Background: an optimization exercise with open tools, aiming at small area. Do not read the settings as production practice. At most, simulation tests tie the RTL to the original design; equivalence was not proved. Some runs may be left out. An edit can pass the tests and still lose a function that they never use. For runs 5 to 8, only the layout was checked, not whether the RTL still works.

Figure 1. Full-chip view from the flow's report step (run 1).
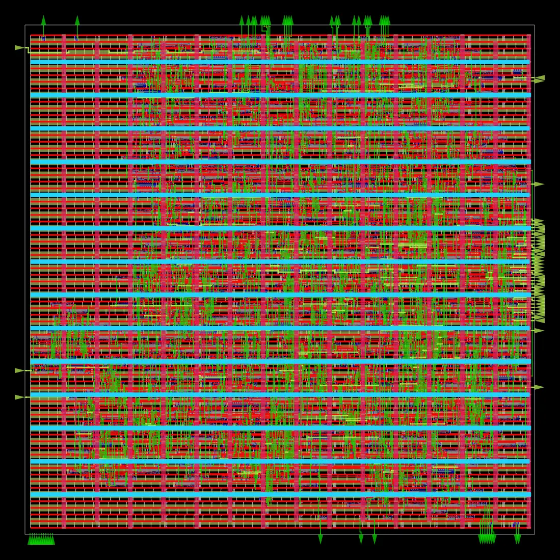
Figure 2. Sequential cells colored by instance or generate block (run 1).
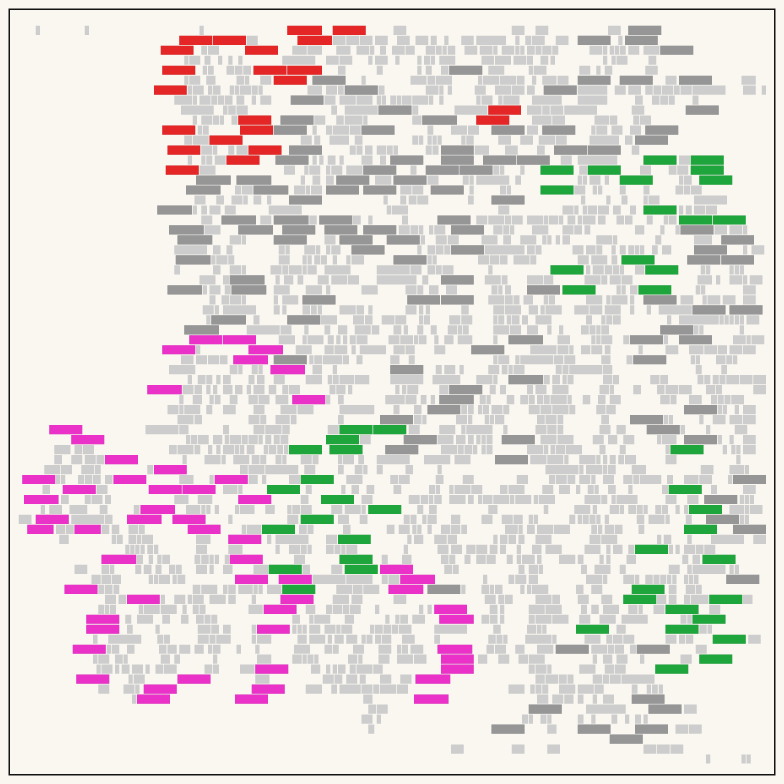
Figure 3. Port wiring (run 1).
Scale bar: 50 um.
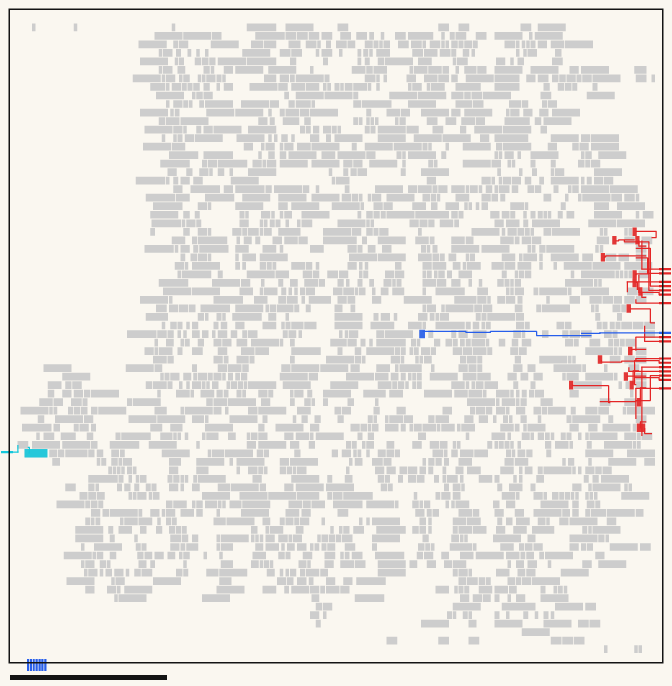
### flow/design.v
`timescale 1ns / 1ps
module counter16(
	input clk,
	input rst,
	input en,
	input [15:0]range,
	output reg [15:0]value
);
	always@(posedge clk or posedge rst) begin
		if(rst) value <= 0;
		else if(en) begin
			if(value == range - 1) value <= 0;
			else value <= value + 1;
		end
	end
endmodule
`timescale 1ns / 1ps
module vga(
	input clk,
	input rst,
	output vgaen,          
	output [8:0]row,
	output [9:0]column,
	input [7:0]color,
	output [2:0]vgaRed,
	output [2:0]vgaGreen,
	output [1:0]vgaBlue,
	output vgaHsync,
	output vgaVsync
);
	parameter CLKF = 25;
	parameter H_SYNC = 96;
	parameter H_BEGIN = 144;
	parameter H_END = 784;
	parameter H_PERIOD = 800;
	parameter V_SYNC = 2;
	parameter V_BEGIN = 31;
	parameter V_END = 511;
	parameter V_PERIOD = 521;
	wire [15:0]clk25;
	counter16 clk25c(clk, rst, 1'b1, 16'd2, clk25);
	assign vgaen = (CLKF == 50) ? 1'b1 : ~clk25[0];
	wire [15:0]hcount16;
	wire [9:0]hcount;
	counter16 hc(clk, rst, vgaen, H_PERIOD, hcount16);
	assign hcount = hcount16[9:0];
	assign vgaHsync = (hcount < H_SYNC) ? 0 : 1;
	assign column = hcount - H_BEGIN;
	wire [15:0]vcount16;
	wire [9:0]vcount;
	counter16 vc(clk, rst, vgaen && (hcount == H_PERIOD - 1), V_PERIOD, vcount16);
	assign vcount = vcount16[9:0];
	assign vgaVsync = (vcount < V_SYNC) ? 0 : 1;
	assign row = vcount - V_BEGIN;
	wire de;
	assign de = (vcount >= V_BEGIN) && (vcount < V_END) && (hcount >= H_BEGIN) && (hcount < H_END);
	assign vgaRed = de ? color[2:0] : 0;
	assign vgaGreen = de ? color[5:3] : 0;
	assign vgaBlue = de ? color[7:6] : 0;
endmodule
`timescale 1ns / 1ps
module mouse #(parameter IDLE_W = 8) (
	input clk,
	input rst,
	input PS2C_act,
	input PS2D,
	output reg [9:0]x,
	output reg [7:0]y,
	output btnl,
	output btnr
);
	reg PS2C;
	always@(posedge clk) PS2C <= PS2C_act;
	reg [7:0]w1;
	reg [7:0]w2;
	reg [7:0]w3;
	reg [7:0]w4;
	reg [IDLE_W-1:0]idlec;
	always@(posedge clk or posedge rst) begin
		if(rst) idlec <= 1;
		else if(~PS2C) idlec <= 1;
		else if(idlec != 0) idlec <= idlec + 1;
	end
	assign idle = (idlec == 0);
	reg oldps2c;
	always@(posedge clk) begin
		oldps2c <= PS2C;
	end
	wire [9:0]newx;
	wire [9:0]newy;
	assign newx = x + {w2[7], w2[7], w2};
	assign newy = {2'b00, y} - {w3[7], w3[7], w3};
	reg [2:0]state;
	reg [8:0]step;
	always@(posedge clk or posedge rst) begin
		if(rst) begin
			w1 <= 0;
			w2 <= 0;
			w3 <= 0;
			w4 <= 0;
			x <= 349;
			y <= 114;
			state <= 7;
			step <= 0;
		end
		else if(idle && PS2C) state <= 0;
		else if(oldps2c & ~PS2C) case(state)
			0: if(~PS2D) begin
					state <= 1;
					step <= 0;
				end
			1: begin
				if(step[3] == 0) w1[step] <= PS2D;
				if(step == 10)	state <= 2;
				if(step == 10) step <= 0;
				else step <= step + 1;
			end
			2: begin
				if(step[3] == 0) w2[step] <= PS2D;
				if(step == 10)	state <= 3;
				if(step == 10) step <= 0;
				else step <= step + 1;
			end
			3: begin
				if(step[3] == 0) w3[step] <= PS2D;
				if(step == 10)	state <= 4;
				if(step == 10) step <= 0;
				else step <= step + 1;
			end
			4: begin
				if(step[3] == 0) w4[step] <= PS2D;
				if(step == 10)	state <= 5;
				if(step == 10) step <= 0;
				else step <= step + 1;
				if(step == 0) begin
					x <= newx > 861 ? 0 : newx > 698 ? 698 : newx;
					y <= (newy > 760) || (newy < 50) ? 50 : newy > 228 ? 228 : newy;
				end
			end
			5: begin
				state <= 6;
			end
			6: begin
				state <= 6;
			end
		endcase
	end
	assign btnl = w1[0];
	assign btnr = w1[1];
endmodule
`timescale 1ns / 1ps
module display(
	input clk,
	input rst,
	input [3:0]num3,
	input [3:0]num2,
	input [3:0]num1,
	input [3:0]num0,
	output reg [3:0]an,
	output reg [6:0]seg
);
	wire [15:0]clk25000;
	counter16 dc(clk, rst, 1'b1, 16'd25000, clk25000);
	reg [1:0]c;
	wire [3:0]num;
	assign num = c[1] ? (c[0] ? num3 : num2) : (c[0] ? num1 : num0);
	always@(posedge clk or posedge rst) begin
		if(rst) begin
			an <= 4'b1110;
			c <= 0;
		end
		else if(clk25000 == 0) begin
			an<={an[2:0],an[3]};
			c<=c+1;
		end
	end
	always@(*) case(num)
		0: seg = 7'b1000000;
		1: seg = 7'b1111001;
		2: seg = 7'b0100100;
		3: seg = 7'b0110000;
		4: seg = 7'b0011001;
		5: seg = 7'b0010010;
		6: seg = 7'b0000010;
		7: seg = 7'b1111000;
		8: seg = 7'b0000000;
		9: seg = 7'b0010000;
		10:seg = 7'b0001000;
		11:seg = 7'b0000011;
		12:seg = 7'b1000110;
		13:seg = 7'b0100001;
		14:seg = 7'b0000110;
		15:seg = 7'b0001110;
	endcase
endmodule
`timescale 1ns / 1ps
module top(
	input clk,
	input rst,
	output [2:0]vgaRed,
	output [2:0]vgaGreen,
	output [1:0]vgaBlue,
	output vgaHsync,
	output vgaVsync,
	output MemOE,
	output MemWR,
	output FlashRp,
	output FlashCS,
	output reg [23:1]MemAdr,
	input [15:0]MemDB,
	input [7:0]sw,
	input [3:0]btn,
	output [7:0]led,
	input PS2C,
	input PS2D,
	output [3:0]an,
	output [6:0]seg
);
	localparam SHOOT_W = 8;    
	localparam RELOAD_W = 13;  
	localparam ENEMY_W = 13;   
	localparam HP_W = 9;       
	parameter E1L = 38;
	parameter E1R = 55;
	parameter E1T = 145;
	parameter E1B = 205;
	parameter E2L = 230;
	parameter E2R = 259;
	parameter E2T = 168;
	parameter E2B = 233;
	parameter E3L = 362;
	parameter E3R = 383;
	parameter E3T = 162;
	parameter E3B = 237;
	parameter E4L = 466;
	parameter E4R = 488;
	parameter E4T = 99;
	parameter E4B = 146;
	wire vgaen;
	wire [8:0]row;
	wire [9:0]column;
	wire [7:0]color;
	vga myvga(clk, rst, vgaen, row, column, color, vgaRed, vgaGreen, vgaBlue, vgaHsync, vgaVsync);
	wire [9:0]x;
	wire [7:0]my;
	wire btnl;
	wire btnr;
	mouse mymouse(clk, rst, PS2C, PS2D, x, my, btnl, btnr);
	reg [3:0]score3;
	reg [3:0]score2;
	reg [3:0]score1;
	reg [3:0]score0;
	display scoredisplay(clk, rst, score3, score2, score1, score0, an, seg);
	reg [6:0]yoffset;
	wire [7:0]y;
	assign y = my - yoffset;
	reg [3:0]ammo;
	assign led = 255 << (8-ammo);
	reg [6:0]hp;
	reg [3:0]enemy;
	wire [10:0]rr;
	wire [10:0]rc;
	assign rr = y - 240 + row;
	assign rc = x - 320 + column;
	assign MemOE = 0;
	assign MemWR = 0;
	assign FlashRp = 1;
	assign FlashCS = 0;
	reg [15:0]cachebg;
	wire picture;
	assign picture = rc < 130 ? enemy[0] : rc < 290 ? enemy[1] : rc < 410 ? enemy[2] : rc < 670 ? enemy[3] : enemy[0];
	always@(posedge clk or posedge rst) begin
		if(rst) begin
			cachebg <= 0;
			MemAdr <= 0;
		end
		else if(vgaen && column[0]) begin
			cachebg <= MemDB;
			MemAdr <= ({picture, 21'd0} | (((y + row) << 11) + ((column + 3) & 11'b01111111111) + x)) >> 1;
		end
	end
	wire [7:0]background;
	assign background = column[0] ? cachebg[15:8] : cachebg[7:0];
	wire [7:0]hud;
	assign hud = ((column == 320 && row >= 237 && row <= 243) || (row == 240 && column >= 317 && column <= 323)) ? 255 :
		((column == 320 && row >= 230 && row <= 250) || (row == 240 && column >= 310 && column <= 330)) ? 0 :
		192;
	wire [7:0]hpdisplay;
	assign hpdisplay = (row >= 465 && row < 475 && column > 5 && column <= 5 + (hp << 1)) ? 7 : 192;
	wire [7:0]ammodisplay;
	assign ammodisplay = (column >= 605 && column < 635 && row < 475 && row >= 475 - (ammo << 4)) ? 8'b00111111 : 192;
	wire [7:0]e1display;
	assign e1display = (enemy[0] && rc >= E1L && rc < E1R && rr >= E1T && rr < E1B) ? 7 : 192;
	wire [7:0]e2display;
	assign e2display = (enemy[1] && rc >= E2L && rc < E2R && rr >= E2T && rr < E2B) ? 7 : 192;
	wire [7:0]e3display;
	assign e3display = (enemy[2] && rc >= E3L && rc < E3R && rr >= E3T && rr < E3B) ? 7 : 192;
	wire [7:0]e4display;
	assign e4display = (enemy[3] && rc >= E4L && rc < E4R && rr >= E4T && rr < E4B) ? 7 : 192;
	wire [7:0]theend;
	assign theend = (hp == 0) ? 7 : 192;
	assign color = (theend != 192) ? theend :
		(hud != 192) ? hud :
		(hpdisplay != 192) ? hpdisplay :
		(ammodisplay != 192) ? ammodisplay :
		background;
	reg [SHOOT_W-1:0]shoot;
	reg lastshoot21;
	reg [SHOOT_W-1:0]offreset;
	reg lastors21;
	reg [RELOAD_W-1:0]reload;
	always@(posedge clk or posedge rst) begin
		if(rst) shoot <= {SHOOT_W{1'b1}};
		else if(btnl) shoot <= shoot + 1;
		else shoot <= {SHOOT_W{1'b1}};
	end
	always@(posedge clk or posedge rst) begin
		if(rst) offreset <= {SHOOT_W{1'b1}};
		else offreset <= offreset + 1;
	end
	always@(posedge clk or posedge rst) begin
		if(rst) lastshoot21 <= 0;
		else lastshoot21 <= shoot[SHOOT_W-1];
	end
	always@(posedge clk or posedge rst) begin
		if(rst) lastors21 <= 0;
		else lastors21 <= offreset[SHOOT_W-1];
	end
	always@(posedge clk or posedge rst) begin
		if(rst) begin
			ammo <= 8;
			reload <= 0;
			yoffset <= 0;
		end
		else begin
			if(&reload) ammo <= 8;
			if(|reload) reload <= reload + 1;
			else if(lastshoot21 & ~(shoot[SHOOT_W-1])) begin
				if(ammo == 1) reload <= 1;
				ammo <= ammo - 1;
			end
			if(~(|reload) && (lastshoot21 & ~(shoot[SHOOT_W-1]))) yoffset <= yoffset + 5;
			else if((lastors21 & ~(offreset[SHOOT_W-1])) && yoffset != 0) yoffset <= yoffset - 1;
		end
	end
	reg [ENEMY_W-1:0]enemytimer;
	wire [3:0]enemycount;
	assign enemycount = {3'b000, enemy[0]} + {3'b000, enemy[1]} + {3'b000, enemy[2]} + {3'b000, enemy[3]};
	always@(posedge clk or posedge rst) begin
		if(rst) enemytimer <= 0;
		else enemytimer <= enemytimer + 1;
	end
	always@(posedge clk or posedge rst) begin
		if(rst) begin
			enemy <= 0;
			hp <= 100;
			score3 <= 0;
			score2 <= 0;
			score1 <= 0;
			score0 <= 0;
		end
		else begin
			if(~(|reload) && (lastshoot21 & ~(shoot[SHOOT_W-1]))) begin
				if(enemy[0] && x >= E1L && x < E1R && y >= E1T && y < E1B) begin
					enemy[0] <= 0;
					if(score0 == 9) begin
						if(score1 == 9) begin
							if(score2 == 9) begin
								score3 <= score3 + 1;
								score2 <= 0;
							end else score2 <= score2 + 1;
							score1 <= 0;
						end else score1 <= score1 + 1;
						score0 <= 0;
					end else score0 <= score0 + 1;
				end
				else if(enemy[1] && x >= E2L && x < E2R && y >= E2T && y < E2B) begin
					enemy[1] <= 0;
					if(score0 == 9) begin
						if(score1 == 9) begin
							if(score2 == 9) begin
								score3 <= score3 + 1;
								score2 <= 0;
							end else score2 <= score2 + 1;
							score1 <= 0;
						end else score1 <= score1 + 1;
						score0 <= 0;
					end else score0 <= score0 + 1;
				end
				else if(enemy[2] && x >= E3L && x < E3R && y >= E3T && y < E3B) begin
					enemy[2] <= 0;
					if(score0 == 9) begin
						if(score1 == 9) begin
							if(score2 == 9) begin
								score3 <= score3 + 1;
								score2 <= 0;
							end else score2 <= score2 + 1;
							score1 <= 0;
						end else score1 <= score1 + 1;
						score0 <= 0;
					end else score0 <= score0 + 1;
				end
				else if(enemy[3] && x >= E4L && x < E4R && y >= E4T && y < E4B) begin
					enemy[3] <= 0;
					if(score0 == 9) begin
						if(score1 == 9) begin
							if(score2 == 9) begin
								score3 <= score3 + 1;
								score2 <= 0;
							end else score2 <= score2 + 1;
							score1 <= 0;
						end else score1 <= score1 + 1;
						score0 <= 0;
					end else score0 <= score0 + 1;
				end
			end
			else if(enemytimer == 0) enemy[{x[0]^hp[0], y[0]^ammo[0]}] <= 1;
			if(enemytimer[HP_W-1:0] == 0) begin
				if(hp < enemycount) hp <= 0;
				else if(~(sw[7]))hp <= hp - enemycount;
			end
		end
	end
endmodule
### flow/run.sh
#!/bin/bash
# synth_recipe.tcl (not shown) runs the flow's synth.tcl, then flattens the netlist and writes it again
# the make line also repeats each setting of config.mk as NAME=value (left out here)
make -C /OpenROAD-flow-scripts/flow DESIGN_CONFIG=/design/flow/config.mk WORK_HOME=/design/flow/orfs CLKGATE_MAP_FILE= SYNTH_SCRIPT=/design/flow/synth_recipe.tcl finish
### flow/config.mk
export PLATFORM = sky130hd
export DESIGN_NAME = top
export DESIGN_NICKNAME = top
export VERILOG_FILES = /design/flow/design.v
export SDC_FILE = /design/flow/constraint.sdc
export NUM_CORES = 4
export LEC_CHECK = 0
export CAP_MARGIN = 20
export CORE_MARGIN = 2
export CORE_UTILIZATION = 40
export SLEW_MARGIN = 20
### flow/constraint.sdc
create_clock -name core_clock -period 10.0 [get_ports {clk}]
set_input_delay 2.0000 -clock core_clock [delete_from_list [all_inputs] [get_ports {clk}]]
set_output_delay 2.0000 -clock core_clock [all_outputs]
set_load 0.01 [all_outputs]
==> results.json, run 1 <==
{
  "finalHoldViolCount": 0,
  "worst-path-max-fanout": 11,
  "postSynth.asyncResetShare": 0.9919,
  "area_delta_synth_final_pct": 13.37,
  "synth_top_cell_by_area": "sky130_fd_sc_hd__dfrtp_1",
  "synth_adder_area_share": 0.1046,
  "hp-class": "reg -> reg",
  "detailedRoute.firstIterationViolations": 609,
  "cts_sinks": 246,
  "cts.reportedPaths.clkPinSlew_ns": 0.06,
  "fillCellCount": 3861,
  "cts_resized": 0,
  "detail_route.wl_per_cell_um": 15.27,
  "multi_input_comb_area_um2": 9809,
  "synth_xor_xnor_area_share": 0.09597,
  "place_hpwl_mm": 27.29,
  "critPathSlowestCell": "sky130_fd_sc_hd__or4_1",
  "grt_start_max_net_pins": 90,
  "post_route_cells_drive_above_1_share": 0.09225,
  "globalRoute.totalOverflow": 0,
  "grt_antenna_before_repair": 0,
  "synth_compound_area_frac": 0.1340,
  "routed-via-count": 12959,
  "postSynthCellCount": 1821,
  "gr-usage-all-layers": 0.1724,
  "rsz0062_at_grt": "no",
  "tritoncts": "done",
  "ys_ff_latch": 246,
  "finalWorstSetupSlack_ns": 3.359,
  "crit_arrival_ns": 4.64,
  "cp_num_buf_inv": 2,
  "vias_in_the_first_global_route": 12700,
  "design.final.nets": 2040,
  "yosys_warnings": 7,
  "ys_top_cells_by_area": "sky130_fd_sc_hd__dfrtp_1 (31%), sky130_fd_sc_hd__ha_1 (9.4%), sky130_fd_sc_hd__xnor2_1 (5.9%)",
  "period_share": 0.6641,
  "clock_tree.htree_level_count": 1,
  "post-cts-setup-buffer-count": 0,
  "final-setup-viol-count": 0,
  "share_of_the_synthesized_area_in_the_top_cell_type": 0.3106,
  "post-place-ws_ns": 4.001,
  "ff_latch_area_um2": 6192,
  "worst_slew_margin_rel": 0.3504,
  "design.die.area_um2": 43340,
  "dominantRegCellSynth": "sky130_fd_sc_hd__dfrtp_1",
  "antenna_diode_count": 0,
  "muxShareOfSynthArea": 0.03579,
  "timing.critical_path.required_ns": 8.00,
  "first_pass_grt_wire_length_mm": 63.29,
  "slew_violations": 0,
  "status": "finished clean",
  "design.core.area_um2": 41020,
  "max_stage_delay_ns": 0.70,
  "hold_buffers": 0,
  "synth_edf_count": 0,
  "drc": 0,
  "synthesis.area_um2": 16670,
  "cts-root-buf": "sky130_fd_sc_hd__clkbuf_16",
  "worstMarginPinSlew_ns": 0.9744,
  "synth_common_cells": "sky130_fd_sc_hd__dfrtp_1 (207), sky130_fd_sc_hd__nand2_1 (207), sky130_fd_sc_hd__ha_1 (125)",
  "achievable-frequency_ghz": 0.1506,
  "fin_worst_skew_ns": 0.01820,
  "cts_inserted_buffers": 29,
  "antenna_left": 0,
  "firstDrtPassIters": 4,
  "synth-simple-area-share": 0.2164,
  "routabilityCongestion": 0.8488,
  "synthDistinctLibCells": 100,
  "clk_latency_ns": 0.57,
  "timing.final.crit_period_ns": 6.641,
  "start_util": 0.4065,
  "cp-start-kind": "flip-flop",
  "timing.critical_path.max_delay_family": "simple AND/OR/NAND/NOR gates",
  "avgViaCountPerCell": 5.335,
  "setup_total_negative_slack_ns": 0,
  "critical_path_cell_list": "inv_1 > ha_1 > nand2b_1 > nand2_1 > xor2_2 > ha_1 > nand4_1 > nor3_1 > nor3_1 > or4_1 > o211a_1 > o21a_1 > clkdlybuf4s50_1",
  "avgSynthCellArea_um2": 9.157,
  "cts.path.max_buffers": 3,
  "worstSetupPathType": "reg -> out",
  "synth-seq-area-share": 0.3714,
  "setup.worst_path.end_class": "output pin",
  "cap_viol_max_count": 0,
  "dominant_combinational_cell_family_by_area_after_synthesis": "simple AND/OR/NAND/NOR gates"
}
About Figure 1:
Die Width: 208.2 um
num rows: 74
io pins: 88
WL final: 37.08 mm
Design Area, Final: 18900 um^2

About Figure 2:
red -> `scoredisplay`  # placed flops 22
green -> `myvga`  # placed flops 48
magenta -> `mymouse`  # placed flops 57

About Figure 3:
red -> `MemDB`  # bits 16, direction input, edge east, end cells 16, wire 369 um
cyan -> `PS2C`  # bits 1, direction input, edge west, end cells 1, wire 6.50 um
count of buffers inserted at the top-level ports: 70

## run 1: metrics by stage
stage          area [um^2]  hold WS, ns  utilization  cells
5_1_grt              18900       0.4219       0.4609   2429
3_5_place_dp         17870       0.4080       0.4356   2375
3_3_place_gp         17870       0.4065       0.4356   2375
2_1_floorplan        16690       0.3412            -   1825
6_report             18900       0.4156       0.4609   2429
4_1_cts              18900       0.4161       0.4608   2429
## run 1: kinds of logic (layout without fill, tap and decap cells)
logic type,Yosys count,count (layout)
multiplexers,49,49
AND/OR/NAND/NOR,705,705
adder cells (fa/ha/maj),134,134
flip-flops,246,246
buffers and inverters,174,246
AO/OA/AOI/OAI,330,330
XOR/XNOR,181,181
other,2,6
## run 1: registers in the layout, indices dropped and copies added (netlist names), 9 cells and up
| signal | flops |
|---|---|
| MemAdr | 21 |
| myvga.clk25c.value | 16 |
| enemytimer | 13 |
| cachebg | 16 |
| reload | 13 |
| mymouse.x | 10 |
| mymouse.step | 9 |
| myvga.vc.value | 16 |
| scoredisplay.dc.value | 16 |
| myvga.hc.value | 16 |
## run 1: layer usage
layer	wire, um	track usage	vias up	part of all wire
li1	-	-	6494	-
met1	17540	0.2331	6194	0.47
met2	17380	0.2918	210	0.47
met3	1346	0.02385	61	0.036
met4	817	0.04267	0	0.022
met5	0	0	-	0
## run 1: path summary, 6_finish.rpt
check,endpoint,cells past startpoint,start,slack (ns)
setup reg to reg,MemAdr[21]$_DFFE_PP0P_,16,myvga.hc.value[4]$_DFFE_PP0N_,5.87
setup / recovery,vgaGreen[1],13,myvga.hc.value[4]$_DFFE_PP0N_,3.36
hold reg to reg,lastors21$_DFF_PP0_,0,offreset[7]$_DFF_PP1_,0.42
min in group asynchronous,score1[3]$_DFFE_PP0P_,2,rst,1.92
max in group asynchronous,mymouse.step[3]$_DFFE_PP0P_,3,rst,6.59
hold / removal,lastors21$_DFF_PP0_,0,offreset[7]$_DFF_PP1_,0.42
## run 1: area by class of cell
cell class | count | share of cell area
multi-input combinational | 1405 | 0.5189
clock buffer | 36 | 0.04242
tap | 532 | 0.03521
inverter | 113 | 0.02283
timing repair buffer | 79 | 0.04084
clock inverter | 18 | 0.01224
sequential | 246 | 0.3276
## run 1: cell usage in the layout (no fill, tap or decap), types with 12 or more instances in the layout
cell type                         netlist  layout
sky130_fd_sc_hd__xnor2_1              113     113
sky130_fd_sc_hd__inv_1                112     111
sky130_fd_sc_hd__nor3b_1               12      12
sky130_fd_sc_hd__nor2_1               121     121
sky130_fd_sc_hd__o21a_1                13      13
sky130_fd_sc_hd__ha_1                 125     125
sky130_fd_sc_hd__and2_1                22      22
sky130_fd_sc_hd__a211oi_1              12      12
sky130_fd_sc_hd__a21oi_1               70      70
sky130_fd_sc_hd__dfrtp_1              207     207
sky130_fd_sc_hd__nor4_1                25      25
sky130_fd_sc_hd__nor2b_1               30      30
sky130_fd_sc_hd__nand4_1               20      20
sky130_fd_sc_hd__a21o_1                24      24
sky130_fd_sc_hd__and3_1                39      39
sky130_fd_sc_hd__mux2i_1               12      12
sky130_fd_sc_hd__clkdlybuf4s50_1        0      70
sky130_fd_sc_hd__o21ai_0               84      84
sky130_fd_sc_hd__xor2_1                66      66
sky130_fd_sc_hd__nand2b_1              25      24
sky130_fd_sc_hd__nor3_1                41      41
sky130_fd_sc_hd__nand3_1               82      82
sky130_fd_sc_hd__dfstp_2               37      37
sky130_fd_sc_hd__mux2_2                28      28
sky130_fd_sc_hd__clkbuf_16              0      29
sky130_fd_sc_hd__nand2_1              207     207
Figure 4. Cell area per tile (run 1).
Scale bar: 50 um. 21 x 21 tiles, from black (low) to pale yellow (high), 0 to 100% covered.
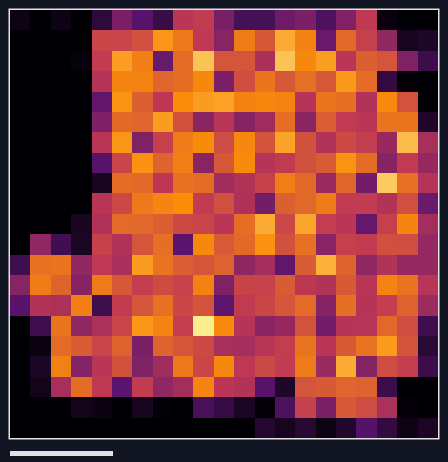

--- run 2 (changed files replaced; the others as in run 1) ---
==> flow/design.v <==
`timescale 1ns / 1ps
`timescale 1ns / 1ps
module vga(
	input de,
	input [7:0]color,
	output [2:0]vgaRed,
	output [2:0]vgaGreen,
	output [1:0]vgaBlue
);
	assign vgaRed = de ? color[2:0] : 3'd0;
	assign vgaGreen = de ? color[5:3] : 3'd0;
	assign vgaBlue = de ? color[7:6] : 2'd0;
endmodule
`timescale 1ns / 1ps
module mouse #(parameter IDLE_W = 8) (
	input clk,
	input rst,
	input PS2C_act,
	input PS2D,
	output reg [9:0]x,
	output reg [7:0]y,
	output reg btnl
);
	localparam WAIT = 3'd5;
	reg PS2C;
	always@(posedge clk) PS2C <= PS2C_act;
	reg oldps2c;
	always@(posedge clk) oldps2c <= PS2C;
	reg [IDLE_W-1:0]idlec;
	always@(posedge clk or posedge rst) begin
		if(rst) idlec <= 1;
		else if(~PS2C) idlec <= 1;
		else if(idlec != 0) idlec <= idlec + 1;
	end
	wire idle = (idlec == 0);
	reg [2:0]state;
	reg [3:0]step;
	reg [15:0]mv;    
	wire fall = oldps2c & ~PS2C;
	wire inbyte = (state != 0) && (state != WAIT);
	always@(posedge clk)
		if(fall && (state == 2 || state == 3) && ~step[3]) mv <= {PS2D, mv[15:1]};
	always@(posedge clk)
		if(fall && (state == 0 ? ~PS2D : inbyte))
			step <= (state == 0 || step == 10) ? 4'd0 : step + 4'd1;
	wire [10:0]sx = {1'b0, x} + {{3{mv[7]}}, mv[7:0]};
	wire [10:0]sy = {3'b000, y} - {{3{mv[15]}}, mv[15:8]};
	always@(posedge clk or posedge rst) begin
		if(rst) begin
			btnl <= 0;
			x <= 349;
			y <= 114;
			state <= WAIT;
		end
		else if(idle && PS2C) state <= 0;
		else if(fall) begin
			if(state == 0) begin
				if(~PS2D) state <= 1;
			end
			else if(inbyte) begin
				if(state == 1 && step == 0) btnl <= PS2D;
				if(step == 10) state <= state + 3'd1;
				if(state == 4 && step == 0) begin
					x <= sx[10] ? 10'd0 : sx > 698 ? 10'd698 : sx[9:0];
					y <= (sy[10] || sy < 50) ? 8'd50 : sy > 228 ? 8'd228 : sy[7:0];
				end
			end
		end
	end
endmodule
`timescale 1ns / 1ps
module display(
	input [1:0]c,
	input [3:0]num3,
	input [3:0]num2,
	input [3:0]num1,
	input [3:0]num0,
	output [3:0]an,
	output reg [6:0]seg
);
	wire [3:0]num;
	assign num = c[1] ? (c[0] ? num3 : num2) : (c[0] ? num1 : num0);
	assign an = ~(4'b0001 << c);
	always@(*) case(num)
		0: seg = 7'b1000000;
		1: seg = 7'b1111001;
		2: seg = 7'b0100100;
		3: seg = 7'b0110000;
		4: seg = 7'b0011001;
		5: seg = 7'b0010010;
		6: seg = 7'b0000010;
		7: seg = 7'b1111000;
		8: seg = 7'b0000000;
		9: seg = 7'b0010000;
		10:seg = 7'b0001000;
		11:seg = 7'b0000011;
		12:seg = 7'b1000110;
		13:seg = 7'b0100001;
		14:seg = 7'b0000110;
		15:seg = 7'b0001110;
	endcase
endmodule
`timescale 1ns / 1ps
module top(
	input clk,
	input rst,
	output [2:0]vgaRed,
	output [2:0]vgaGreen,
	output [1:0]vgaBlue,
	output vgaHsync,
	output vgaVsync,
	output MemOE,
	output MemWR,
	output FlashRp,
	output FlashCS,
	output [23:1]MemAdr,
	input [15:0]MemDB,
	input [7:0]sw,
	input [3:0]btn,
	output [7:0]led,
	input PS2C,
	input PS2D,
	output [3:0]an,
	output [6:0]seg
);
	parameter E1L = 38;
	parameter E1R = 55;
	parameter E1T = 145;
	parameter E1B = 205;
	parameter E2L = 230;
	parameter E2R = 259;
	parameter E2T = 168;
	parameter E2B = 233;
	parameter E3L = 362;
	parameter E3R = 383;
	parameter E3T = 162;
	parameter E3B = 237;
	parameter E4L = 466;
	parameter E4R = 488;
	parameter E4T = 99;
	parameter E4B = 146;
	localparam [12:0] TOFF = 13'd281;
	localparam [12:0] V_RST = 13'd0 - TOFF;
	reg [12:0]v;
	always@(posedge clk or posedge rst) begin
		if(rst) v <= V_RST;
		else v <= v + 13'd1;
	end
	wire vgaen = v[0];
	reg [4:0]hp5;
	wire [9:0]hc = {hp5, v[5:1]};
	wire lineend = vgaen && hp5 == 5'd20 && v[5:1] == 5'd18;    
	always@(posedge clk or posedge rst) begin
		if(rst) hp5 <= 5'd27;
		else if(lineend) hp5 <= 5'd27;
		else if(v[5:0] == 6'd63) hp5 <= hp5 + 5'd1;
	end
	reg [9:0]rv;
	always@(posedge clk or posedge rst) begin
		if(rst) rv <= 10'd993;
		else if(lineend) rv <= (rv == 10'd489) ? 10'd993 : rv + 10'd1;
	end
	wire [8:0]row = rv[8:0];
	assign vgaHsync = ~(hc >= 10'd883 && hc <= 10'd978);
	assign vgaVsync = ~(rv == 10'd993 || rv == 10'd994);
	wire de = (rv < 10'd480) && (hc >= 10'd3) && (hc <= 10'd642);
	localparam [12:0] V_T1 = 13'd1 - TOFF;
	localparam [12:0] V_T7 = 13'd7 - TOFF;
	wire tick_recoil = (v[7:0] == V_T1[7:0]);      
	wire tick_hp = (v[8:0] == V_RST[8:0]);         
	wire tick_enemy = (v == V_RST);                
	wire tick_digit = (v[2:0] == V_T7[2:0]);       
	wire tick_an0 = (v[2:0] == V_RST[2:0]);        
	wire [9:0]x;
	wire [7:0]my;
	wire btnl;
	mouse mymouse(clk, rst, PS2C, PS2D, x, my, btnl);
	reg [3:0]score3;
	reg [3:0]score2;
	reg [3:0]score1;
	reg [3:0]score0;
	reg [11:0]d;
	reg [1:0]c;
	always@(posedge clk or posedge rst) begin
		if(rst) d <= 0;
		else if(tick_digit) d <= (d == 12'd3124) ? 12'd0 : d + 12'd1;
	end
	always@(posedge clk or posedge rst) begin
		if(rst) c <= 0;
		else if(d == 0 && tick_an0) c <= c + 2'd1;
	end
	display scoredisplay(c, score3, score2, score1, score0, an, seg);
	reg [6:0]yoffset;
	wire [7:0]y;
	assign y = my - {1'b0, yoffset};
	reg [3:0]ammo;
	wire [15:0]ledsh = 16'hff << (4'd8 - ammo);
	assign led = ledsh[7:0];
	reg [6:0]hp4;
	reg [3:0]enemy;
	assign MemOE = 0;
	assign MemWR = 0;
	assign FlashRp = 1;
	assign FlashCS = 0;
	reg [20:1]adr;
	reg pic;
	assign MemAdr = {2'b00, pic, adr};
	reg [15:0]cachebg;
	wire fetch = vgaen && ~v[1];
	wire [9:0]ysum = {2'b00, y} + {1'b0, row};
	wire [9:0]alo = hc[9:1] + x[9:1];           
	wire [10:0]sum = {alo, x[0]};               
	wire picture = (hc[9:2] == 0) ? enemy[0] :
		(sum < 11'd453) ? enemy[0] :
		(sum < 11'd613) ? enemy[1] :
		(sum < 11'd733) ? enemy[2] :
		(sum < 11'd993) ? enemy[3] : enemy[0];
	always@(posedge clk or posedge rst) begin
		if(rst) begin
			adr <= 0;
			pic <= 0;
		end
		else if(fetch) begin
			adr <= {ysum, alo};
			pic <= picture;
		end
	end
	always@(posedge clk) if(fetch) cachebg <= MemDB;
	wire [7:0]background = hc[0] ? cachebg[7:0] : cachebg[15:8];
	wire hud_w = (hc == 10'd323 && rv >= 10'd237 && rv <= 10'd243) ||
		(rv == 10'd240 && hc >= 10'd320 && hc <= 10'd326);
	wire hud_b = (hc == 10'd323 && rv >= 10'd230 && rv <= 10'd250) ||
		(rv == 10'd240 && hc >= 10'd313 && hc <= 10'd333);
	wire hpbar = rv >= 10'd465 && rv < 10'd475 && hc >= 10'd9 && hc <= {hp4, 1'b0};
	wire ammobar = hc >= 10'd608 && hc < 10'd638 && rv < 10'd475 &&
		({1'b0, row} + {2'b00, ammo, 4'b0000}) >= 10'd475;
	wire [7:0]color = (hp4 == 7'd4) ? 8'd7 :
		hud_w ? 8'd255 :
		hud_b ? 8'd0 :
		hpbar ? 8'd7 :
		ammobar ? 8'b00111111 :
		background;
	vga myvga(de, color, vgaRed, vgaGreen, vgaBlue);
	reg [7:0]shoot;
	reg [12:0]reload;
	always@(posedge clk or posedge rst) begin
		if(rst) shoot <= 8'hff;
		else if(btnl) shoot <= shoot + 8'd1;
		else shoot <= 8'hff;
	end
	wire reloading = |reload;
	wire fire = ~reloading && (shoot == 0);
	always@(posedge clk or posedge rst) begin
		if(rst) begin
			ammo <= 8;
			reload <= 0;
			yoffset <= 0;
		end
		else begin
			if(&reload) ammo <= 8;
			if(reloading) reload <= reload + 13'd1;
			else if(shoot == 0) begin
				if(ammo == 1) reload <= 1;
				ammo <= ammo - 4'd1;
			end
			if(fire) yoffset <= yoffset + 7'd5;
			else if(tick_recoil && yoffset != 0) yoffset <= yoffset - 7'd1;
		end
	end
	wire [2:0]enemycount = {2'b00, enemy[0]} + {2'b00, enemy[1]} + {2'b00, enemy[2]} + {2'b00, enemy[3]};
	wire h1 = enemy[0] && x >= E1L && x < E1R && y >= E1T && y < E1B;
	wire h2 = enemy[1] && x >= E2L && x < E2R && y >= E2T && y < E2B;
	wire h3 = enemy[2] && x >= E3L && x < E3R && y >= E3T && y < E3B;
	wire h4 = enemy[3] && x >= E4L && x < E4R && y >= E4T && y < E4B;
	wire hit = h1 | h2 | h3 | h4;
	always@(posedge clk or posedge rst) begin
		if(rst) begin
			enemy <= 0;
			hp4 <= 104;
			score3 <= 0;
			score2 <= 0;
			score1 <= 0;
			score0 <= 0;
		end
		else begin
			if(fire) begin
				if(h1) enemy[0] <= 0;
				else if(h2) enemy[1] <= 0;
				else if(h3) enemy[2] <= 0;
				else if(h4) enemy[3] <= 0;
				if(hit) begin
					if(score0 == 9) begin
						if(score1 == 9) begin
							if(score2 == 9) begin
								score3 <= score3 + 1;
								score2 <= 0;
							end else score2 <= score2 + 1;
							score1 <= 0;
						end else score1 <= score1 + 1;
						score0 <= 0;
					end else score0 <= score0 + 1;
				end
			end
			else if(tick_enemy) enemy[{x[0]^hp4[0], y[0]^ammo[0]}] <= 1;
			if(tick_hp) begin
				if(hp4 < {4'b0000, enemycount} + 7'd4) hp4 <= 4;
				else if(~(sw[7])) hp4 <= hp4 - {4'b0000, enemycount};
			end
		end
	end
endmodule
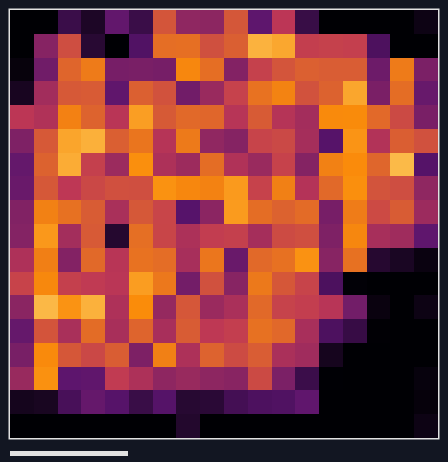
Figure 5: run 2, cell area per tile.
Scale bar: 50 um. 18 x 18 tiles, from black (low) to pale yellow (high), 0 to 100% covered.
emptiest ninth of the die = south-east
nearly empty tiles = 15%
fullest tile = 85%
mean over tiles = 42%
tiles over 75% full = 6.8%

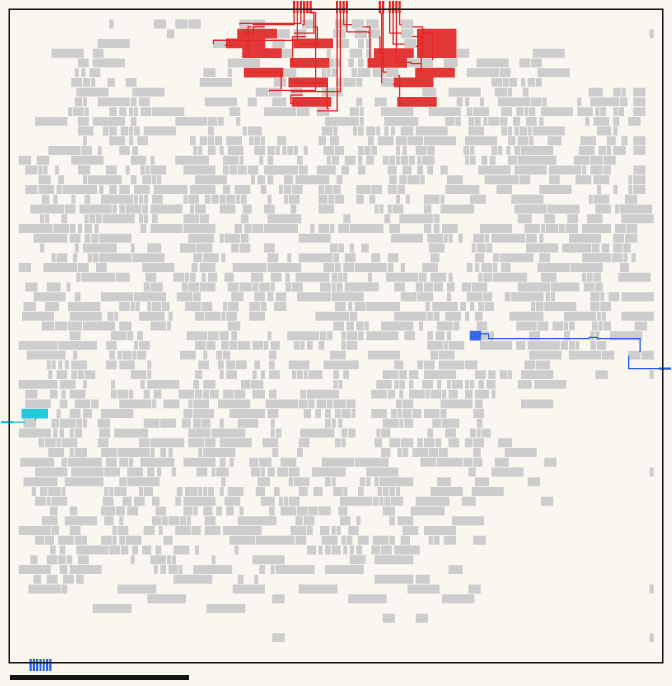
Figure 6: run 2, port wiring.
Scale bar: 50 um.
cyan -> `PS2C`  # bits 1, direction input, edge west, end cells 1, wire 7.30 um
red -> `MemDB`  # bits 16, direction input, edge north, end cells 16, wire 442 um

==> run 2 against run 1 <==
  * Still clean on timing, DRC and antenna
  * Critical path depth down 5
  * Die area fell by 24%
  * Clock-buffer cell count decreased by 15
  * Global-route usage increased by 0.49 points
  * Critical path type unchanged
  * Critical endpoint is now vgaRed[2]
  * Largest cell class unchanged
  * Highest routed layer unchanged
==> results.json, run 2 <==
{
  "status": "finished clean",
  "cts_resized": 0,
  "finalNonFillerCells": 1767,
  "utilization": 0.4562,
  "finalWorstSetupSlack_ns": 3.933,
  "top_regs": "adr: 20 flops, cachebg: 16 flops, mymouse.mv: 16 flops",
  "antenna_left": 0,
  "postSynth.asyncResetShare": 0.8000,
  "post-cts-setup-buffer-count": 0,
  "die_width_um": 182.1,
  "routabilityCongestion": 0.8418,
  "ys_ff_latch": 190,
  "start_util": 0.4039,
  "clock_tree.htree_level_count": 4,
  "synth_edf_count": 36,
  "first_pass_grt_wire_length_mm": 47.87,
  "reg2reg_slack_ns": 6.15,
  "cp-start-kind": "flip-flop",
  "synthesis.area_um2": 12680,
  "worst-path-max-fanout": 15,
  "yosys_warnings": 3,
  "vias_in_the_first_global_route": 9537,
  "final_common_cell": "sky130_fd_sc_hd__nor2_1",
  "hp-class": "reg -> reg",
  "rsz0062_at_grt": "no",
  "std_cell_rows": 65,
  "synth_top_cell_by_area": "sky130_fd_sc_hd__dfrtp_1",
  "detailedRoute.firstIterationViolations": 542,
  "final.hold.worst_slack_ns": 0.4505,
  "design.core.area_um2": 31390,
  "drt-total-wl_mm": 28.05,
  "cts-root-buf": "sky130_fd_sc_hd__clkbuf_16",
  "area_delta_synth_final_pct": 12.94,
  "dominantRegCellSynth": "sky130_fd_sc_hd__dfrtp_1",
  "synth.most_common_cell": "sky130_fd_sc_hd__nor2_1",
  "synth-seq-area-share": 0.3928,
  "worst_slew_margin_rel": 0.4252,
  "port_buffers": 70,
  "share_of_the_synthesized_area_in_the_top_cell_type": 0.2111,
  "cts_inserted_buffers": 17,
  "die_y_um": 182.1,
  "cts.path.max_buffers": 2,
  "achievable-frequency_ghz": 0.1648,
  "avgViaCountPerCell": 5.386,
  "globalRoute.totalOverflow": 0,
  "detail_route.wl_per_cell_um": 15.87,
  "tritoncts": "done",
  "place_hpwl_mm": 20.77,
  "place_area_um2": 13740,
  "drc": 0,
  "avgSynthCellArea_um2": 9.777,
  "final_cell_area_um2": 14320,
  "routed-via-count": 9517,
  "synth_common_cells": "sky130_fd_sc_hd__nor2_1 (109), sky130_fd_sc_hd__dfrtp_1 (107), sky130_fd_sc_hd__ha_1 (104)",
  "fin_worst_skew_ns": 0.01561,
  "synthDistinctLibCells": 101,
  "timing.critical_path.required_ns": 8.00,
  "cap_viol_max_count": 0,
  "ys_top_cells_by_area": "sky130_fd_sc_hd__dfrtp_1 (21%), sky130_fd_sc_hd__ha_1 (10%), sky130_fd_sc_hd__dfstp_2 (9.3%)",
  "grt_start_max_net_pins": 91,
  "slew_violations": 0,
  "period_share": 0.6067,
  "ioPinCount": 88,
  "setup.worst_path.end_class": "output pin",
  "firstDrtPassIters": 4,
  "gr-usage-all-layers": 0.1773,
  "post_route_cells_drive_above_1_share": 0.1033,
  "setup_total_negative_slack_ns": 0,
  "final-setup-viol-count": 0,
  "finalHoldViolCount": 0,
  "hold_buffers": 0,
  "worstMarginPinSlew_ns": 0.8514,
  "top_register": "adr",
  "grt_antenna_before_repair": 0,
  "design.final.nets": 1496,
  "clk_latency_ns": 0.45,
  "placed_cells_incl_taps": 1735,
  "cts.reportedPaths.clkPinSlew_ns": 0.08,
  "post-place-ws_ns": 4.079,
  "antenna_diode_count": 0,
  "cts_sinks": 190,
  "layout.cells.most_common_list": "sky130_fd_sc_hd__nor2_1 (109), sky130_fd_sc_hd__dfrtp_1 (107), sky130_fd_sc_hd__ha_1 (103)",
  "worstSetupPathType": "reg -> out",
  "design.die.area_um2": 33140,
  "largest_register_ffs": 20,
  "crit_arrival_ns": 4.07,
  "postSynthCellCount": 1297,
  "timing.final.crit_period_ns": 6.067
}
## run 2: changes by cell type after synthesis, moves of 12 or more
cell | before | now
sky130_fd_sc_hd__dfrtp_1 | 207 | 107
sky130_fd_sc_hd__xnor2_1 | 113 | 64
sky130_fd_sc_hd__xor2_1 | 66 | 38
sky130_fd_sc_hd__clkbuf_1 | 46 | 29
sky130_fd_sc_hd__ha_1 | 125 | 104
sky130_fd_sc_hd__o21ai_0 | 84 | 42
sky130_fd_sc_hd__nor2b_1 | 30 | 17
sky130_fd_sc_hd__nand3_1 | 82 | 48
sky130_fd_sc_hd__edfxtp_1 | 0 | 36
sky130_fd_sc_hd__nor4_1 | 25 | 10
sky130_fd_sc_hd__nand2_1 | 207 | 85
sky130_fd_sc_hd__inv_1 | 112 | 93
sky130_fd_sc_hd__nor2_1 | 121 | 109
sky130_fd_sc_hd__and3_1 | 39 | 11
## run 2: worst paths after layout
path,from,to,depth (start not counted)
worst min register to register,mymouse.mv[12]$_DFFE_PP_,mymouse.mv[11]$_DFFE_PP_,0
worst max-delay path,rv[4]$_DFFE_PP0P_,vgaRed[2],8
worst max register to register,mymouse.y[1]$_DFFE_PP1P_,adr[20]$_DFFE_PP0P_,13
min in group asynchronous,rst,adr[18]$_DFFE_PP0P_,2
worst min-delay path,mymouse.mv[12]$_DFFE_PP_,mymouse.mv[11]$_DFFE_PP_,0
max in group asynchronous,rst,mymouse.state[1]$_DFFE_PP0P_,3
## run 2: cell families (layout without fill, tap and decap cells)
| kind of cell | count (synthesis) | after routing | synth area share |
|---|---|---|---|
| other cells | 2 | 6 | 0.0005922 |
| fa+ha+maj | 116 | 116 | 0.1184 |
| flops | 190 | 190 | 0.3928 |
| xor+xnor | 105 | 105 | 0.07519 |
| buf+inv | 134 | 198 | 0.04252 |
| mux | 44 | 44 | 0.04193 |
| compound gates | 274 | 274 | 0.1527 |
| simple gates | 432 | 432 | 0.1758 |
## run 2: worst max-delay path: stages, from the launching register on
cell,delay (ns)
sky130_fd_sc_hd__dfrtp_1,0.58
sky130_fd_sc_hd__ha_1,0.34
sky130_fd_sc_hd__fa_1,0.48
sky130_fd_sc_hd__a21oi_1,0.04
sky130_fd_sc_hd__or4_1,0.56
sky130_fd_sc_hd__a2111oi_2,0.70
sky130_fd_sc_hd__nor3_1,0.18
sky130_fd_sc_hd__a21oi_1,0.17
sky130_fd_sc_hd__clkdlybuf4s50_1,0.57
## run 2: area by class of cell
cell class | count | area, um^2
inverter | 94 | 357.8
tap | 402 | 503.0
fill | 3017 | 17070
timing repair buffer | 72 | 715.7
multi-input combinational | 977 | 7206
clock inverter | 11 | 107.6
clock buffer | 21 | 450.4
sequential | 190 | 4981
## run 2: routing by layer
| layer | up-vias | share of wire | track usage | wire length, um |
|---|---|---|---|---|
| met4 | 0 | 0.011 | 0.04194 | 318 |
| met2 | 123 | 0.48 | 0.3047 | 13550 |
| li1 | 4767 | - | - | - |
| met1 | 4606 | 0.48 | 0.2346 | 13420 |
| met5 | - | 0 | 0 | 0 |
| met3 | 21 | 0.027 | 0.02894 | 759 |
Figure 7. Register map, names as in the netlist (run 2).
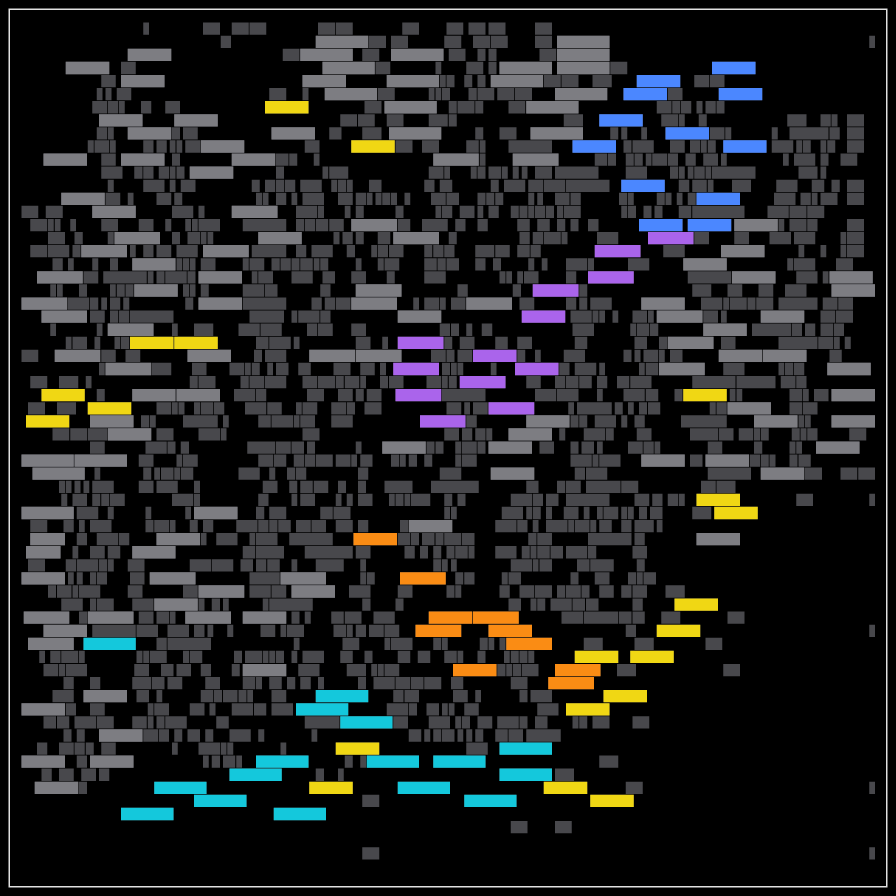

--- run 3 (changed files replaced; the others as in run 2) ---
removed: flow/run.sh
==> flow/design.v <==
`timescale 1ns / 1ps
`timescale 1ns / 1ps
module vga(
	input de,
	input [7:0]color,
	output [2:0]vgaRed,
	output [2:0]vgaGreen,
	output [1:0]vgaBlue
);
	assign vgaRed = de ? color[2:0] : 3'd0;
	assign vgaGreen = de ? color[5:3] : 3'd0;
	assign vgaBlue = de ? color[7:6] : 2'd0;
endmodule
`timescale 1ns / 1ps
module mouse #(parameter IDLE_W = 8) (
	input clk,
	input rst,
	input PS2C_act,
	input PS2D,
	output reg [9:0]x,
	output reg [7:0]y,
	output reg btnl
);
	function automatic [15:0] addc(input [15:0] a, input [15:0] b, input ci);
		integer i;
		reg c;
		begin
			c = ci;
			for(i = 0; i < 16; i = i + 1) begin
				addc[i] = a[i] ^ b[i] ^ c;
				c = (a[i] & b[i]) | (c & (a[i] ^ b[i]));
			end
		end
	endfunction
	function automatic ltu(input [15:0] a, input [15:0] b);
		integer i;
		reg br;
		begin
			br = 0;
			for(i = 0; i < 16; i = i + 1)
				br = (~a[i] & b[i]) | (~(a[i] ^ b[i]) & br);
			ltu = br;
		end
	endfunction
	localparam WAIT = 3'd5;
	reg PS2C;
	always@(posedge clk) PS2C <= PS2C_act;
	reg oldps2c;
	always@(posedge clk) oldps2c <= PS2C;
	reg [IDLE_W-1:0]idlec;
	always@(posedge clk or posedge rst) begin
		if(rst) idlec <= 1;
		else if(~PS2C) idlec <= 1;
		else if(idlec != 0) idlec <= idlec + 1;
	end
	wire idle = (idlec == 0);
	reg [2:0]state;
	reg [3:0]step;
	reg [15:0]mv;    
	wire fall = oldps2c & ~PS2C;
	wire inbyte = (state != 0) && (state != WAIT);
	always@(posedge clk)
		if(fall && (state == 2 || state == 3) && ~step[3]) mv <= {PS2D, mv[15:1]};
	always@(posedge clk)
		if(fall && (state == 0 ? ~PS2D : inbyte))
			step <= (state == 0 || step == 10) ? 4'd0 : step + 4'd1;
	wire [10:0]sx = addc(x, {{8{mv[7]}}, mv[7:0]}, 1'b0);
	wire [10:0]sy = addc(y, ~{{8{mv[15]}}, mv[15:8]}, 1'b1);
	always@(posedge clk or posedge rst) begin
		if(rst) begin
			btnl <= 0;
			x <= 349;
			y <= 114;
			state <= WAIT;
		end
		else if(idle && PS2C) state <= 0;
		else if(fall) begin
			if(state == 0) begin
				if(~PS2D) state <= 1;
			end
			else if(inbyte) begin
				if(state == 1 && step == 0) btnl <= PS2D;
				if(step == 10) state <= state + 3'd1;
				if(state == 4 && step == 0) begin
					x <= sx[10] ? 10'd0 : ~ltu(sx, 699) ? 10'd698 : sx[9:0];
					y <= (sy[10] || ltu(sy, 50)) ? 8'd50 : ~ltu(sy, 229) ? 8'd228 : sy[7:0];
				end
			end
		end
	end
endmodule
`timescale 1ns / 1ps
module display(
	input [1:0]c,
	input [3:0]num3,
	input [3:0]num2,
	input [3:0]num1,
	input [3:0]num0,
	output [3:0]an,
	output reg [6:0]seg
);
	wire [3:0]num;
	assign num = c[1] ? (c[0] ? num3 : num2) : (c[0] ? num1 : num0);
	assign an = ~(4'b0001 << c);
	always@(*) case(num)
		0: seg = 7'b1000000;
		1: seg = 7'b1111001;
		2: seg = 7'b0100100;
		3: seg = 7'b0110000;
		4: seg = 7'b0011001;
		5: seg = 7'b0010010;
		6: seg = 7'b0000010;
		7: seg = 7'b1111000;
		8: seg = 7'b0000000;
		9: seg = 7'b0010000;
		10:seg = 7'b0001000;
		11:seg = 7'b0000011;
		12:seg = 7'b1000110;
		13:seg = 7'b0100001;
		14:seg = 7'b0000110;
		15:seg = 7'b0001110;
	endcase
endmodule
`timescale 1ns / 1ps
module top(
	input clk,
	input rst,
	output [2:0]vgaRed,
	output [2:0]vgaGreen,
	output [1:0]vgaBlue,
	output vgaHsync,
	output vgaVsync,
	output MemOE,
	output MemWR,
	output FlashRp,
	output FlashCS,
	output [23:1]MemAdr,
	input [15:0]MemDB,
	input [7:0]sw,
	input [3:0]btn,
	output [7:0]led,
	input PS2C,
	input PS2D,
	output [3:0]an,
	output [6:0]seg
);
	function automatic [15:0] addc(input [15:0] a, input [15:0] b, input ci);
		integer i;
		reg c;
		begin
			c = ci;
			for(i = 0; i < 16; i = i + 1) begin
				addc[i] = a[i] ^ b[i] ^ c;
				c = (a[i] & b[i]) | (c & (a[i] ^ b[i]));
			end
		end
	endfunction
	function automatic ltu(input [15:0] a, input [15:0] b);
		integer i;
		reg br;
		begin
			br = 0;
			for(i = 0; i < 16; i = i + 1)
				br = (~a[i] & b[i]) | (~(a[i] ^ b[i]) & br);
			ltu = br;
		end
	endfunction
	parameter E1L = 38;
	parameter E1R = 55;
	parameter E1T = 145;
	parameter E1B = 205;
	parameter E2L = 230;
	parameter E2R = 259;
	parameter E2T = 168;
	parameter E2B = 233;
	parameter E3L = 362;
	parameter E3R = 383;
	parameter E3T = 162;
	parameter E3B = 237;
	parameter E4L = 466;
	parameter E4R = 488;
	parameter E4T = 99;
	parameter E4B = 146;
	localparam [12:0] TOFF = 13'd281;
	localparam [12:0] V_RST = 13'd0 - TOFF;
	reg [12:0]v;
	always@(posedge clk or posedge rst) begin
		if(rst) v <= V_RST;
		else v <= v + 13'd1;
	end
	wire vgaen = v[0];
	reg [4:0]hp5;
	wire [9:0]hc = {hp5, v[5:1]};
	wire lineend = vgaen && hp5 == 5'd20 && v[5:1] == 5'd18;    
	always@(posedge clk or posedge rst) begin
		if(rst) hp5 <= 5'd27;
		else if(lineend) hp5 <= 5'd27;
		else if(v[5:0] == 6'd63) hp5 <= hp5 + 5'd1;
	end
	reg [9:0]rv;
	always@(posedge clk or posedge rst) begin
		if(rst) rv <= 10'd993;
		else if(lineend) rv <= (rv == 10'd489) ? 10'd993 : rv + 10'd1;
	end
	wire [8:0]row = rv[8:0];
	assign vgaHsync = ~(~ltu(hc, 883) && ltu(hc, 979));
	assign vgaVsync = ~(rv == 10'd993 || rv == 10'd994);
	wire de = ltu(rv, 480) && ~ltu(hc, 3) && ltu(hc, 643);
	localparam [12:0] V_T1 = 13'd1 - TOFF;
	localparam [12:0] V_T7 = 13'd7 - TOFF;
	wire tick_recoil = (v[7:0] == V_T1[7:0]);      
	wire tick_hp = (v[8:0] == V_RST[8:0]);         
	wire tick_enemy = (v == V_RST);                
	wire tick_digit = (v[2:0] == V_T7[2:0]);       
	wire tick_an0 = (v[2:0] == V_RST[2:0]);        
	wire [9:0]x;
	wire [7:0]my;
	wire btnl;
	mouse mymouse(clk, rst, PS2C, PS2D, x, my, btnl);
	reg [3:0]score3;
	reg [3:0]score2;
	reg [3:0]score1;
	reg [3:0]score0;
	reg [11:0]e;
	reg [1:0]c;
	wire [12:0]einc = addc(e, 0, tick_digit);
	always@(posedge clk or posedge rst) begin
		if(rst) e <= 12'd4095;
		else e <= einc[11:0] | (einc[12] ? 12'd971 : 12'd0);
	end
	always@(posedge clk or posedge rst) begin
		if(rst) c <= 0;
		else if((&e) && tick_an0) c <= c + 2'd1;
	end
	display scoredisplay(c, score3, score2, score1, score0, an, seg);
	reg [6:0]yoffset;
	wire [7:0]y;
	assign y = addc(my, ~{9'd0, yoffset}, 1'b1);
	reg [3:0]ammo;
	wire [15:0]ledsh = 16'hff << (4'd8 - ammo);
	assign led = ledsh[7:0];
	reg [6:0]hp4;
	reg [3:0]enemy;
	assign MemOE = 0;
	assign MemWR = 0;
	assign FlashRp = 1;
	assign FlashCS = 0;
	reg [20:1]adr;
	reg pic;
	assign MemAdr = {2'b00, pic, adr};
	reg [15:0]cachebg;
	wire fetch = vgaen && ~v[1];
	wire [9:0]ysum = addc(y, row, 1'b0);
	wire [9:0]alo = addc(hc[9:1], x[9:1], 1'b0);           
	wire [10:0]sum = {alo, x[0]};               
	wire picture = (hc[9:2] == 0) ? enemy[0] :
		ltu(sum, 453) ? enemy[0] :
		ltu(sum, 613) ? enemy[1] :
		ltu(sum, 733) ? enemy[2] :
		ltu(sum, 993) ? enemy[3] : enemy[0];
	always@(posedge clk or posedge rst) begin
		if(rst) begin
			adr <= 0;
			pic <= 0;
		end
		else if(fetch) begin
			adr <= {ysum, alo};
			pic <= picture;
		end
	end
	always@(posedge clk) if(fetch) cachebg <= MemDB;
	wire [7:0]background = hc[0] ? cachebg[7:0] : cachebg[15:8];
	wire hud_w = (hc == 10'd323 && ~ltu(rv, 237) && ltu(rv, 244)) ||
		(rv == 10'd240 && ~ltu(hc, 320) && ltu(hc, 327));
	wire hud_b = (hc == 10'd323 && ~ltu(rv, 230) && ltu(rv, 251)) ||
		(rv == 10'd240 && ~ltu(hc, 313) && ltu(hc, 334));
	wire hpbar = ~ltu(rv, 465) && ltu(rv, 475) && ~ltu(hc, 9) && ~ltu({hp4, 1'b0}, hc);
	wire ammobar = ~ltu(hc, 608) && ltu(hc, 638) && ltu(rv, 475) &&
		ammo_rows;
	wire [5:0]ammo_sum = addc(row[8:4], ammo, ~ltu(row[3:0], 11));
	wire ammo_rows = ammo_sum[5] | (&ammo_sum[4:1]);
	wire [7:0]color = (hp4 == 7'd4) ? 8'd7 :
		hud_w ? 8'd255 :
		hud_b ? 8'd0 :
		hpbar ? 8'd7 :
		ammobar ? 8'b00111111 :
		background;
	vga myvga(de, color, vgaRed, vgaGreen, vgaBlue);
	reg [7:0]shoot;
	reg [12:0]reload;
	wire rz12 = (reload[11:0] == 0);
	wire reloading = ~rz12 | reload[12];
	wire reload_end = rz12 & reload[12];
	wire reload_start = (shoot == 0) && (ammo == 1);
	wire reload_fb = (reload[12] ^ reload[3] ^ reload[2] ^ reload[0] ^ rz12) & (reloading | reload_start);
	always@(posedge clk or posedge rst) begin
		if(rst) shoot <= 8'hff;
		else if(btnl) shoot <= shoot + 8'd1;
		else shoot <= 8'hff;
	end
	wire fire = ~reloading && (shoot == 0);
	always@(posedge clk or posedge rst) begin
		if(rst) begin
			ammo <= 8;
			reload <= 0;
			yoffset <= 0;
		end
		else begin
			if(reload_end) ammo <= 8;
			reload <= {reload[11:0], reload_fb};
			if(~reloading && shoot == 0) ammo <= ammo - 4'd1;
			if(fire) yoffset <= yoffset + 7'd5;
			else if(tick_recoil && yoffset != 0) yoffset <= yoffset - 7'd1;
		end
	end
	wire [2:0]enemycount = {2'b00, enemy[0]} + {2'b00, enemy[1]} + {2'b00, enemy[2]} + {2'b00, enemy[3]};
	wire h1 = enemy[0] && ~ltu(x, E1L) && ltu(x, E1R) && ~ltu(y, E1T) && ltu(y, E1B);
	wire h2 = enemy[1] && ~ltu(x, E2L) && ltu(x, E2R) && ~ltu(y, E2T) && ltu(y, E2B);
	wire h3 = enemy[2] && ~ltu(x, E3L) && ltu(x, E3R) && ~ltu(y, E3T) && ltu(y, E3B);
	wire h4 = enemy[3] && ~ltu(x, E4L) && ltu(x, E4R) && ~ltu(y, E4T) && ltu(y, E4B);
	wire hit = h1 | h2 | h3 | h4;
	function automatic [3:0] bcdtog(input [3:0] q);
		bcdtog = {q[0] & (q[3] | (q[2] & q[1])), q[1] & q[0], q[0] & ~q[3], 1'b1};
	endfunction
	wire sc_c0 = fire & hit;
	wire sc_c1 = sc_c0 & score0[3] & score0[0];
	wire sc_c2 = sc_c1 & score1[3] & score1[0];
	wire sc_c3 = sc_c2 & score2[3] & score2[0];
	wire [3:0]sc_t0 = sc_c0 ? bcdtog(score0) : 4'd0;
	wire [3:0]sc_t1 = sc_c1 ? bcdtog(score1) : 4'd0;
	wire [3:0]sc_t2 = sc_c2 ? bcdtog(score2) : 4'd0;
	wire [3:0]sc_t3 = sc_c3 ? {&score3[2:0], &score3[1:0], score3[0], 1'b1} : 4'd0;
	always@(posedge clk or posedge rst) begin
		if(rst) begin
			enemy <= 0;
			hp4 <= 104;
			score3 <= 0;
			score2 <= 0;
			score1 <= 0;
			score0 <= 0;
		end
		else begin
			score0 <= score0 ^ sc_t0;
			score1 <= score1 ^ sc_t1;
			score2 <= score2 ^ sc_t2;
			score3 <= score3 ^ sc_t3;
			if(fire) begin
				if(h1) enemy[0] <= 0;
				else if(h2) enemy[1] <= 0;
				else if(h3) enemy[2] <= 0;
				else if(h4) enemy[3] <= 0;
			end
			else if(tick_enemy) enemy[{x[0]^hp4[0], y[0]^ammo[0]}] <= 1;
			if(tick_hp) begin
				if(ltu(hp4, enemycount + 7'd4)) hp4 <= 4;
				else if(~(sw[7])) hp4 <= addc(hp4, ~{13'd0, enemycount}, 1'b1);
			end
		end
	end
endmodule
==> flow/flow/run.sh <==
#!/bin/bash
# Standard ORFS layout; the only change is the cell used for the port
# buffers (buf_1 instead of the default pick).
set -euo pipefail
bash standard.sh BUFFER_PORTS_ARGS="-buffer_cell sky130_fd_sc_hd__buf_1" finish > make_finish.log 2>&1
==> flow/standard.sh <==
#!/bin/bash
# synth_recipe.tcl (not shown) runs the flow's synth.tcl, then flattens the netlist and writes it again
# the make line also repeats each setting of config.mk as NAME=value (left out here)
make -C /OpenROAD-flow-scripts/flow DESIGN_CONFIG=/design/flow/config.mk WORK_HOME=/design/flow/orfs CLKGATE_MAP_FILE= SYNTH_SCRIPT=/design/flow/synth_recipe.tcl "${@:-finish}"
==> flow/config.mk <==
export PLATFORM = sky130hd
export DESIGN_NAME = top
export DESIGN_NICKNAME = top
export VERILOG_FILES = /design/flow/design.v
export SDC_FILE = /design/flow/constraint.sdc
export NUM_CORES = 4
export LEC_CHECK = 0
export CAP_MARGIN = 20
export CORE_MARGIN = 2
export CORE_UTILIZATION = 40
export CTS_BUF_LIST = sky130_fd_sc_hd__clkbuf_8
export SLEW_MARGIN = 20
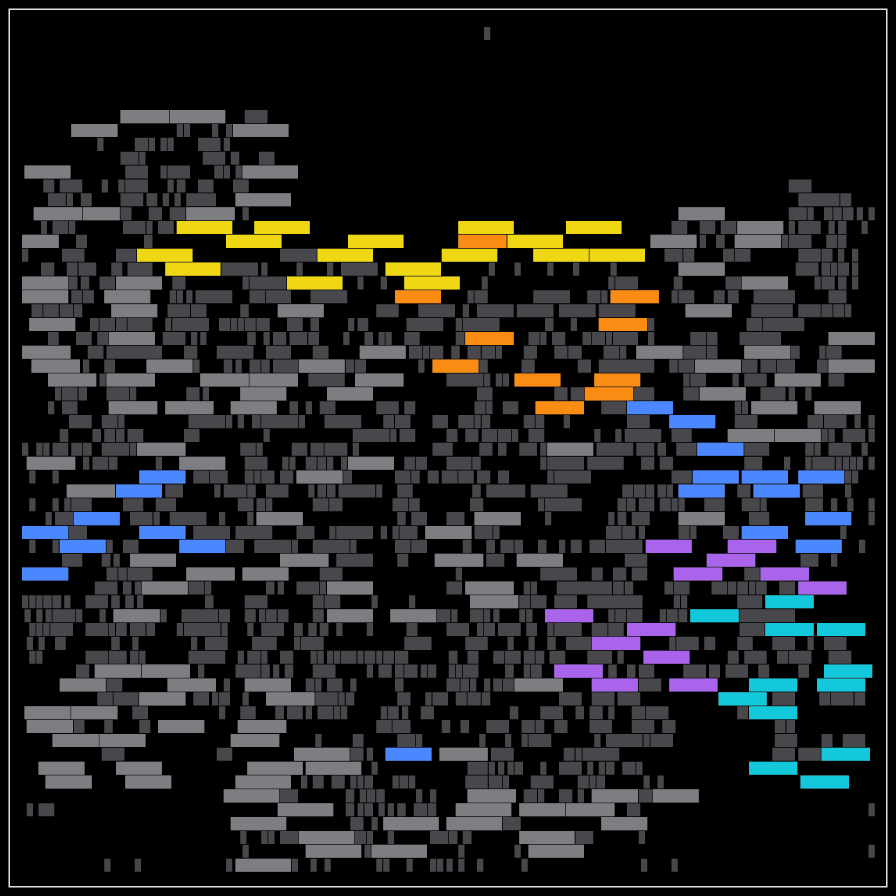
Figure 8: run 3, register map, names as in the netlist.
purple -> `v`  # placed flops 13
orange -> `mymouse.x`  # placed flops 10, where center
cyan -> `e`  # placed flops 12, where south-east
blue -> `adr`  # placed flops 20
yellow -> `mymouse.mv`  # placed flops 16

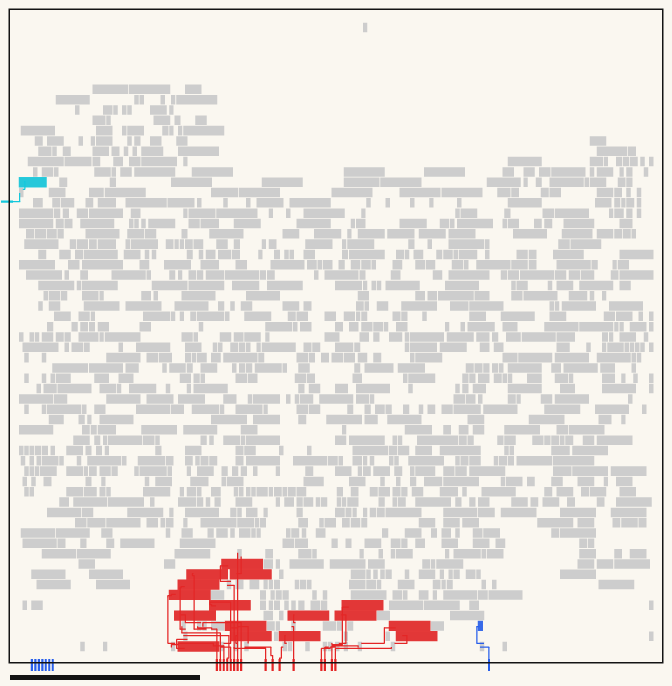
Figure 9: run 3, port wiring.
Scale bar: 50 um.
cyan -> `PS2C`  # bits 1, direction input, edge west, end cells 1, wire 6.80 um
red -> `MemDB`  # bits 16, direction input, edge south, end cells 16, wire 388 um

==> run 3 against run 2 <==
  * Still clean on timing, DRC and antenna
  * Register-to-register slack got worse by 1.6 ns
  * Hold slack got worse by 0.075 ns
  * Cell area fell by 14%
  * Sequential share of layout area rose by 5.7 points
  * Die area fell by 11%
  * Critical path depth rose by 9
  * Global-route usage fell by 1.3 points
  * Routed wire length fell by 19%
==> results.json, run 3 <==
{
  "hold-path-cell-count": 0,
  "utilization": 0.4444,
  "final_cell_area_um2": 12350,
  "start_util": 0.4058,
  "worst-path-max-fanout": 6,
  "hold_end": "reload[2]$_DFF_PP0_",
  "achievable-frequency_ghz": 0.1617,
  "gr-usage-all-layers": 0.1643,
  "clock_tree.htree_level_count": 4,
  "period_share": 0.6186,
  "post_route_cells_drive_above_1_share": 0.1205,
  "synth.most_common_cell": "sky130_fd_sc_hd__inv_1",
  "critPathSlowestCell": "sky130_fd_sc_hd__a2111oi_2",
  "postSynthCellCount": 1050,
  "timing.critical_path.required_ns": 8.00,
  "routed-via-count": 7611,
  "timing.critical_path.max_delay_family": "adder cells",
  "slew_violations": 0,
  "cts.path.max_buffers": 2,
  "drc": 0,
  "setup_total_negative_slack_ns": 0,
  "largest_register_ffs": 20,
  "synthDistinctLibCells": 80,
  "detail_route.wl_per_cell_um": 15.09,
  "final_common_cell": "sky130_fd_sc_hd__inv_1",
  "design.final.nets": 1265,
  "crit_arrival_ns": 4.19,
  "hold_path_startpoint": "reload[1]$_DFF_PP0_",
  "worstMarginPinSlew_ns": 1.057,
  "status": "finished clean",
  "post-cts-setup-buffer-count": 0,
  "worst_slew_margin_rel": 0.2957,
  "cp_num_buf_inv": 4,
  "grt_antenna_before_repair": 0,
  "drt-total-wl_mm": 22.61,
  "reg2reg_slack_ns": 4.60,
  "share_of_the_synthesized_area_in_the_top_cell_type": 0.2109,
  "finalHoldViolCount": 0,
  "ys_ff_latch": 190,
  "synthesis.area_um2": 11270,
  "vias_in_the_first_global_route": 7519,
  "hp-class": "reg -> reg",
  "postSynth.asyncResetShare": 0.8000,
  "tritoncts": "done",
  "max_stage_delay_ns": 0.62,
  "top_register": "adr",
  "antenna_left": 0,
  "firstDrtPassIters": 5,
  "top_regs": "adr: 20 flops, cachebg: 16 flops, mymouse.mv: 16 flops",
  "die_width_um": 171.9,
  "layout.cells.most_common_list": "sky130_fd_sc_hd__inv_1 (127), sky130_fd_sc_hd__dfrtp_1 (95), sky130_fd_sc_hd__nand2_1 (86)",
  "clk_latency_ns": 0.48,
  "synth_common_cells": "sky130_fd_sc_hd__inv_1 (127), sky130_fd_sc_hd__dfrtp_1 (95), sky130_fd_sc_hd__nand2_1 (86)",
  "synth_edf_count": 36,
  "worst-r2r-cell-count": 14,
  "place_area_um2": 11880,
  "cap_viol_max_count": 0,
  "avgSynthCellArea_um2": 10.74,
  "cts_inserted_buffers": 17,
  "design.die.area_um2": 29540,
  "cts_sinks": 190,
  "rsz0062_at_grt": "no",
  "globalRoute.totalOverflow": 0,
  "timing.final.crit_period_ns": 6.186,
  "ys_top_cells_by_area": "sky130_fd_sc_hd__dfrtp_1 (21%), sky130_fd_sc_hd__dfstp_2 (13%), sky130_fd_sc_hd__edfxtp_1 (9.6%)",
  "worstSetupPathType": "reg -> out",
  "die_y_um": 171.9,
  "cts.reportedPaths.clkPinSlew_ns": 0.10,
  "setup.worst_path.end_class": "output pin",
  "hold_buffers": 0,
  "crit_reg_reg_endpoint": "mymouse.x[8]$_DFFE_PP1P_",
  "cp-start-kind": "flip-flop",
  "cts-root-buf": "sky130_fd_sc_hd__clkbuf_8",
  "port_buffers": 70,
  "dominantRegCellSynth": "sky130_fd_sc_hd__dfrtp_1",
  "avgViaCountPerCell": 5.081,
  "cts_resized": 0,
  "synth-seq-area-share": 0.4432,
  "routabilityCongestion": 0.8379,
  "antenna_diode_count": 0,
  "place_hpwl_mm": 16.65,
  "final.hold.worst_slack_ns": 0.3750,
  "detailedRoute.firstIterationViolations": 566,
  "fin_worst_skew_ns": 0.01535,
  "ioPinCount": 88,
  "area_delta_synth_final_pct": 9.512,
  "yosys_warnings": 3,
  "design.core.area_um2": 27780,
  "fillCellCount": 2725,
  "grt_start_max_net_pins": 92,
  "std_cell_rows": 61,
  "critical_path.reg2reg.startpoint": "mymouse.x[0]$_DFFE_PP1P_",
  "first_pass_grt_wire_length_mm": 38.50,
  "synth_top_cell_by_area": "sky130_fd_sc_hd__dfrtp_1",
  "final-setup-viol-count": 0,
  "critical_path_cell_list": "ha_1 > inv_1 > ha_1 > inv_1 > a31oi_1 > fa_1 > fa_1 > inv_1 > fa_1 > ha_1 > a31oi_1 > a2111oi_2 > a211oi_1 > nor2_1 > nand2_1 > a21oi_1 > buf_1"
}
[run 3: cell count changes in the layout (fill, tap and decap cells not counted), sizes merged, moves of 15 or more]
cell / previous run / this run
a21oi: 77 / 37
nand3: 48 / 33
clkdlybuf4s50: 70 / 0
o21ai: 48 / 28
xnor2: 66 / 46
buf: 2 / 72
xor2: 39 / 15
ha: 104 / 82
inv: 99 / 130
fa: 8 / 44
nor2: 109 / 44
[run 3: worst max path at each step]
stage | startpoint | endpoint | slack (ns) | cells past startpoint
final | rv[0]$_DFFE_PP1P_ | vgaGreen[0] | 3.81 | 17
after global routing | rv[0]$_DFFE_PP1P_ | vgaGreen[0] | 3.56 | 17
after detailed placement | rv[0]$_DFFE_PP1P_ | vgaGreen[2] | 4.35 | 17
after floorplan | rst | adr[10]$_DFFE_PP0P_ | 4.00 | 1
after CTS | rv[0]$_DFFE_PP1P_ | vgaGreen[2] | 3.80 | 17
after global placement | rv[1]$_DFFE_PP0P_ | vgaGreen[2] | 4.38 | 17
[run 3: layout make-up]
cell class | count | area [um^2] | share of cell area
Inverter | 129 | 489.2 | 0.03963
Sequential cell | 190 | 4996 | 0.4047
Timing Repair Buffer | 72 | 277.8 | 0.02250
Clock inverter | 14 | 216.5 | 0.01753
Multi-Input combinational cell | 697 | 5645 | 0.4573
Clock buffer | 18 | 247.7 | 0.02007
Tap cell | 378 | 473.0 | 0.03831
[run 3: metal layers]
metal | vias up | wire length, um | global-route usage
li1 | 3713 | - | -
met1 | 3735 | 11210 | 0.2340
met2 | 141 | 10280 | 0.2574
met3 | 22 | 815 | 0.02976
met4 | 0 | 303 | 0.04677
met5 | - | 0 | 0
[run 3: cells by family after synthesis]
| logic type | Yosys count | synth area share |
|---|---|---|
| xor gates and xnor gates | 61 | 0.04739 |
| and+or+nand+nor | 302 | 0.1391 |
| AOI/OAI and AO/OA | 161 | 0.09856 |
| buffers and inverters | 167 | 0.05860 |
| DFF | 190 | 0.4432 |
| muxes | 41 | 0.04340 |
| adders and majority gates | 126 | 0.1691 |
| other | 2 | 0.0006662 |
[run 3: through the flow]
stage,setup slack (ns),instances
floorplan,4.001,1054
global placement,4.384,1466
detailed placement,4.349,1466
CTS,3.801,1498
global route,3.560,1498
finish,3.814,1498
Figure 10. Signal wires on met4 (run 3).
Supply wires on this layer in gray.
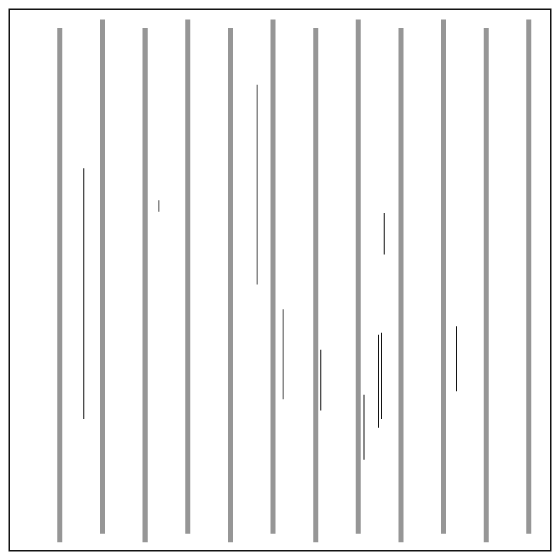

## Run 4: what changed since run 3
==> flow/run.sh (new file) <==
#!/bin/bash
# synth_recipe.tcl (not shown) runs the flow's synth.tcl, then flattens the netlist and writes it again
# the make line also repeats each setting of config.mk as NAME=value (left out here)
make -C /OpenROAD-flow-scripts/flow DESIGN_CONFIG=/design/flow/config.mk WORK_HOME=/design/flow/orfs CLKGATE_MAP_FILE= SYNTH_SCRIPT=/design/flow/synth_recipe.tcl finish
--- a/flow/config.mk
+++ b/flow/config.mk
@@ -10,3 +10,2 @@
 export CORE_UTILIZATION = 40
-export CTS_BUF_LIST = sky130_fd_sc_hd__clkbuf_8
 export SLEW_MARGIN = 20
removed: flow/flow/run.sh
removed: flow/standard.sh
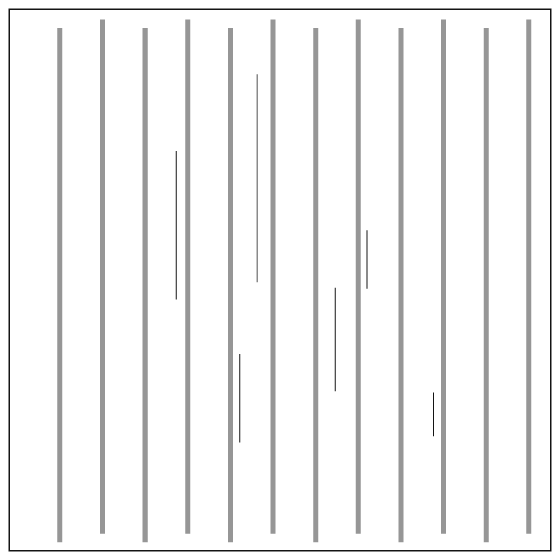
Figure 11: run 4, signal wires on met4.
Supply wires on this layer in gray.
main direction = vertical
wire length on this layer = 205 um
longest straight run = 66.0 um
number of vias after detailed routing: 7600
WL final: 22.86 mm

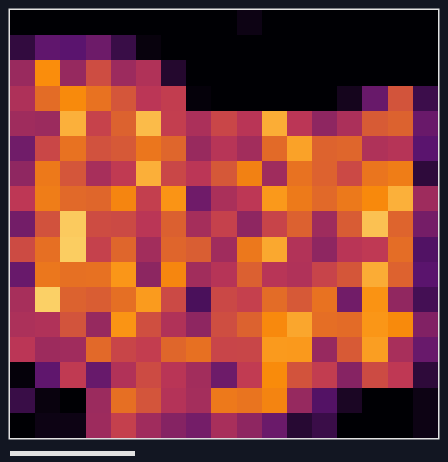
Figure 12: run 4, cell area per tile.
Scale bar: 50 um. 17 x 17 tiles, from black (low) to pale yellow (high), 0 to 100% covered.
tiles over 75% full = 8.3%
mean over tiles = 42%
nearly empty tiles = 18%
fullest tile = 90%
area of the core region: 27780 um^2
initial standard-cell utilization of the core: 0.4058
final core utilization: 0.4661

==> run 4 against run 3 <==
  * Still clean
  * Register-to-register slack better by 0.09 ns
  * Clock-buffer cell count up 1
  * Sequential cell count unchanged
  * Clock skew down 0.0070 ns
  * Worst setup slack worse by 0.24 ns
==> results.json, run 4 <==
{
  "status": "finished clean",
  "clk_latency_ns": 0.44,
  "hold-path-cell-count": 0,
  "firstDrtPassIters": 5,
  "grtUsageMet3": 0.03136,
  "cts-root-buf": "sky130_fd_sc_hd__clkbuf_16",
  "period_share": 0.6424,
  "worstMarginPinSlew_ns": 1.019,
  "routabilityCongestion": 0.8307,
  "synth_edf_count": 36,
  "timing.final.crit_period_ns": 6.424,
  "final_common_cell": "sky130_fd_sc_hd__inv_1",
  "crit_reg_reg_endpoint": "mymouse.x[0]$_DFFE_PP1P_",
  "finalNonFillerCells": 1498,
  "gr-usage-all-layers": 0.1663,
  "design.die.area_um2": 29540,
  "die_y_um": 171.9,
  "reg2reg_slack_ns": 4.69,
  "avgViaCountPerCell": 5.073,
  "top_regs": "adr: 20 flops, cachebg: 16 flops, mymouse.mv: 16 flops",
  "post-place-ws_ns": 4.033,
  "synthDistinctLibCells": 80,
  "cts_inserted_buffers": 17,
  "dominantRegCellSynth": "sky130_fd_sc_hd__dfrtp_1",
  "hp-class": "reg -> reg",
  "design.final.nets": 1265,
  "finalWorstSetupSlack_ns": 3.576,
  "drc": 0,
  "detailedRoute.firstIterationViolations": 566,
  "grt-busiest-layer": "met2",
  "hold_end": "reload[7]$_DFF_PP0_",
  "rsz0062_at_grt": "no",
  "postSynthCellCount": 1050,
  "layout.cells.most_common_list": "sky130_fd_sc_hd__inv_1 (126), sky130_fd_sc_hd__dfrtp_1 (95), sky130_fd_sc_hd__nand2_1 (86)",
  "cts_sinks": 190,
  "synthesis.area_um2": 11270,
  "timing.critical_path.required_ns": 8.00,
  "critPathSlowestCell": "sky130_fd_sc_hd__dfstp_2",
  "ioPinCount": 88,
  "fin_worst_skew_ns": 0.008323,
  "largest_register_ffs": 20,
  "finalHoldViolCount": 0,
  "cts.reportedPaths.clkPinSlew_ns": 0.07,
  "max_stage_delay_ns": 0.60,
  "synth_top_cell_by_area": "sky130_fd_sc_hd__dfrtp_1",
  "top_register": "adr",
  "setup.worst_path.end_class": "output pin",
  "achievable-frequency_ghz": 0.1557,
  "ys_ff_latch": 190,
  "antenna_left": 0,
  "fillCellCount": 2630,
  "ys_top_cells_by_area": "sky130_fd_sc_hd__dfrtp_1 (21%), sky130_fd_sc_hd__dfstp_2 (13%), sky130_fd_sc_hd__edfxtp_1 (9.6%)",
  "share_of_the_synthesized_area_in_the_top_cell_type": 0.2109,
  "area_delta_synth_final_pct": 14.87,
  "cts.path.max_buffers": 2,
  "crit_arrival_ns": 4.42,
  "std_cell_rows": 61,
  "global_route.usage.met2": 0.2609,
  "port_buffers": 70
}
-- run 4: cell count changes in the layout (fill, tap and decap cells not counted) --
cell	before	now
sky130_fd_sc_hd__clkinv_1	1	2
sky130_fd_sc_hd__inv_1	127	126
sky130_fd_sc_hd__inv_6	2	4
sky130_fd_sc_hd__clkinv_4	3	2
sky130_fd_sc_hd__buf_1	70	0
sky130_fd_sc_hd__clkdlybuf4s50_1	0	70
sky130_fd_sc_hd__clkbuf_16	0	17
sky130_fd_sc_hd__clkbuf_8	18	1
sky130_fd_sc_hd__clkbuf_1	0	1
sky130_fd_sc_hd__bufinv_16	5	4
sky130_fd_sc_hd__clkinvlp_4	3	2
-- run 4: cells by family (layout without fill, tap and decap cells) --
logic type | after synthesis | after routing | share of synthesized area
and+or+nand+nor | 302 | 302 | 0.1391
DFF | 190 | 190 | 0.4432
buffers and inverters | 167 | 233 | 0.05860
AOI/OAI and AO/OA | 161 | 161 | 0.09856
adders and majority gates | 126 | 126 | 0.1691
xor gates and xnor gates | 61 | 61 | 0.04739
muxes | 41 | 41 | 0.04340
other | 2 | 6 | 0.0006662
-- run 4: layer usage --
layer / wire length (um) / vias to the layer above
met3: 617 / 15
met4: 205 / 0
li1: - / 3718
met2: 10400 / 97
met1: 11640 / 3770
met5: 0 / -
-- run 4: worst max path at each step --
stage | from | to | cells past startpoint
final | rv[0]$_DFFE_PP1P_ | vgaGreen[0] | 17
after global routing | rv[1]$_DFFE_PP0P_ | vgaGreen[0] | 17
after CTS | rv[0]$_DFFE_PP1P_ | vgaGreen[0] | 17
after detailed placement | rv[0]$_DFFE_PP1P_ | vgaGreen[0] | 17
after global placement | rv[0]$_DFFE_PP1P_ | vgaGreen[2] | 17
after floorplan | rst | adr[10]$_DFFE_PP0P_ | 1
-- run 4: area by class of cell --
class / instances / area, um^2 / share of cell area
clock buffer: 19 / 442.9 / 0.03420
inverter: 129 / 489.2 / 0.03778
tap: 378 / 473.0 / 0.03652
timing repair buffer: 72 / 715.7 / 0.05527
sequential: 190 / 4996 / 0.3858
clock inverter: 13 / 187.7 / 0.01449
multi-input combinational: 697 / 5645 / 0.4359
-- run 4: worst max-delay path: cells and delay by family (launching register included) --
kind	cells	cell delay, ns
DFF	1	0.60
AOI/OAI and AO/OA	5	1.06
and+or+nand+nor	2	0.18
buffers and inverters	4	0.76
adders and majority gates	6	1.39
-- run 4: metrics by stage --
| step | area, um^2 | hold WS (ns) | utilization |
|---|---|---|---|
| global placement | 12310 | 0.3597 | 0.4432 |
| CTS | 12940 | 0.3822 | 0.4659 |
| finish | 12950 | 0.3802 | 0.4661 |
| global route | 12950 | 0.4009 | 0.4661 |
| floorplan | 11290 | 0.3540 | - |
| detailed placement | 12310 | 0.3669 | 0.4432 |
Figure 13. Full-chip view from the flow's report step (run 4).
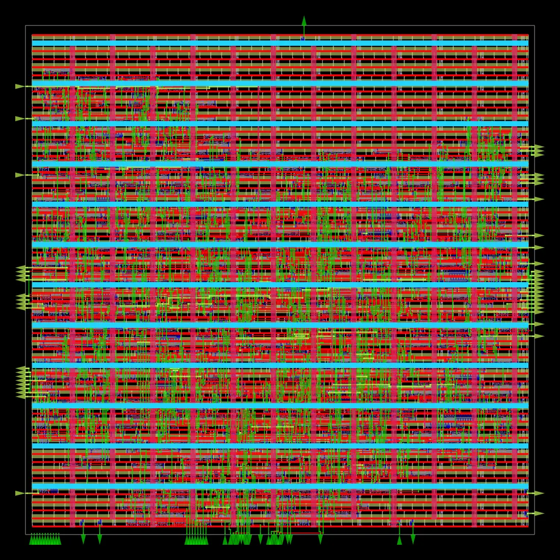

## Run 5: what changed since run 4
--- a/flow/design.v
+++ b/flow/design.v
@@ -14,3 +14,3 @@
 `timescale 1ns / 1ps
-module mouse #(parameter IDLE_W = 8) (
+module mouse(
 	input clk,
@@ -49,3 +49,5 @@
 	always@(posedge clk) oldps2c <= PS2C;
-	reg [IDLE_W-1:0]idlec;
+	reg [7:0]idlec;
+	wire iz7 = (idlec[6:0] == 0);
+	wire idle = iz7 & ~idlec[7];
 	always@(posedge clk or posedge rst) begin
@@ -53,5 +55,4 @@
 		else if(~PS2C) idlec <= 1;
-		else if(idlec != 0) idlec <= idlec + 1;
+		else idlec <= {idlec[6:0], (idlec[7] ^ idlec[5] ^ idlec[4] ^ idlec[3]) & ~iz7};
 	end
-	wire idle = (idlec == 0);
 	reg [2:0]state;
@@ -289,2 +290,3 @@
 	reg [7:0]shoot;
+	wire shot = (shoot == 8'hfe);
 	reg [12:0]reload;
@@ -293,3 +295,3 @@
 	wire reload_end = rz12 & reload[12];
-	wire reload_start = (shoot == 0) && (ammo == 1);
+	wire reload_start = shot && (ammo == 1);
 	wire reload_fb = (reload[12] ^ reload[3] ^ reload[2] ^ reload[0] ^ rz12) & (reloading | reload_start);
@@ -297,6 +299,6 @@
 		if(rst) shoot <= 8'hff;
-		else if(btnl) shoot <= shoot + 8'd1;
+		else if(btnl) shoot <= {shoot[6:0], shoot[7] ^ shoot[5] ^ shoot[4] ^ shoot[3] ^ (shoot[6:0] == 0)};
 		else shoot <= 8'hff;
 	end
-	wire fire = ~reloading && (shoot == 0);
+	wire fire = ~reloading && shot;
 	always@(posedge clk or posedge rst) begin
@@ -310,3 +312,3 @@
 			reload <= {reload[11:0], reload_fb};
-			if(~reloading && shoot == 0) ammo <= ammo - 4'd1;
+			if(fire) ammo <= ammo - 4'd1;
 			if(fire) yoffset <= yoffset + 7'd5;
==> flow/flow/run.sh (new file) <==
#!/bin/bash
# Standard ORFS layout with buf_1 port buffers and a clock tree of clkbuf_8
# without dummy loads.
set -euo pipefail
bash standard.sh BUFFER_PORTS_ARGS="-buffer_cell sky130_fd_sc_hd__buf_1" \
  CTS_ARGS="-sink_clustering_enable -repair_clock_nets -buf_list sky130_fd_sc_hd__clkbuf_8 -dont_use_dummy_load" \
  finish > make_finish.log 2>&1
==> flow/standard.sh (new file) <==
#!/bin/bash
# synth_recipe.tcl (not shown) runs the flow's synth.tcl, then flattens the netlist and writes it again
# the make line also repeats each setting of config.mk as NAME=value (left out here)
make -C /OpenROAD-flow-scripts/flow DESIGN_CONFIG=/design/flow/config.mk WORK_HOME=/design/flow/orfs CLKGATE_MAP_FILE= SYNTH_SCRIPT=/design/flow/synth_recipe.tcl "${@:-finish}"
removed: flow/run.sh
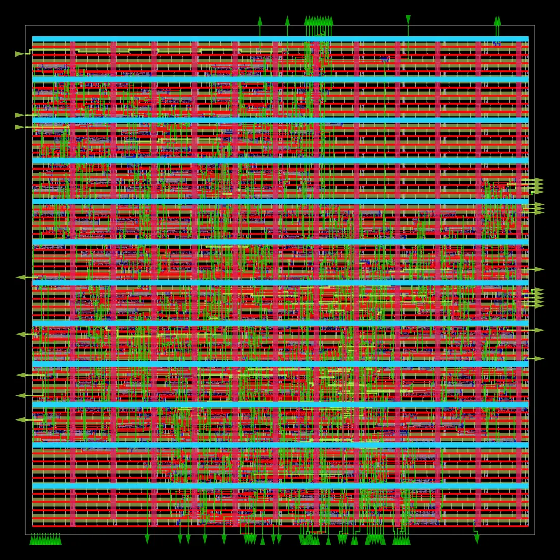
Figure 14: run 5, full-chip view from the flow's report step.
Design Area, Final: 11950 um^2
Die Width: 170.4 um
die area: 29030 um^2

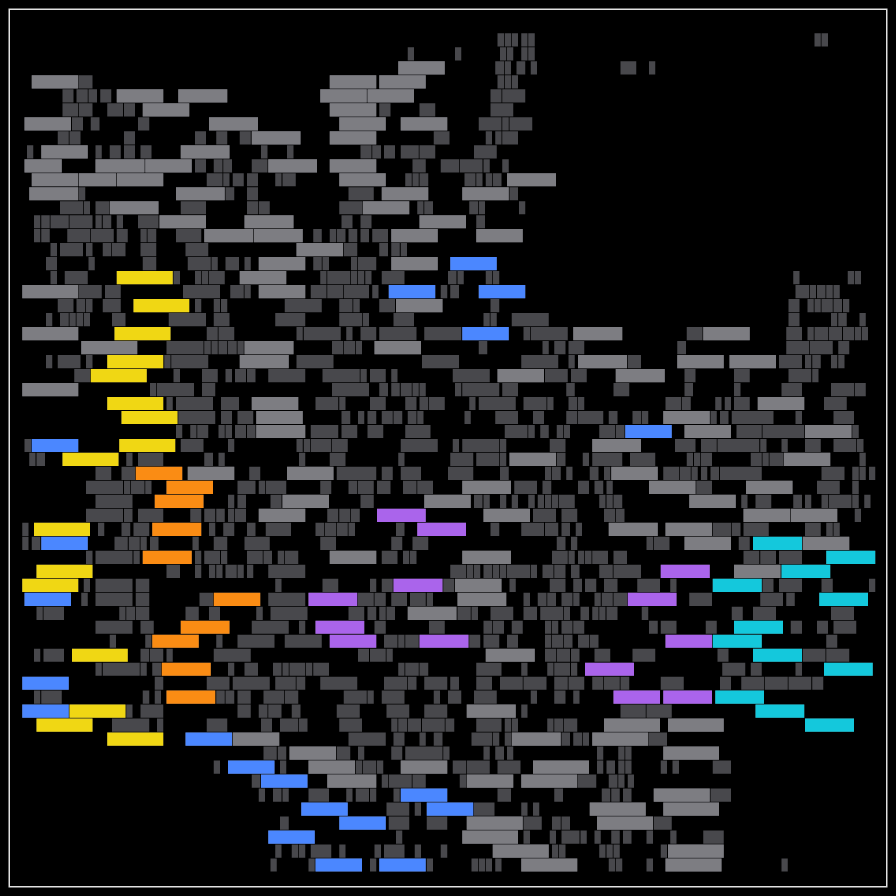
Figure 15: run 5, register map, names as in the netlist.
purple -> `v`  # placed flops 13
orange -> `mymouse.x`  # placed flops 10
blue -> `adr`  # placed flops 20
cyan -> `e`  # placed flops 12
yellow -> `mymouse.mv`  # placed flops 16, where west

==> run 5 against run 4 <==
  * Synthesized cell count decreased by 1.0%
  * Clock skew increased by 0.025 ns
  * Largest cell class unchanged
  * Cell area decreased by 7.7%
  * Non-clock buffer count increased by 5
==> results.json, run 5 <==
{
  "status": "finished clean",
  "ff_latch_area_um2": 4996,
  "tritoncts": "done",
  "std_cell_rows": 60,
  "cts.path.max_buffers": 2,
  "grt_start_max_net_pins": 58,
  "postSynthCellCount": 1039,
  "fillCellCount": 2617,
  "critical_path.reg2reg.startpoint": "mymouse.x[0]$_DFFE_PP1P_",
  "yosys_warnings": 3,
  "final-setup-viol-count": 0,
  "routabilityCongestion": 0.9090,
  "ioPinCount": 88,
  "cts.reportedPaths.clkPinSlew_ns": 0.11,
  "gr-usage-all-layers": 0.1669,
  "ys_top_cells_by_area": "sky130_fd_sc_hd__dfrtp_1 (21%), sky130_fd_sc_hd__dfstp_2 (14%), sky130_fd_sc_hd__edfxtp_1 (9.8%)",
  "clock_tree.htree_level_count": 4,
  "synth_common_cells": "sky130_fd_sc_hd__inv_1 (110), sky130_fd_sc_hd__dfrtp_1 (95), sky130_fd_sc_hd__nand2_1 (92)",
  "design.final.nets": 1259,
  "hold_path_startpoint": "reload[1]$_DFF_PP0_",
  "globalRoute.totalOverflow": 0,
  "largest_register_ffs": 20,
  "cap_viol_max_count": 0,
  "achievable-frequency_ghz": 0.1653,
  "fin_worst_skew_ns": 0.03378,
  "ys_ff_latch": 190,
  "drt-total-wl_mm": 22.61,
  "post-cts-setup-buffer-count": 0,
  "hold-path-cell-count": 0,
  "synthesis.area_um2": 11070,
  "timing.final.crit_period_ns": 6.051,
  "cts_inserted_buffers": 17,
  "hold_end": "reload[2]$_DFF_PP0_",
  "hold_buffers": 0,
  "reg2reg_slack_ns": 4.78,
  "start_util": 0.4086,
  "period_share": 0.6051,
  "drc": 0,
  "grt_antenna_before_repair": 0,
  "crit_reg_reg_endpoint": "mymouse.x[6]$_DFFE_PP1P_",
  "synth.most_common_cell": "sky130_fd_sc_hd__inv_1",
  "critical_path_cell_list": "ha_1 > inv_1 > ha_1 > inv_1 > a31oi_1 > fa_1 > fa_1 > inv_1 > fa_1 > a31oi_1 > nor2_1 > o221ai_1 > nand3_1 > a21oi_1 > a21oi_1 > buf_1",
  "synth_top_cell_by_area": "sky130_fd_sc_hd__dfrtp_1",
  "detail_route.wl_per_cell_um": 15.33,
  "layout.cells.most_common_list": "sky130_fd_sc_hd__inv_1 (109), sky130_fd_sc_hd__dfrtp_1 (95), sky130_fd_sc_hd__nand2_1 (92)",
  "port_buffers": 70,
  "detailedRoute.firstIterationViolations": 425,
  "groute.layer.met1.usage": 0.2282,
  "finalHoldViolCount": 0,
  "cts-root-buf": "sky130_fd_sc_hd__clkbuf_8",
  "share_of_the_synthesized_area_in_the_top_cell_type": 0.2147,
  "cts_resized": 0,
  "worstMarginPinSlew_ns": 0.9018,
  "grt-busiest-layer": "met2",
  "worst-r2r-cell-count": 14,
  "first_pass_grt_wire_length_mm": 38.09,
  "synthDistinctLibCells": 74,
  "avgSynthCellArea_um2": 10.66,
  "timing.critical_path.required_ns": 8.00,
  "top_regs": "adr: 20 flops, cachebg: 16 flops, mymouse.mv: 16 flops",
  "crit_arrival_ns": 4.05,
  "setup.worst_path.end_class": "output pin",
  "post_route_cells_drive_above_1_share": 0.1188,
  "top_register": "adr",
  "final_common_cell": "sky130_fd_sc_hd__inv_1",
  "area_delta_synth_final_pct": 7.910,
  "antenna_diode_count": 0,
  "clk_latency_ns": 0.48,
  "cp-start-kind": "flip-flop",
  "synth_edf_count": 36,
  "cts_sinks": 190,
  "worst_slew_margin_rel": 0.3976,
  "setup_total_negative_slack_ns": 0,
  "utilization": 0.4409,
  "vias_in_the_first_global_route": 7481,
  "dominantRegCellSynth": "sky130_fd_sc_hd__dfrtp_1",
  "global_route.usage.met2": 0.2681,
  "routed-via-count": 7583,
  "max_stage_delay_ns": 0.59,
  "worstSetupPathType": "reg -> out",
  "design.core.area_um2": 27100,
  "hp-class": "reg -> reg",
  "antenna_left": 0,
  "rsz0062_at_grt": "no",
  "avgViaCountPerCell": 5.141,
  "slew_violations": 0,
  "synth-seq-area-share": 0.4512,
  "critPathSlowestCell": "sky130_fd_sc_hd__dfstp_2",
  "multi_input_comb_area_um2": 5509,
  "firstDrtPassIters": 4,
  "place_hpwl_mm": 17.07,
  "worst-path-max-fanout": 6,
  "postSynth.asyncResetShare": 0.8000,
  "grtUsageMet3": 0.02953
}
run 5: area by class of cell:
type                    count  share of cell area
multi-input cells         706              0.4610
repair buffers             77             0.02639
clock buffers              17             0.01958
inverters                 113             0.03592
flip-flops and latches    190              0.4181
well taps                 372             0.03895
run 5: how the worst max path moves through the flow:
| stage | slack (ns) | end | startpoint |
|---|---|---|---|
| final | 3.95 | vgaRed[0] | rv[0]$_DFFE_PP1P_ |
| after global routing | 3.68 | vgaRed[0] | rv[0]$_DFFE_PP1P_ |
| after CTS | 3.89 | vgaRed[0] | rv[0]$_DFFE_PP1P_ |
| after detailed placement | 4.40 | vgaRed[0] | rv[0]$_DFFE_PP1P_ |
| after global placement | 4.41 | vgaRed[0] | rv[0]$_DFFE_PP1P_ |
| after floorplan | 4.00 | adr[10]$_DFFE_PP0P_ | rst |
run 5: worst max-delay path: cells and delay by family, from the launching register on:
family	cells	cell delay [ns]
DFF	1	0.59
adders and majority gates	5	1.52
AOI/OAI and AO/OA	5	0.94
buffers and inverters	4	0.32
and+or+nand+nor	2	0.22
run 5: cells by family (layout without fill, tap and decap cells):
logic type / Yosys count / count (layout) / share of synthesized area
fa+ha+maj: 122 / 122 / 0.1677
mux: 32 / 32 / 0.03559
buf+inv: 147 / 207 / 0.05333
compound gates: 174 / 174 / 0.1019
other cells: 2 / 6 / 0.0006782
simple gates: 319 / 319 / 0.1470
xor+xnor: 53 / 53 / 0.04260
flops: 190 / 190 / 0.4512
run 5: metrics by stage:
| stage | cell area (um^2) | worst slack (ns) | std cells | hold WS [ns] |
|---|---|---|---|---|
| 3_3_place_gp | 11720 | 4.414 | 1458 | 0.3613 |
| 5_1_grt | 11950 | 3.684 | 1475 | 0.4031 |
| 3_5_place_dp | 11720 | 4.398 | 1458 | 0.3682 |
| 6_report | 11950 | 3.949 | 1475 | 0.3899 |
| 4_1_cts | 11950 | 3.889 | 1475 | 0.3929 |
| 2_1_floorplan | 11090 | 4.001 | 1043 | 0.3540 |
run 5: per-layer routing:
layer | wire length (um) | vias to the layer above | part of all wire
met2 | 10650 | 135 | 0.47
met3 | 786 | 33 | 0.035
li1 | - | 3705 | -
met1 | 10690 | 3710 | 0.47
met5 | 0 | - | 0
met4 | 486 | 0 | 0.021
Figure 16. Cell area per tile (run 5).
Scale bar: 50 um. 17 x 17 tiles, from black (low) to pale yellow (high), 0 to 100% covered.
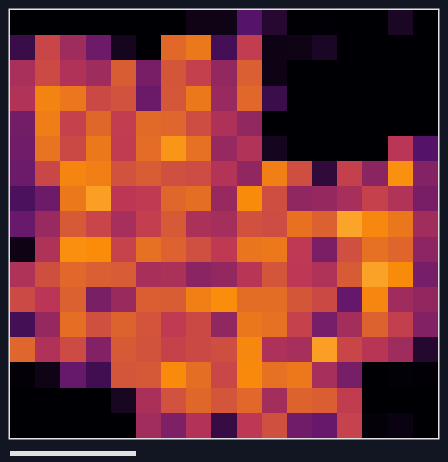

## Run 6: what changed since run 5
--- a/flow/design.v
+++ b/flow/design.v
@@ -210,3 +210,2 @@
 	localparam [12:0] V_T1 = 13'd1 - TOFF;
-	localparam [12:0] V_T7 = 13'd7 - TOFF;
 	wire tick_recoil = (v[7:0] == V_T1[7:0]);      
@@ -214,4 +213,2 @@
 	wire tick_enemy = (v == V_RST);                
-	wire tick_digit = (v[2:0] == V_T7[2:0]);       
-	wire tick_an0 = (v[2:0] == V_RST[2:0]);        
 	wire [9:0]x;
@@ -224,12 +221,13 @@
 	reg [3:0]score0;
-	reg [11:0]e;
-	reg [1:0]c;
-	wire [12:0]einc = addc(e, 0, tick_digit);
+	localparam [14:0] DL_END = 15'd21978;
+	reg [14:0]dl;
+	wire dl_end = (dl == DL_END);
 	always@(posedge clk or posedge rst) begin
-		if(rst) e <= 12'd4095;
-		else e <= einc[11:0] | (einc[12] ? 12'd971 : 12'd0);
+		if(rst) dl <= DL_END;
+		else dl <= {dl[13:0], dl[14] ^ dl[13] ^ dl_end};
 	end
+	reg [1:0]c;
 	always@(posedge clk or posedge rst) begin
 		if(rst) c <= 0;
-		else if((&e) && tick_an0) c <= c + 2'd1;
+		else if(dl_end) c <= c + 2'd1;
 	end
==> flow/flow/run.sh (replaced) <==
#!/bin/bash
# Standard ORFS layout with buf_1 port buffers and a clock tree without
# dummy loads.
set -euo pipefail
bash standard.sh BUFFER_PORTS_ARGS="-buffer_cell sky130_fd_sc_hd__buf_1" \
  CTS_ARGS="-sink_clustering_enable -repair_clock_nets -buf_list sky130_fd_sc_hd__clkbuf_8 -sink_clustering_size 24 -sink_clustering_max_diameter 80 -dont_use_dummy_load" \
  finish > make_finish.log 2>&1
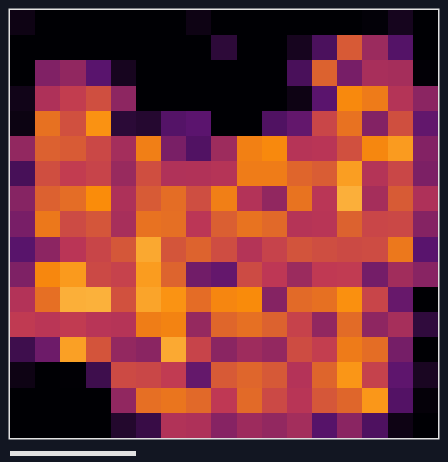
Figure 17: run 6, cell area per tile.
Scale bar: 50 um. 17 x 17 tiles, from black (low) to pale yellow (high), 0 to 100% covered.
emptiest ninth of the die = north
fullest tile = 83%
mean over tiles = 40%
nearly empty tiles = 19%
tiles over 75% full = 5.5%
area of the core region: 26950 um^2
final core utilization: 0.4380
initial standard-cell utilization of the core: 0.4077

==> run 6 against run 5 <==
  * Cell area fell by 1.2%
  * Worst setup slack got worse by 0.58 ns
  * Routed wire length fell by 1.3%
  * Hold slack got worse by 0.033 ns
==> results.json, run 6 <==
{
  "status": "finished clean",
  "cts_resized": 0,
  "postSynth.asyncResetShare": 0.8031,
  "avgSynthCellArea_um2": 11.03,
  "slew_violations": 0,
  "clock_tree.htree_level_count": 4,
  "top_register": "adr",
  "path_common_cell": "sky130_fd_sc_hd__inv_1",
  "setup.worst_path.end_class": "output pin",
  "achievable-frequency_ghz": 0.1509,
  "yosys_warnings": 3,
  "worstSetupPathType": "reg -> out",
  "ioPinCount": 88,
  "dominant_combinational_cell_family_by_area_after_synthesis": "adder cells",
  "routed-via-count": 7272,
  "vias_in_the_first_global_route": 7344,
  "globalRoute.totalOverflow": 0,
  "die_width_um": 169.7,
  "synth_compound_area_frac": 0.1050,
  "worstMarginPinSlew_ns": 1.065,
  "finalHoldViolCount": 0,
  "dominantRegCellSynth": "sky130_fd_sc_hd__dfrtp_1",
  "place_hpwl_mm": 16.63,
  "setup_total_negative_slack_ns": 0,
  "fin_worst_skew_ns": 0.03259,
  "port_buffers": 70,
  "rsz0062_at_grt": "no",
  "critPathSlowestCell": "sky130_fd_sc_hd__dfstp_2",
  "muxShareOfSynthArea": 0.03997,
  "wire_length_on_met1_mm": 11.08,
  "synth_top_cell_by_area": "sky130_fd_sc_hd__dfrtp_1",
  "hold_buffers": 0,
  "synth-seq-area-share": 0.4612,
  "worst-r2r-cell-count": 14,
  "synth_adder_area_share": 0.1508,
  "share_of_the_synthesized_area_in_the_top_cell_type": 0.2300,
  "worst_slew_margin_rel": 0.2897,
  "synthDistinctLibCells": 89,
  "period_share": 0.6627,
  "met2_wirelength_mm": 10.12,
  "cts_sinks": 193,
  "synth.most_common_cell": "sky130_fd_sc_hd__inv_1",
  "crit_path_start": "rv[0]$_DFFE_PP1P_",
  "detailedRoute.firstIterationViolations": 420,
  "design.die.area_um2": 28810,
  "fillCellCount": 2554,
  "largest_register_ffs": 20,
  "final_common_cell": "sky130_fd_sc_hd__inv_1",
  "timing.critical_path.max_delay_family": "adder cells",
  "die_y_um": 169.7,
  "timing.critical_path.required_ns": 8.00,
  "first_pass_grt_wire_length_mm": 38.03,
  "critical_path.reg2reg.startpoint": "mymouse.x[0]$_DFFE_PP1P_",
  "hold_path_startpoint": "dl[9]$_DFF_PP0_"
}
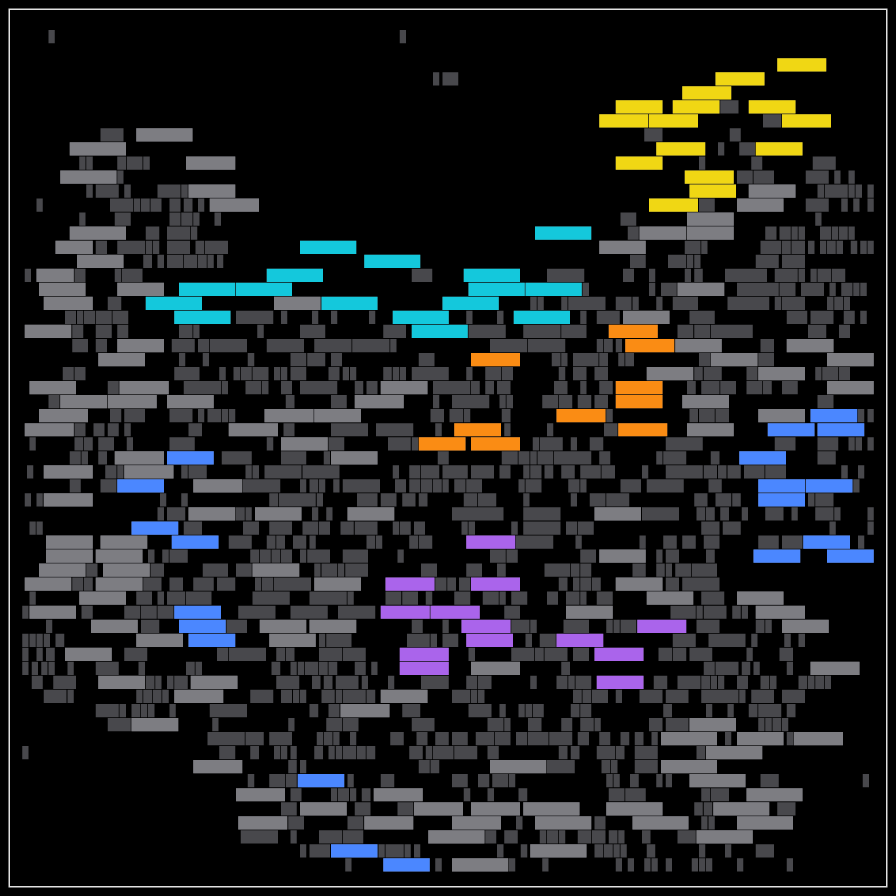
Figure 18: run 6, register map, names as in the netlist.
blue -> `adr`  # placed flops 20
cyan -> `mymouse.mv`  # placed flops 16
yellow -> `dl`  # placed flops 15, where north-east
purple -> `v`  # placed flops 13
orange -> `mymouse.x`  # placed flops 10

-- run 6: cell types whose count changed after synthesis, sizes merged, moves of 7 or more --
cell,delta
clkbuf,-8
a211oi,+8
a21oi,-25
ha,-16
nand2,-22
or2,-7
inv,+9
mux2i,+9
o21ai,+10
-- run 6: cell type report --
| cell class | count | area (um^2) | area share |
|---|---|---|---|
| Multi-Input combinational cell | 655 | 5314 | 0.4502 |
| Sequential cell | 193 | 5067 | 0.4293 |
| Inverter | 122 | 465.4 | 0.03943 |
| Tap cell | 341 | 426.7 | 0.03615 |
| Timing Repair Buffer | 74 | 296.5 | 0.02512 |
| Clock buffer | 17 | 234.0 | 0.01982 |
-- run 6: worst paths after layout --
kind,endpoint,slack (ns)
worst max register to register,mymouse.x[6]$_DFFE_PP1P_,4.63
worst min register to register,dl[10]$_DFF_PP1_,0.36
max in group asynchronous,yoffset[0]$_DFFE_PP0P_,7.20
worst max-delay path,vgaRed[2],3.37
worst min-delay path,dl[10]$_DFF_PP1_,0.36
min in group asynchronous,mymouse.state[1]$_DFFE_PP0P_,1.63
-- run 6: routing by layer --
layer  vias up  track usage
met4         0      0.04236
li1       3547            -
met5         -            0
met1      3565       0.2403
met2       142       0.2559
met3        18      0.03032
-- run 6: metrics by stage --
step / hold slack [ns] / setup WS [ns] / cell area (um^2) / instances
finish: 0.3570 / 3.373 / 11800 / 1402
detailed placement: 0.3540 / 3.861 / 11570 / 1385
global route: 0.3656 / 3.070 / 11800 / 1402
CTS: 0.3592 / 3.358 / 11800 / 1402
floorplan: 0.3484 / 3.911 / 11000 / 1000
global placement: 0.3522 / 3.922 / 11570 / 1385
-- run 6: cell families after synthesis --
family | after synthesis
flops | 193
compound gates | 168
mux | 37
buf+inv | 152
fa+ha+maj | 106
xor+xnor | 55
simple gates | 283
other cells | 2
Figure 19. Port wiring (run 6).
Scale bar: 50 um.
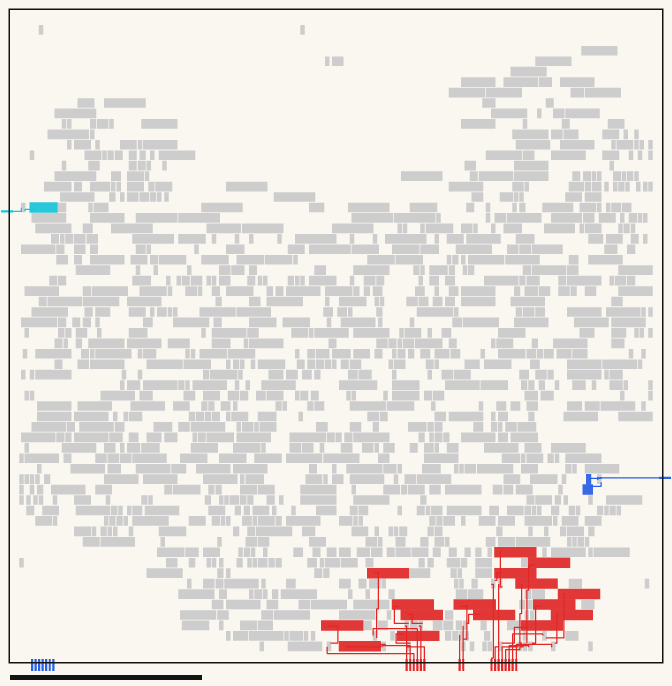

## Run 7: what changed since run 6
==> flow/flow/run.sh (replaced) <==
#!/bin/bash
# Standard ORFS layout with buf_1 port buffers and a clock tree without
# dummy loads.
set -euo pipefail
bash standard.sh BUFFER_PORTS_ARGS="-buffer_cell sky130_fd_sc_hd__buf_1" \
  CTS_ARGS="-sink_clustering_enable -repair_clock_nets -buf_list sky130_fd_sc_hd__clkbuf_16 -sink_clustering_size 48 -sink_clustering_max_diameter 120 -dont_use_dummy_load" \
  finish > make_finish.log 2>&1
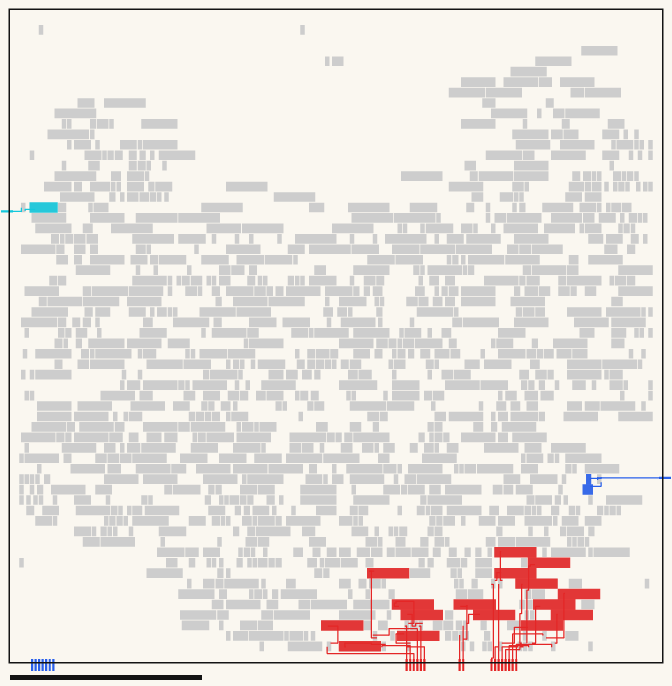
Figure 20: run 7, port wiring.
Scale bar: 50 um.
red -> `MemDB`  # bits 16, direction input, edge south, end cells 16, wire 388 um
cyan -> `PS2C`  # bits 1, direction input, edge west, end cells 1, wire 6.30 um

==> run 7 against run 6 <==
  * Die area is the same
  * Critical path depth is the same
  * Via count barely moved
  * Global-route usage grew 0.062 points
  * Worst setup slack improved by 0.055 ns
  * Hold slack better by 0.0038 ns
  * Routed wire length up 0.15%
  * Cell area grew 1.6%
  * Still clean
  * Register-to-register slack improved by 0.07 ns
  * Final cell count stayed put
  * Clock skew fell by 0.010 ns
==> results.json, run 7 <==
{
  "cts-root-buf": "sky130_fd_sc_hd__clkbuf_16",
  "hold_buffers": 0,
  "worst_slew_margin_rel": 0.2878,
  "worstSetupPathType": "reg -> out",
  "design.final.nets": 1201,
  "design.core.area_um2": 26950,
  "design.die.area_um2": 28810,
  "multi_input_comb_area_um2": 5314,
  "die_y_um": 169.7,
  "antenna_left": 0,
  "dominantRegCellSynth": "sky130_fd_sc_hd__dfrtp_1",
  "clock_tree.htree_level_count": 4,
  "hold_end": "dl[10]$_DFF_PP1_",
  "worstMarginPinSlew_ns": 1.068,
  "place_hpwl_mm": 16.63,
  "synthDistinctLibCells": 89,
  "hold_path_startpoint": "dl[9]$_DFF_PP0_",
  "tritoncts": "done",
  "final.hold.worst_slack_ns": 0.3608,
  "crit_reg_reg_endpoint": "mymouse.x[6]$_DFFE_PP1P_",
  "routed-via-count": 7269,
  "synth_top_cell_by_area": "sky130_fd_sc_hd__dfrtp_1",
  "ioPinCount": 88,
  "grt_antenna_before_repair": 0,
  "avgViaCountPerCell": 5.185,
  "detail_route.wl_per_cell_um": 15.94,
  "status": "finished clean",
  "timing.critical_path.required_ns": 8.00,
  "largest_register_ffs": 20,
  "detailedRoute.firstIterationViolations": 413,
  "setup_total_negative_slack_ns": 0,
  "routabilityCongestion": 0.8156,
  "post-cts-setup-buffer-count": 0,
  "hp-class": "reg -> reg",
  "crit_arrival_ns": 4.57,
  "slew_violations": 0,
  "cap_viol_max_count": 0,
  "drt-total-wl_mm": 22.35,
  "finalNonFillerCells": 1402,
  "ff_latch_area_um2": 5067,
  "worst-path-max-fanout": 7,
  "top_register": "adr",
  "place_area_um2": 11570,
  "final_common_cell": "sky130_fd_sc_hd__inv_1",
  "reg2reg_slack_ns": 4.70,
  "clk_latency_ns": 0.43,
  "grt_start_max_net_pins": 83,
  "postSynthCellCount": 996,
  "yosys_warnings": 3,
  "rsz0062_at_grt": "no",
  "achievable-frequency_ghz": 0.1522,
  "gr-usage-all-layers": 0.1661,
  "post-place-ws_ns": 3.861,
  "layout.cells.most_common_list": "sky130_fd_sc_hd__inv_1 (119), sky130_fd_sc_hd__dfrtp_1 (101), sky130_fd_sc_hd__nand2_1 (70), sky130_fd_sc_hd__buf_1 (70), sky130_fd_sc_hd__ha_1 (61)",
  "fin_worst_skew_ns": 0.02227,
  "postSynth.asyncResetShare": 0.8031,
  "placed_cells_incl_taps": 1385,
  "top_regs": "adr: 20 flops, cachebg: 16 flops, mymouse.mv: 16 flops",
  "drc": 0,
  "synth_edf_count": 36,
  "globalRoute.totalOverflow": 0,
  "ys_ff_latch": 193,
  "cts_resized": 0,
  "synth.most_common_cell": "sky130_fd_sc_hd__inv_1",
  "final_cell_area_um2": 12000,
  "start_util": 0.4077,
  "first_pass_grt_wire_length_mm": 38.14
}
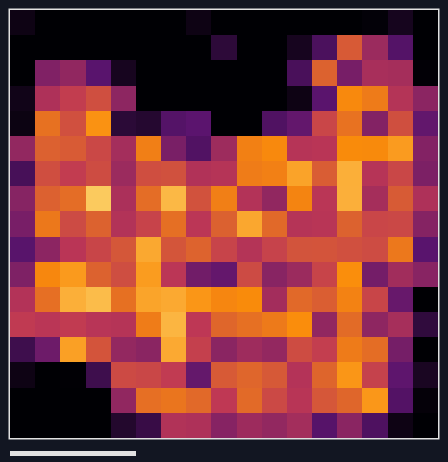
Figure 21: run 7, cell area per tile.
Scale bar: 50 um. 17 x 17 tiles, from black (low) to pale yellow (high), 0 to 100% covered.
fullest tile = 89%
emptiest ninth of the die = north
tiles over 75% full = 8.0%
mean over tiles = 40%
final core utilization: 0.4451

==> run 7: cell counts after synthesis <==
No cell type changed its count.
==> run 7: worst max-delay path, cell delays in order, from the launching register on <==
cell and delay [ns]:
sky130_fd_sc_hd__dfstp_2 0.59, sky130_fd_sc_hd__ha_1 0.27, sky130_fd_sc_hd__inv_1 0.07, sky130_fd_sc_hd__ha_1 0.18
sky130_fd_sc_hd__inv_1 0.07, sky130_fd_sc_hd__a31oi_1 0.11, sky130_fd_sc_hd__fa_1 0.40, sky130_fd_sc_hd__fa_1 0.36
sky130_fd_sc_hd__inv_1 0.07, sky130_fd_sc_hd__fa_1 0.18, sky130_fd_sc_hd__ha_1 0.12, sky130_fd_sc_hd__nor4bb_1 0.38
sky130_fd_sc_hd__o211ai_1 0.14, sky130_fd_sc_hd__a211oi_1 0.55, sky130_fd_sc_hd__inv_1 0.13, sky130_fd_sc_hd__and4_4 0.23
sky130_fd_sc_hd__a21oi_1 0.15, sky130_fd_sc_hd__buf_1 0.17
==> run 7: worst max-delay path by stage <==
stage,from,endpoint,slack (ns),cells past startpoint
floorplan,rst,adr[10]$_DFFE_PP0P_,3.91,1
global placement,rv[0]$_DFFE_PP1P_,vgaRed[2],3.92,17
detailed placement,rv[0]$_DFFE_PP1P_,vgaRed[2],3.86,17
CTS,rv[0]$_DFFE_PP1P_,vgaRed[2],3.40,17
global route,rv[0]$_DFFE_PP1P_,vgaRed[2],3.12,17
finish,rv[0]$_DFFE_PP1P_,vgaRed[2],3.43,17
==> run 7: area by class of cell <==
cell class,instances,share of cell area
Clock buffer,17,0.03546
Inverter,122,0.03880
Multi-Input combinational cell,655,0.4430
Sequential cell,193,0.4224
Tap cell,341,0.03557
Timing Repair Buffer,74,0.02472
==> run 7: logic make-up (layout without fill, tap and decap cells) <==
family,Yosys count,in the layout,share of synthesized area
flip-flops,193,193,0.4612
other,2,6,0.0006835
multiplexers,37,37,0.03997
adder cells (fa/ha/maj),106,106,0.1508
AO/OA/AOI/OAI,168,168,0.1050
AND/OR/NAND/NOR,283,283,0.1405
buffers and inverters,152,213,0.05728
XOR/XNOR,55,55,0.04453
==> run 7: layer usage <==
| layer | wire, um | global-route usage |
|---|---|---|
| met1 | 10990 | 0.2396 |
| met2 | 10200 | 0.2589 |
| met3 | 893 | 0.03242 |
| met4 | 269 | 0.03902 |
| met5 | 0 | 0 |
Figure 22. Full-chip view from the flow's report step (run 7).
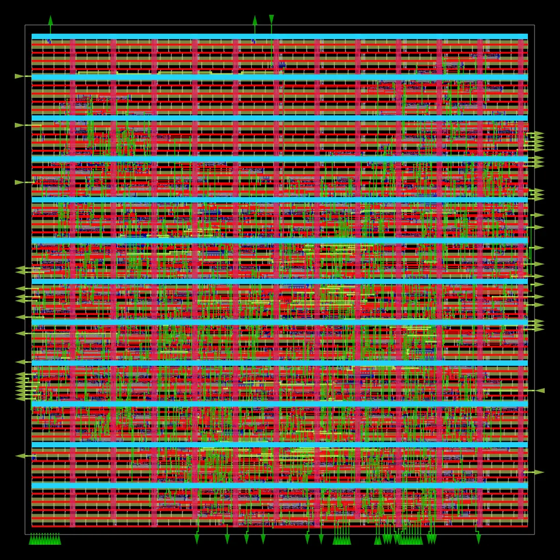

## Run 8: what changed since run 7
==> flow/flow/run.sh (replaced) <==
#!/bin/bash
# Layout flow: the standard ORFS flow (standard.sh) with
#  - synthesis: the standard script (synth_recipe.tcl) with full-adder
#    extraction off and an area-oriented ABC script (flow/area.abc);
#    registers are mapped exactly as in the standard synthesis;
#  - port buffers: buf_1;
#  - clock tree: clkbuf_8, no dummy loads.
# Each ORFS step logs to orfs/logs/; make's own output goes to make_*.log.
set -euo pipefail
W=$(pwd)
bash standard.sh SYNTH_SCRIPT="$W/flow/synth.tcl" ADDER_MAP_FILE= \
  BUFFER_PORTS_ARGS="-buffer_cell sky130_fd_sc_hd__buf_1" \
  CTS_ARGS="-sink_clustering_enable -repair_clock_nets -buf_list sky130_fd_sc_hd__clkbuf_8 -dont_use_dummy_load" \
  finish > make_finish.log 2>&1
==> flow/flow/area.abc (new file) <==
strash
&get -n
&deepsyn -T 30
&put
dch -f
amap
topo
dnsize -c
==> flow/flow/synth.tcl (new file) <==
# The standard synthesis script, with ABC run on flow/area.abc instead
# of ORFS's speed script.
set ::area_abc [file join [file dirname [file normalize [info script]]] area.abc]
proc abc {args} {
  set i [lsearch $args -script]
  if {$i >= 0} { lset args [expr {$i + 1}] $::area_abc }
  yosys abc {*}$args
}
source [file join [file dirname [file dirname [file normalize [info script]]]] synth_recipe.tcl]
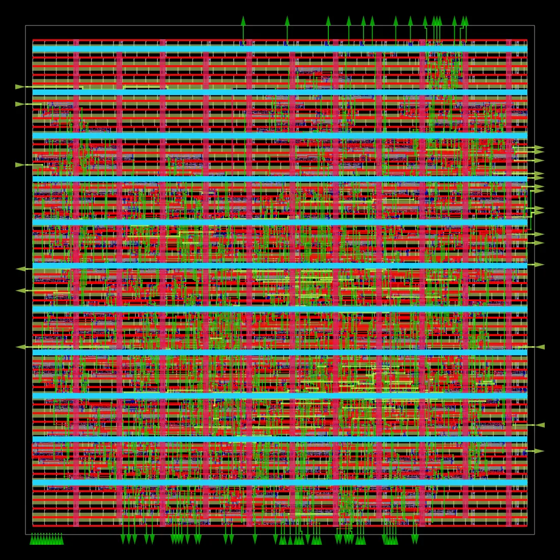
Figure 23: run 8, full-chip view from the flow's report step.
non-filler instance count after layout: 1527
die area: 25490 um^2
Die Height: 159.7 um

==> run 8 against run 7 <==
  * Critical path depth grew 10
  * Sequential cell count stayed put
  * Routed wire length grew 1.5%
  * Clock-buffer cell count is the same
  * Die area is 12% lower
  * Hold slack got worse by 0.023 ns
  * Sequential share of layout area up 5.5 points
  * Critical path type is now reg -> reg
==> results.json, run 8 <==
{
  "std_cell_rows": 56,
  "crit_arrival_ns": 5.78,
  "post_route_cells_drive_above_1_share": 0.06705,
  "drt-total-wl_mm": 22.69,
  "post-cts-setup-buffer-count": 0,
  "gr-usage-all-layers": 0.1824,
  "ys_top_cells_by_area": "sky130_fd_sc_hd__dfrtp_1 (26%), sky130_fd_sc_hd__dfstp_2 (15%), sky130_fd_sc_hd__edfxtp_1 (11%)",
  "worst_slew_margin_rel": 0.4349,
  "cp-start-kind": "flip-flop",
  "postSynthCellCount": 1118,
  "setup.worst_path.end_class": "flip-flop",
  "ioPinCount": 88,
  "hold_buffers": 0,
  "clk_latency_ns": 0.47,
  "status": "finished clean",
  "top_regs": "adr: 20 flops, cachebg: 16 flops, mymouse.mv: 16 flops",
  "yosys_warnings": 3,
  "share_of_the_synthesized_area_in_the_top_cell_type": 0.2608,
  "routabilityCongestion": 0.9041,
  "finalHoldViolCount": 0,
  "worstSetupPathType": "reg -> reg",
  "antenna_left": 0,
  "cts_sinks": 193,
  "firstDrtPassIters": 5,
  "fillCellCount": 2382,
  "synth.most_common_cell": "sky130_fd_sc_hd__nor2_1",
  "final-setup-viol-count": 0,
  "placed_cells_incl_taps": 1510,
  "avgSynthCellArea_um2": 8.669,
  "synth_common_cells": "sky130_fd_sc_hd__nor2_1 (207), sky130_fd_sc_hd__clkinv_1 (140), sky130_fd_sc_hd__nand2_1 (111)",
  "place_hpwl_mm": 17.10,
  "hp-class": "reg -> reg",
  "fin_worst_skew_ns": 0.04312,
  "cap_viol_max_count": 0,
  "synth_edf_count": 36,
  "detailedRoute.firstIterationViolations": 650,
  "synthesis.area_um2": 9692,
  "cts_inserted_buffers": 17,
  "port_buffers": 70,
  "dominantRegCellSynth": "sky130_fd_sc_hd__dfrtp_1",
  "period_share": 0.5377,
  "achievable-frequency_ghz": 0.1860,
  "clock_tree.htree_level_count": 4,
  "die_width_um": 159.7,
  "cts_resized": 0,
  "setup_total_negative_slack_ns": 0,
  "timing.final.crit_period_ns": 5.377,
  "cts.reportedPaths.clkPinSlew_ns": 0.11,
  "tritoncts": "done",
  "synth_top_cell_by_area": "sky130_fd_sc_hd__dfrtp_1",
  "rsz0062_at_grt": "no",
  "synthDistinctLibCells": 53,
  "cts-root-buf": "sky130_fd_sc_hd__clkbuf_8",
  "antenna_diode_count": 0,
  "routed-via-count": 8118,
  "largest_register_ffs": 20,
  "globalRoute.totalOverflow": 0,
  "ys_ff_latch": 193,
  "critPathSlowestCell": "sky130_fd_sc_hd__a21oi_1",
  "first_pass_grt_wire_length_mm": 38.12,
  "reg2reg_slack_ns": 4.62,
  "synth-seq-area-share": 0.5229,
  "cts.path.max_buffers": 2,
  "worstMarginPinSlew_ns": 0.8476,
  "worst-path-max-fanout": 8,
  "vias_in_the_first_global_route": 7624,
  "final_common_cell": "sky130_fd_sc_hd__nor2_1",
  "avgViaCountPerCell": 5.316,
  "layout.cells.most_common_list": "sky130_fd_sc_hd__nor2_1 (206), sky130_fd_sc_hd__clkinv_1 (139), sky130_fd_sc_hd__nand2_1 (111)",
  "timing.critical_path.required_ns": 10.41,
  "design.final.nets": 1242,
  "grt_start_max_net_pins": 95,
  "drc": 0,
  "slew_violations": 0,
  "area_delta_synth_final_pct": 9.502,
  "grt_antenna_before_repair": 0,
  "postSynth.asyncResetShare": 0.8031,
  "path_common_cell": "sky130_fd_sc_hd__nand2_1",
  "detail_route.wl_per_cell_um": 14.86,
  "max_stage_delay_ns": 0.64,
  "design.core.area_um2": 23610,
  "start_util": 0.4104,
  "top_register": "adr"
}
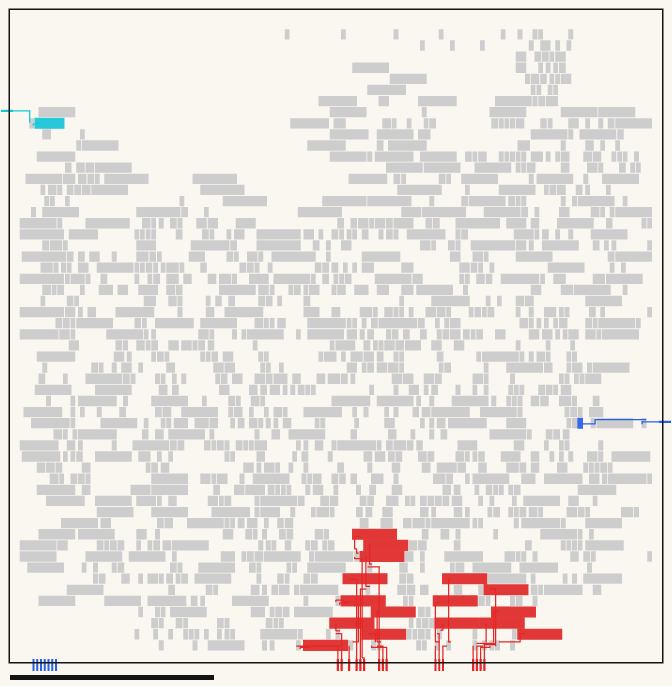
Figure 24: run 8, port wiring.
Scale bar: 50 um.
red -> `MemDB`  # bits 16, direction input, edge south, end cells 16, wire 296 um
cyan -> `PS2C`  # bits 1, direction input, edge west, end cells 1, wire 9.70 um

==> run 8: cell types whose count changed in the layout (fill, tap and decap cells not counted), moves of 23 or more <==
| cell | change |
|---|---|
| sky130_fd_sc_hd__o21ai_0 | +40 |
| sky130_fd_sc_hd__a21oi_1 | +46 |
| sky130_fd_sc_hd__a22oi_1 | +23 |
| sky130_fd_sc_hd__nand2_1 | +41 |
| sky130_fd_sc_hd__inv_1 | -119 |
| sky130_fd_sc_hd__ha_1 | -61 |
| sky130_fd_sc_hd__fa_1 | -44 |
| sky130_fd_sc_hd__clkinv_1 | +139 |
| sky130_fd_sc_hd__o22ai_1 | +31 |
| sky130_fd_sc_hd__xnor2_1 | -35 |
| sky130_fd_sc_hd__o21a_1 | +28 |
| sky130_fd_sc_hd__nor2_1 | +154 |
==> run 8: logic make-up after synthesis <==
kind of cell,synth area share
compound gates,0.2104
xor+xnor,0.0009039
buf+inv,0.05964
flops,0.5229
other cells,0.0007749
simple gates,0.2054
==> run 8: area by class of cell <==
type	count	area, um^2	share of cell area
sequential	193	5067	0.4775
multi-input combinational	782	4074	0.3839
inverter	140	530.5	0.04999
tap	319	399.1	0.03761
timing repair buffer	76	307.8	0.02900
clock buffer	17	234.0	0.02205
==> run 8: metal layers <==
| metal | track usage | vias to the layer above | wire length (um) |
|---|---|---|---|
| met5 | 0 | - | 0 |
| met4 | 0.04421 | 0 | 332 |
| met3 | 0.03325 | 24 | 1003 |
| met2 | 0.2893 | 152 | 10310 |
| met1 | 0.2597 | 3817 | 11050 |
| li1 | - | 4125 | - |
==> run 8: through the flow <==
step             util  worst slack [ns]  hold WS, ns  instance area [um^2]
2_1_floorplan       -             5.306       0.3456                  9707
3_3_place_gp   0.4395             4.728       0.3504                 10380
3_5_place_dp   0.4395             4.766       0.3541                 10380
4_1_cts        0.4494             4.546       0.3379                 10610
5_1_grt        0.4494             3.834       0.3408                 10610
6_report       0.4494             4.623       0.3374                 10610
==> run 8: worst paths after layout <==
kind	from	end	cells after the start
max	yoffset[0]$_DFFE_PP0P_	score3[3]$_DFF_PP0_	27
min	dl[6]$_DFF_PP1_	dl[7]$_DFF_PP1_	0
max reg2reg	yoffset[0]$_DFFE_PP0P_	score3[3]$_DFF_PP0_	27
min reg2reg	dl[6]$_DFF_PP1_	dl[7]$_DFF_PP1_	0
max in group asynchronous	rst	yoffset[5]$_DFFE_PP0P_	3
min in group asynchronous	rst	hp4[4]$_DFFE_PP0P_	2
==> run 8: worst max-delay path: cells and delay by family, from the launching register on <==
kind	cells	cell delay, ns
DFF	1	0.43
and+or+nand+nor	16	2.44
buffers and inverters	2	0.33
AOI/OAI and AO/OA	9	2.14

-- re-timing with driven ports --
The flow's constraints put no driver on any port. The routed layouts listed below were extracted and timed again, unchanged, in two steps. Step 1, drivers: a clkbuf_16 drives clk and a buf_2 each remaining input, both assumed. Step 2 moves the port delays by t, midway between the first and last clock arrival at a register: inputs arrive t later, outputs are due t later. That takes back most of the time a late clock gives input paths. Slacks: ideal ports / drivers / drivers and shift; pairs: ideal ports / drivers.
run	shift t [ns]	setup slack, ns	worst hold slack (ns)	worst slew at a driven data input, ns
run 1	0.617	3.359 / 3.303 / 3.920	0.416 / 0.416 / 0.416	0.05
run 2	0.489	3.933 / 3.882 / 4.371	0.450 / 0.450 / 0.450	0.05
run 3	0.520	3.814 / 3.773 / 4.293	0.375 / 0.375 / 0.375	0.04
run 4	0.480	3.576 / 3.529 / 4.009	0.380 / 0.380 / 0.380	0.05
run 5	0.512	3.949 / 3.904 / 4.416	0.390 / 0.390 / 0.390	0.04
run 6	0.487	3.373 / 3.333 / 3.819	0.357 / 0.357 / 0.357	0.04
run 7	0.466	3.429 / 3.381 / 3.847	0.361 / 0.361 / 0.361	0.04
run 8	0.490	4.623 / 4.584 / 4.623	0.337 / 0.337 / 0.337	0.04
After both steps setup and hold are still met in every run listed.
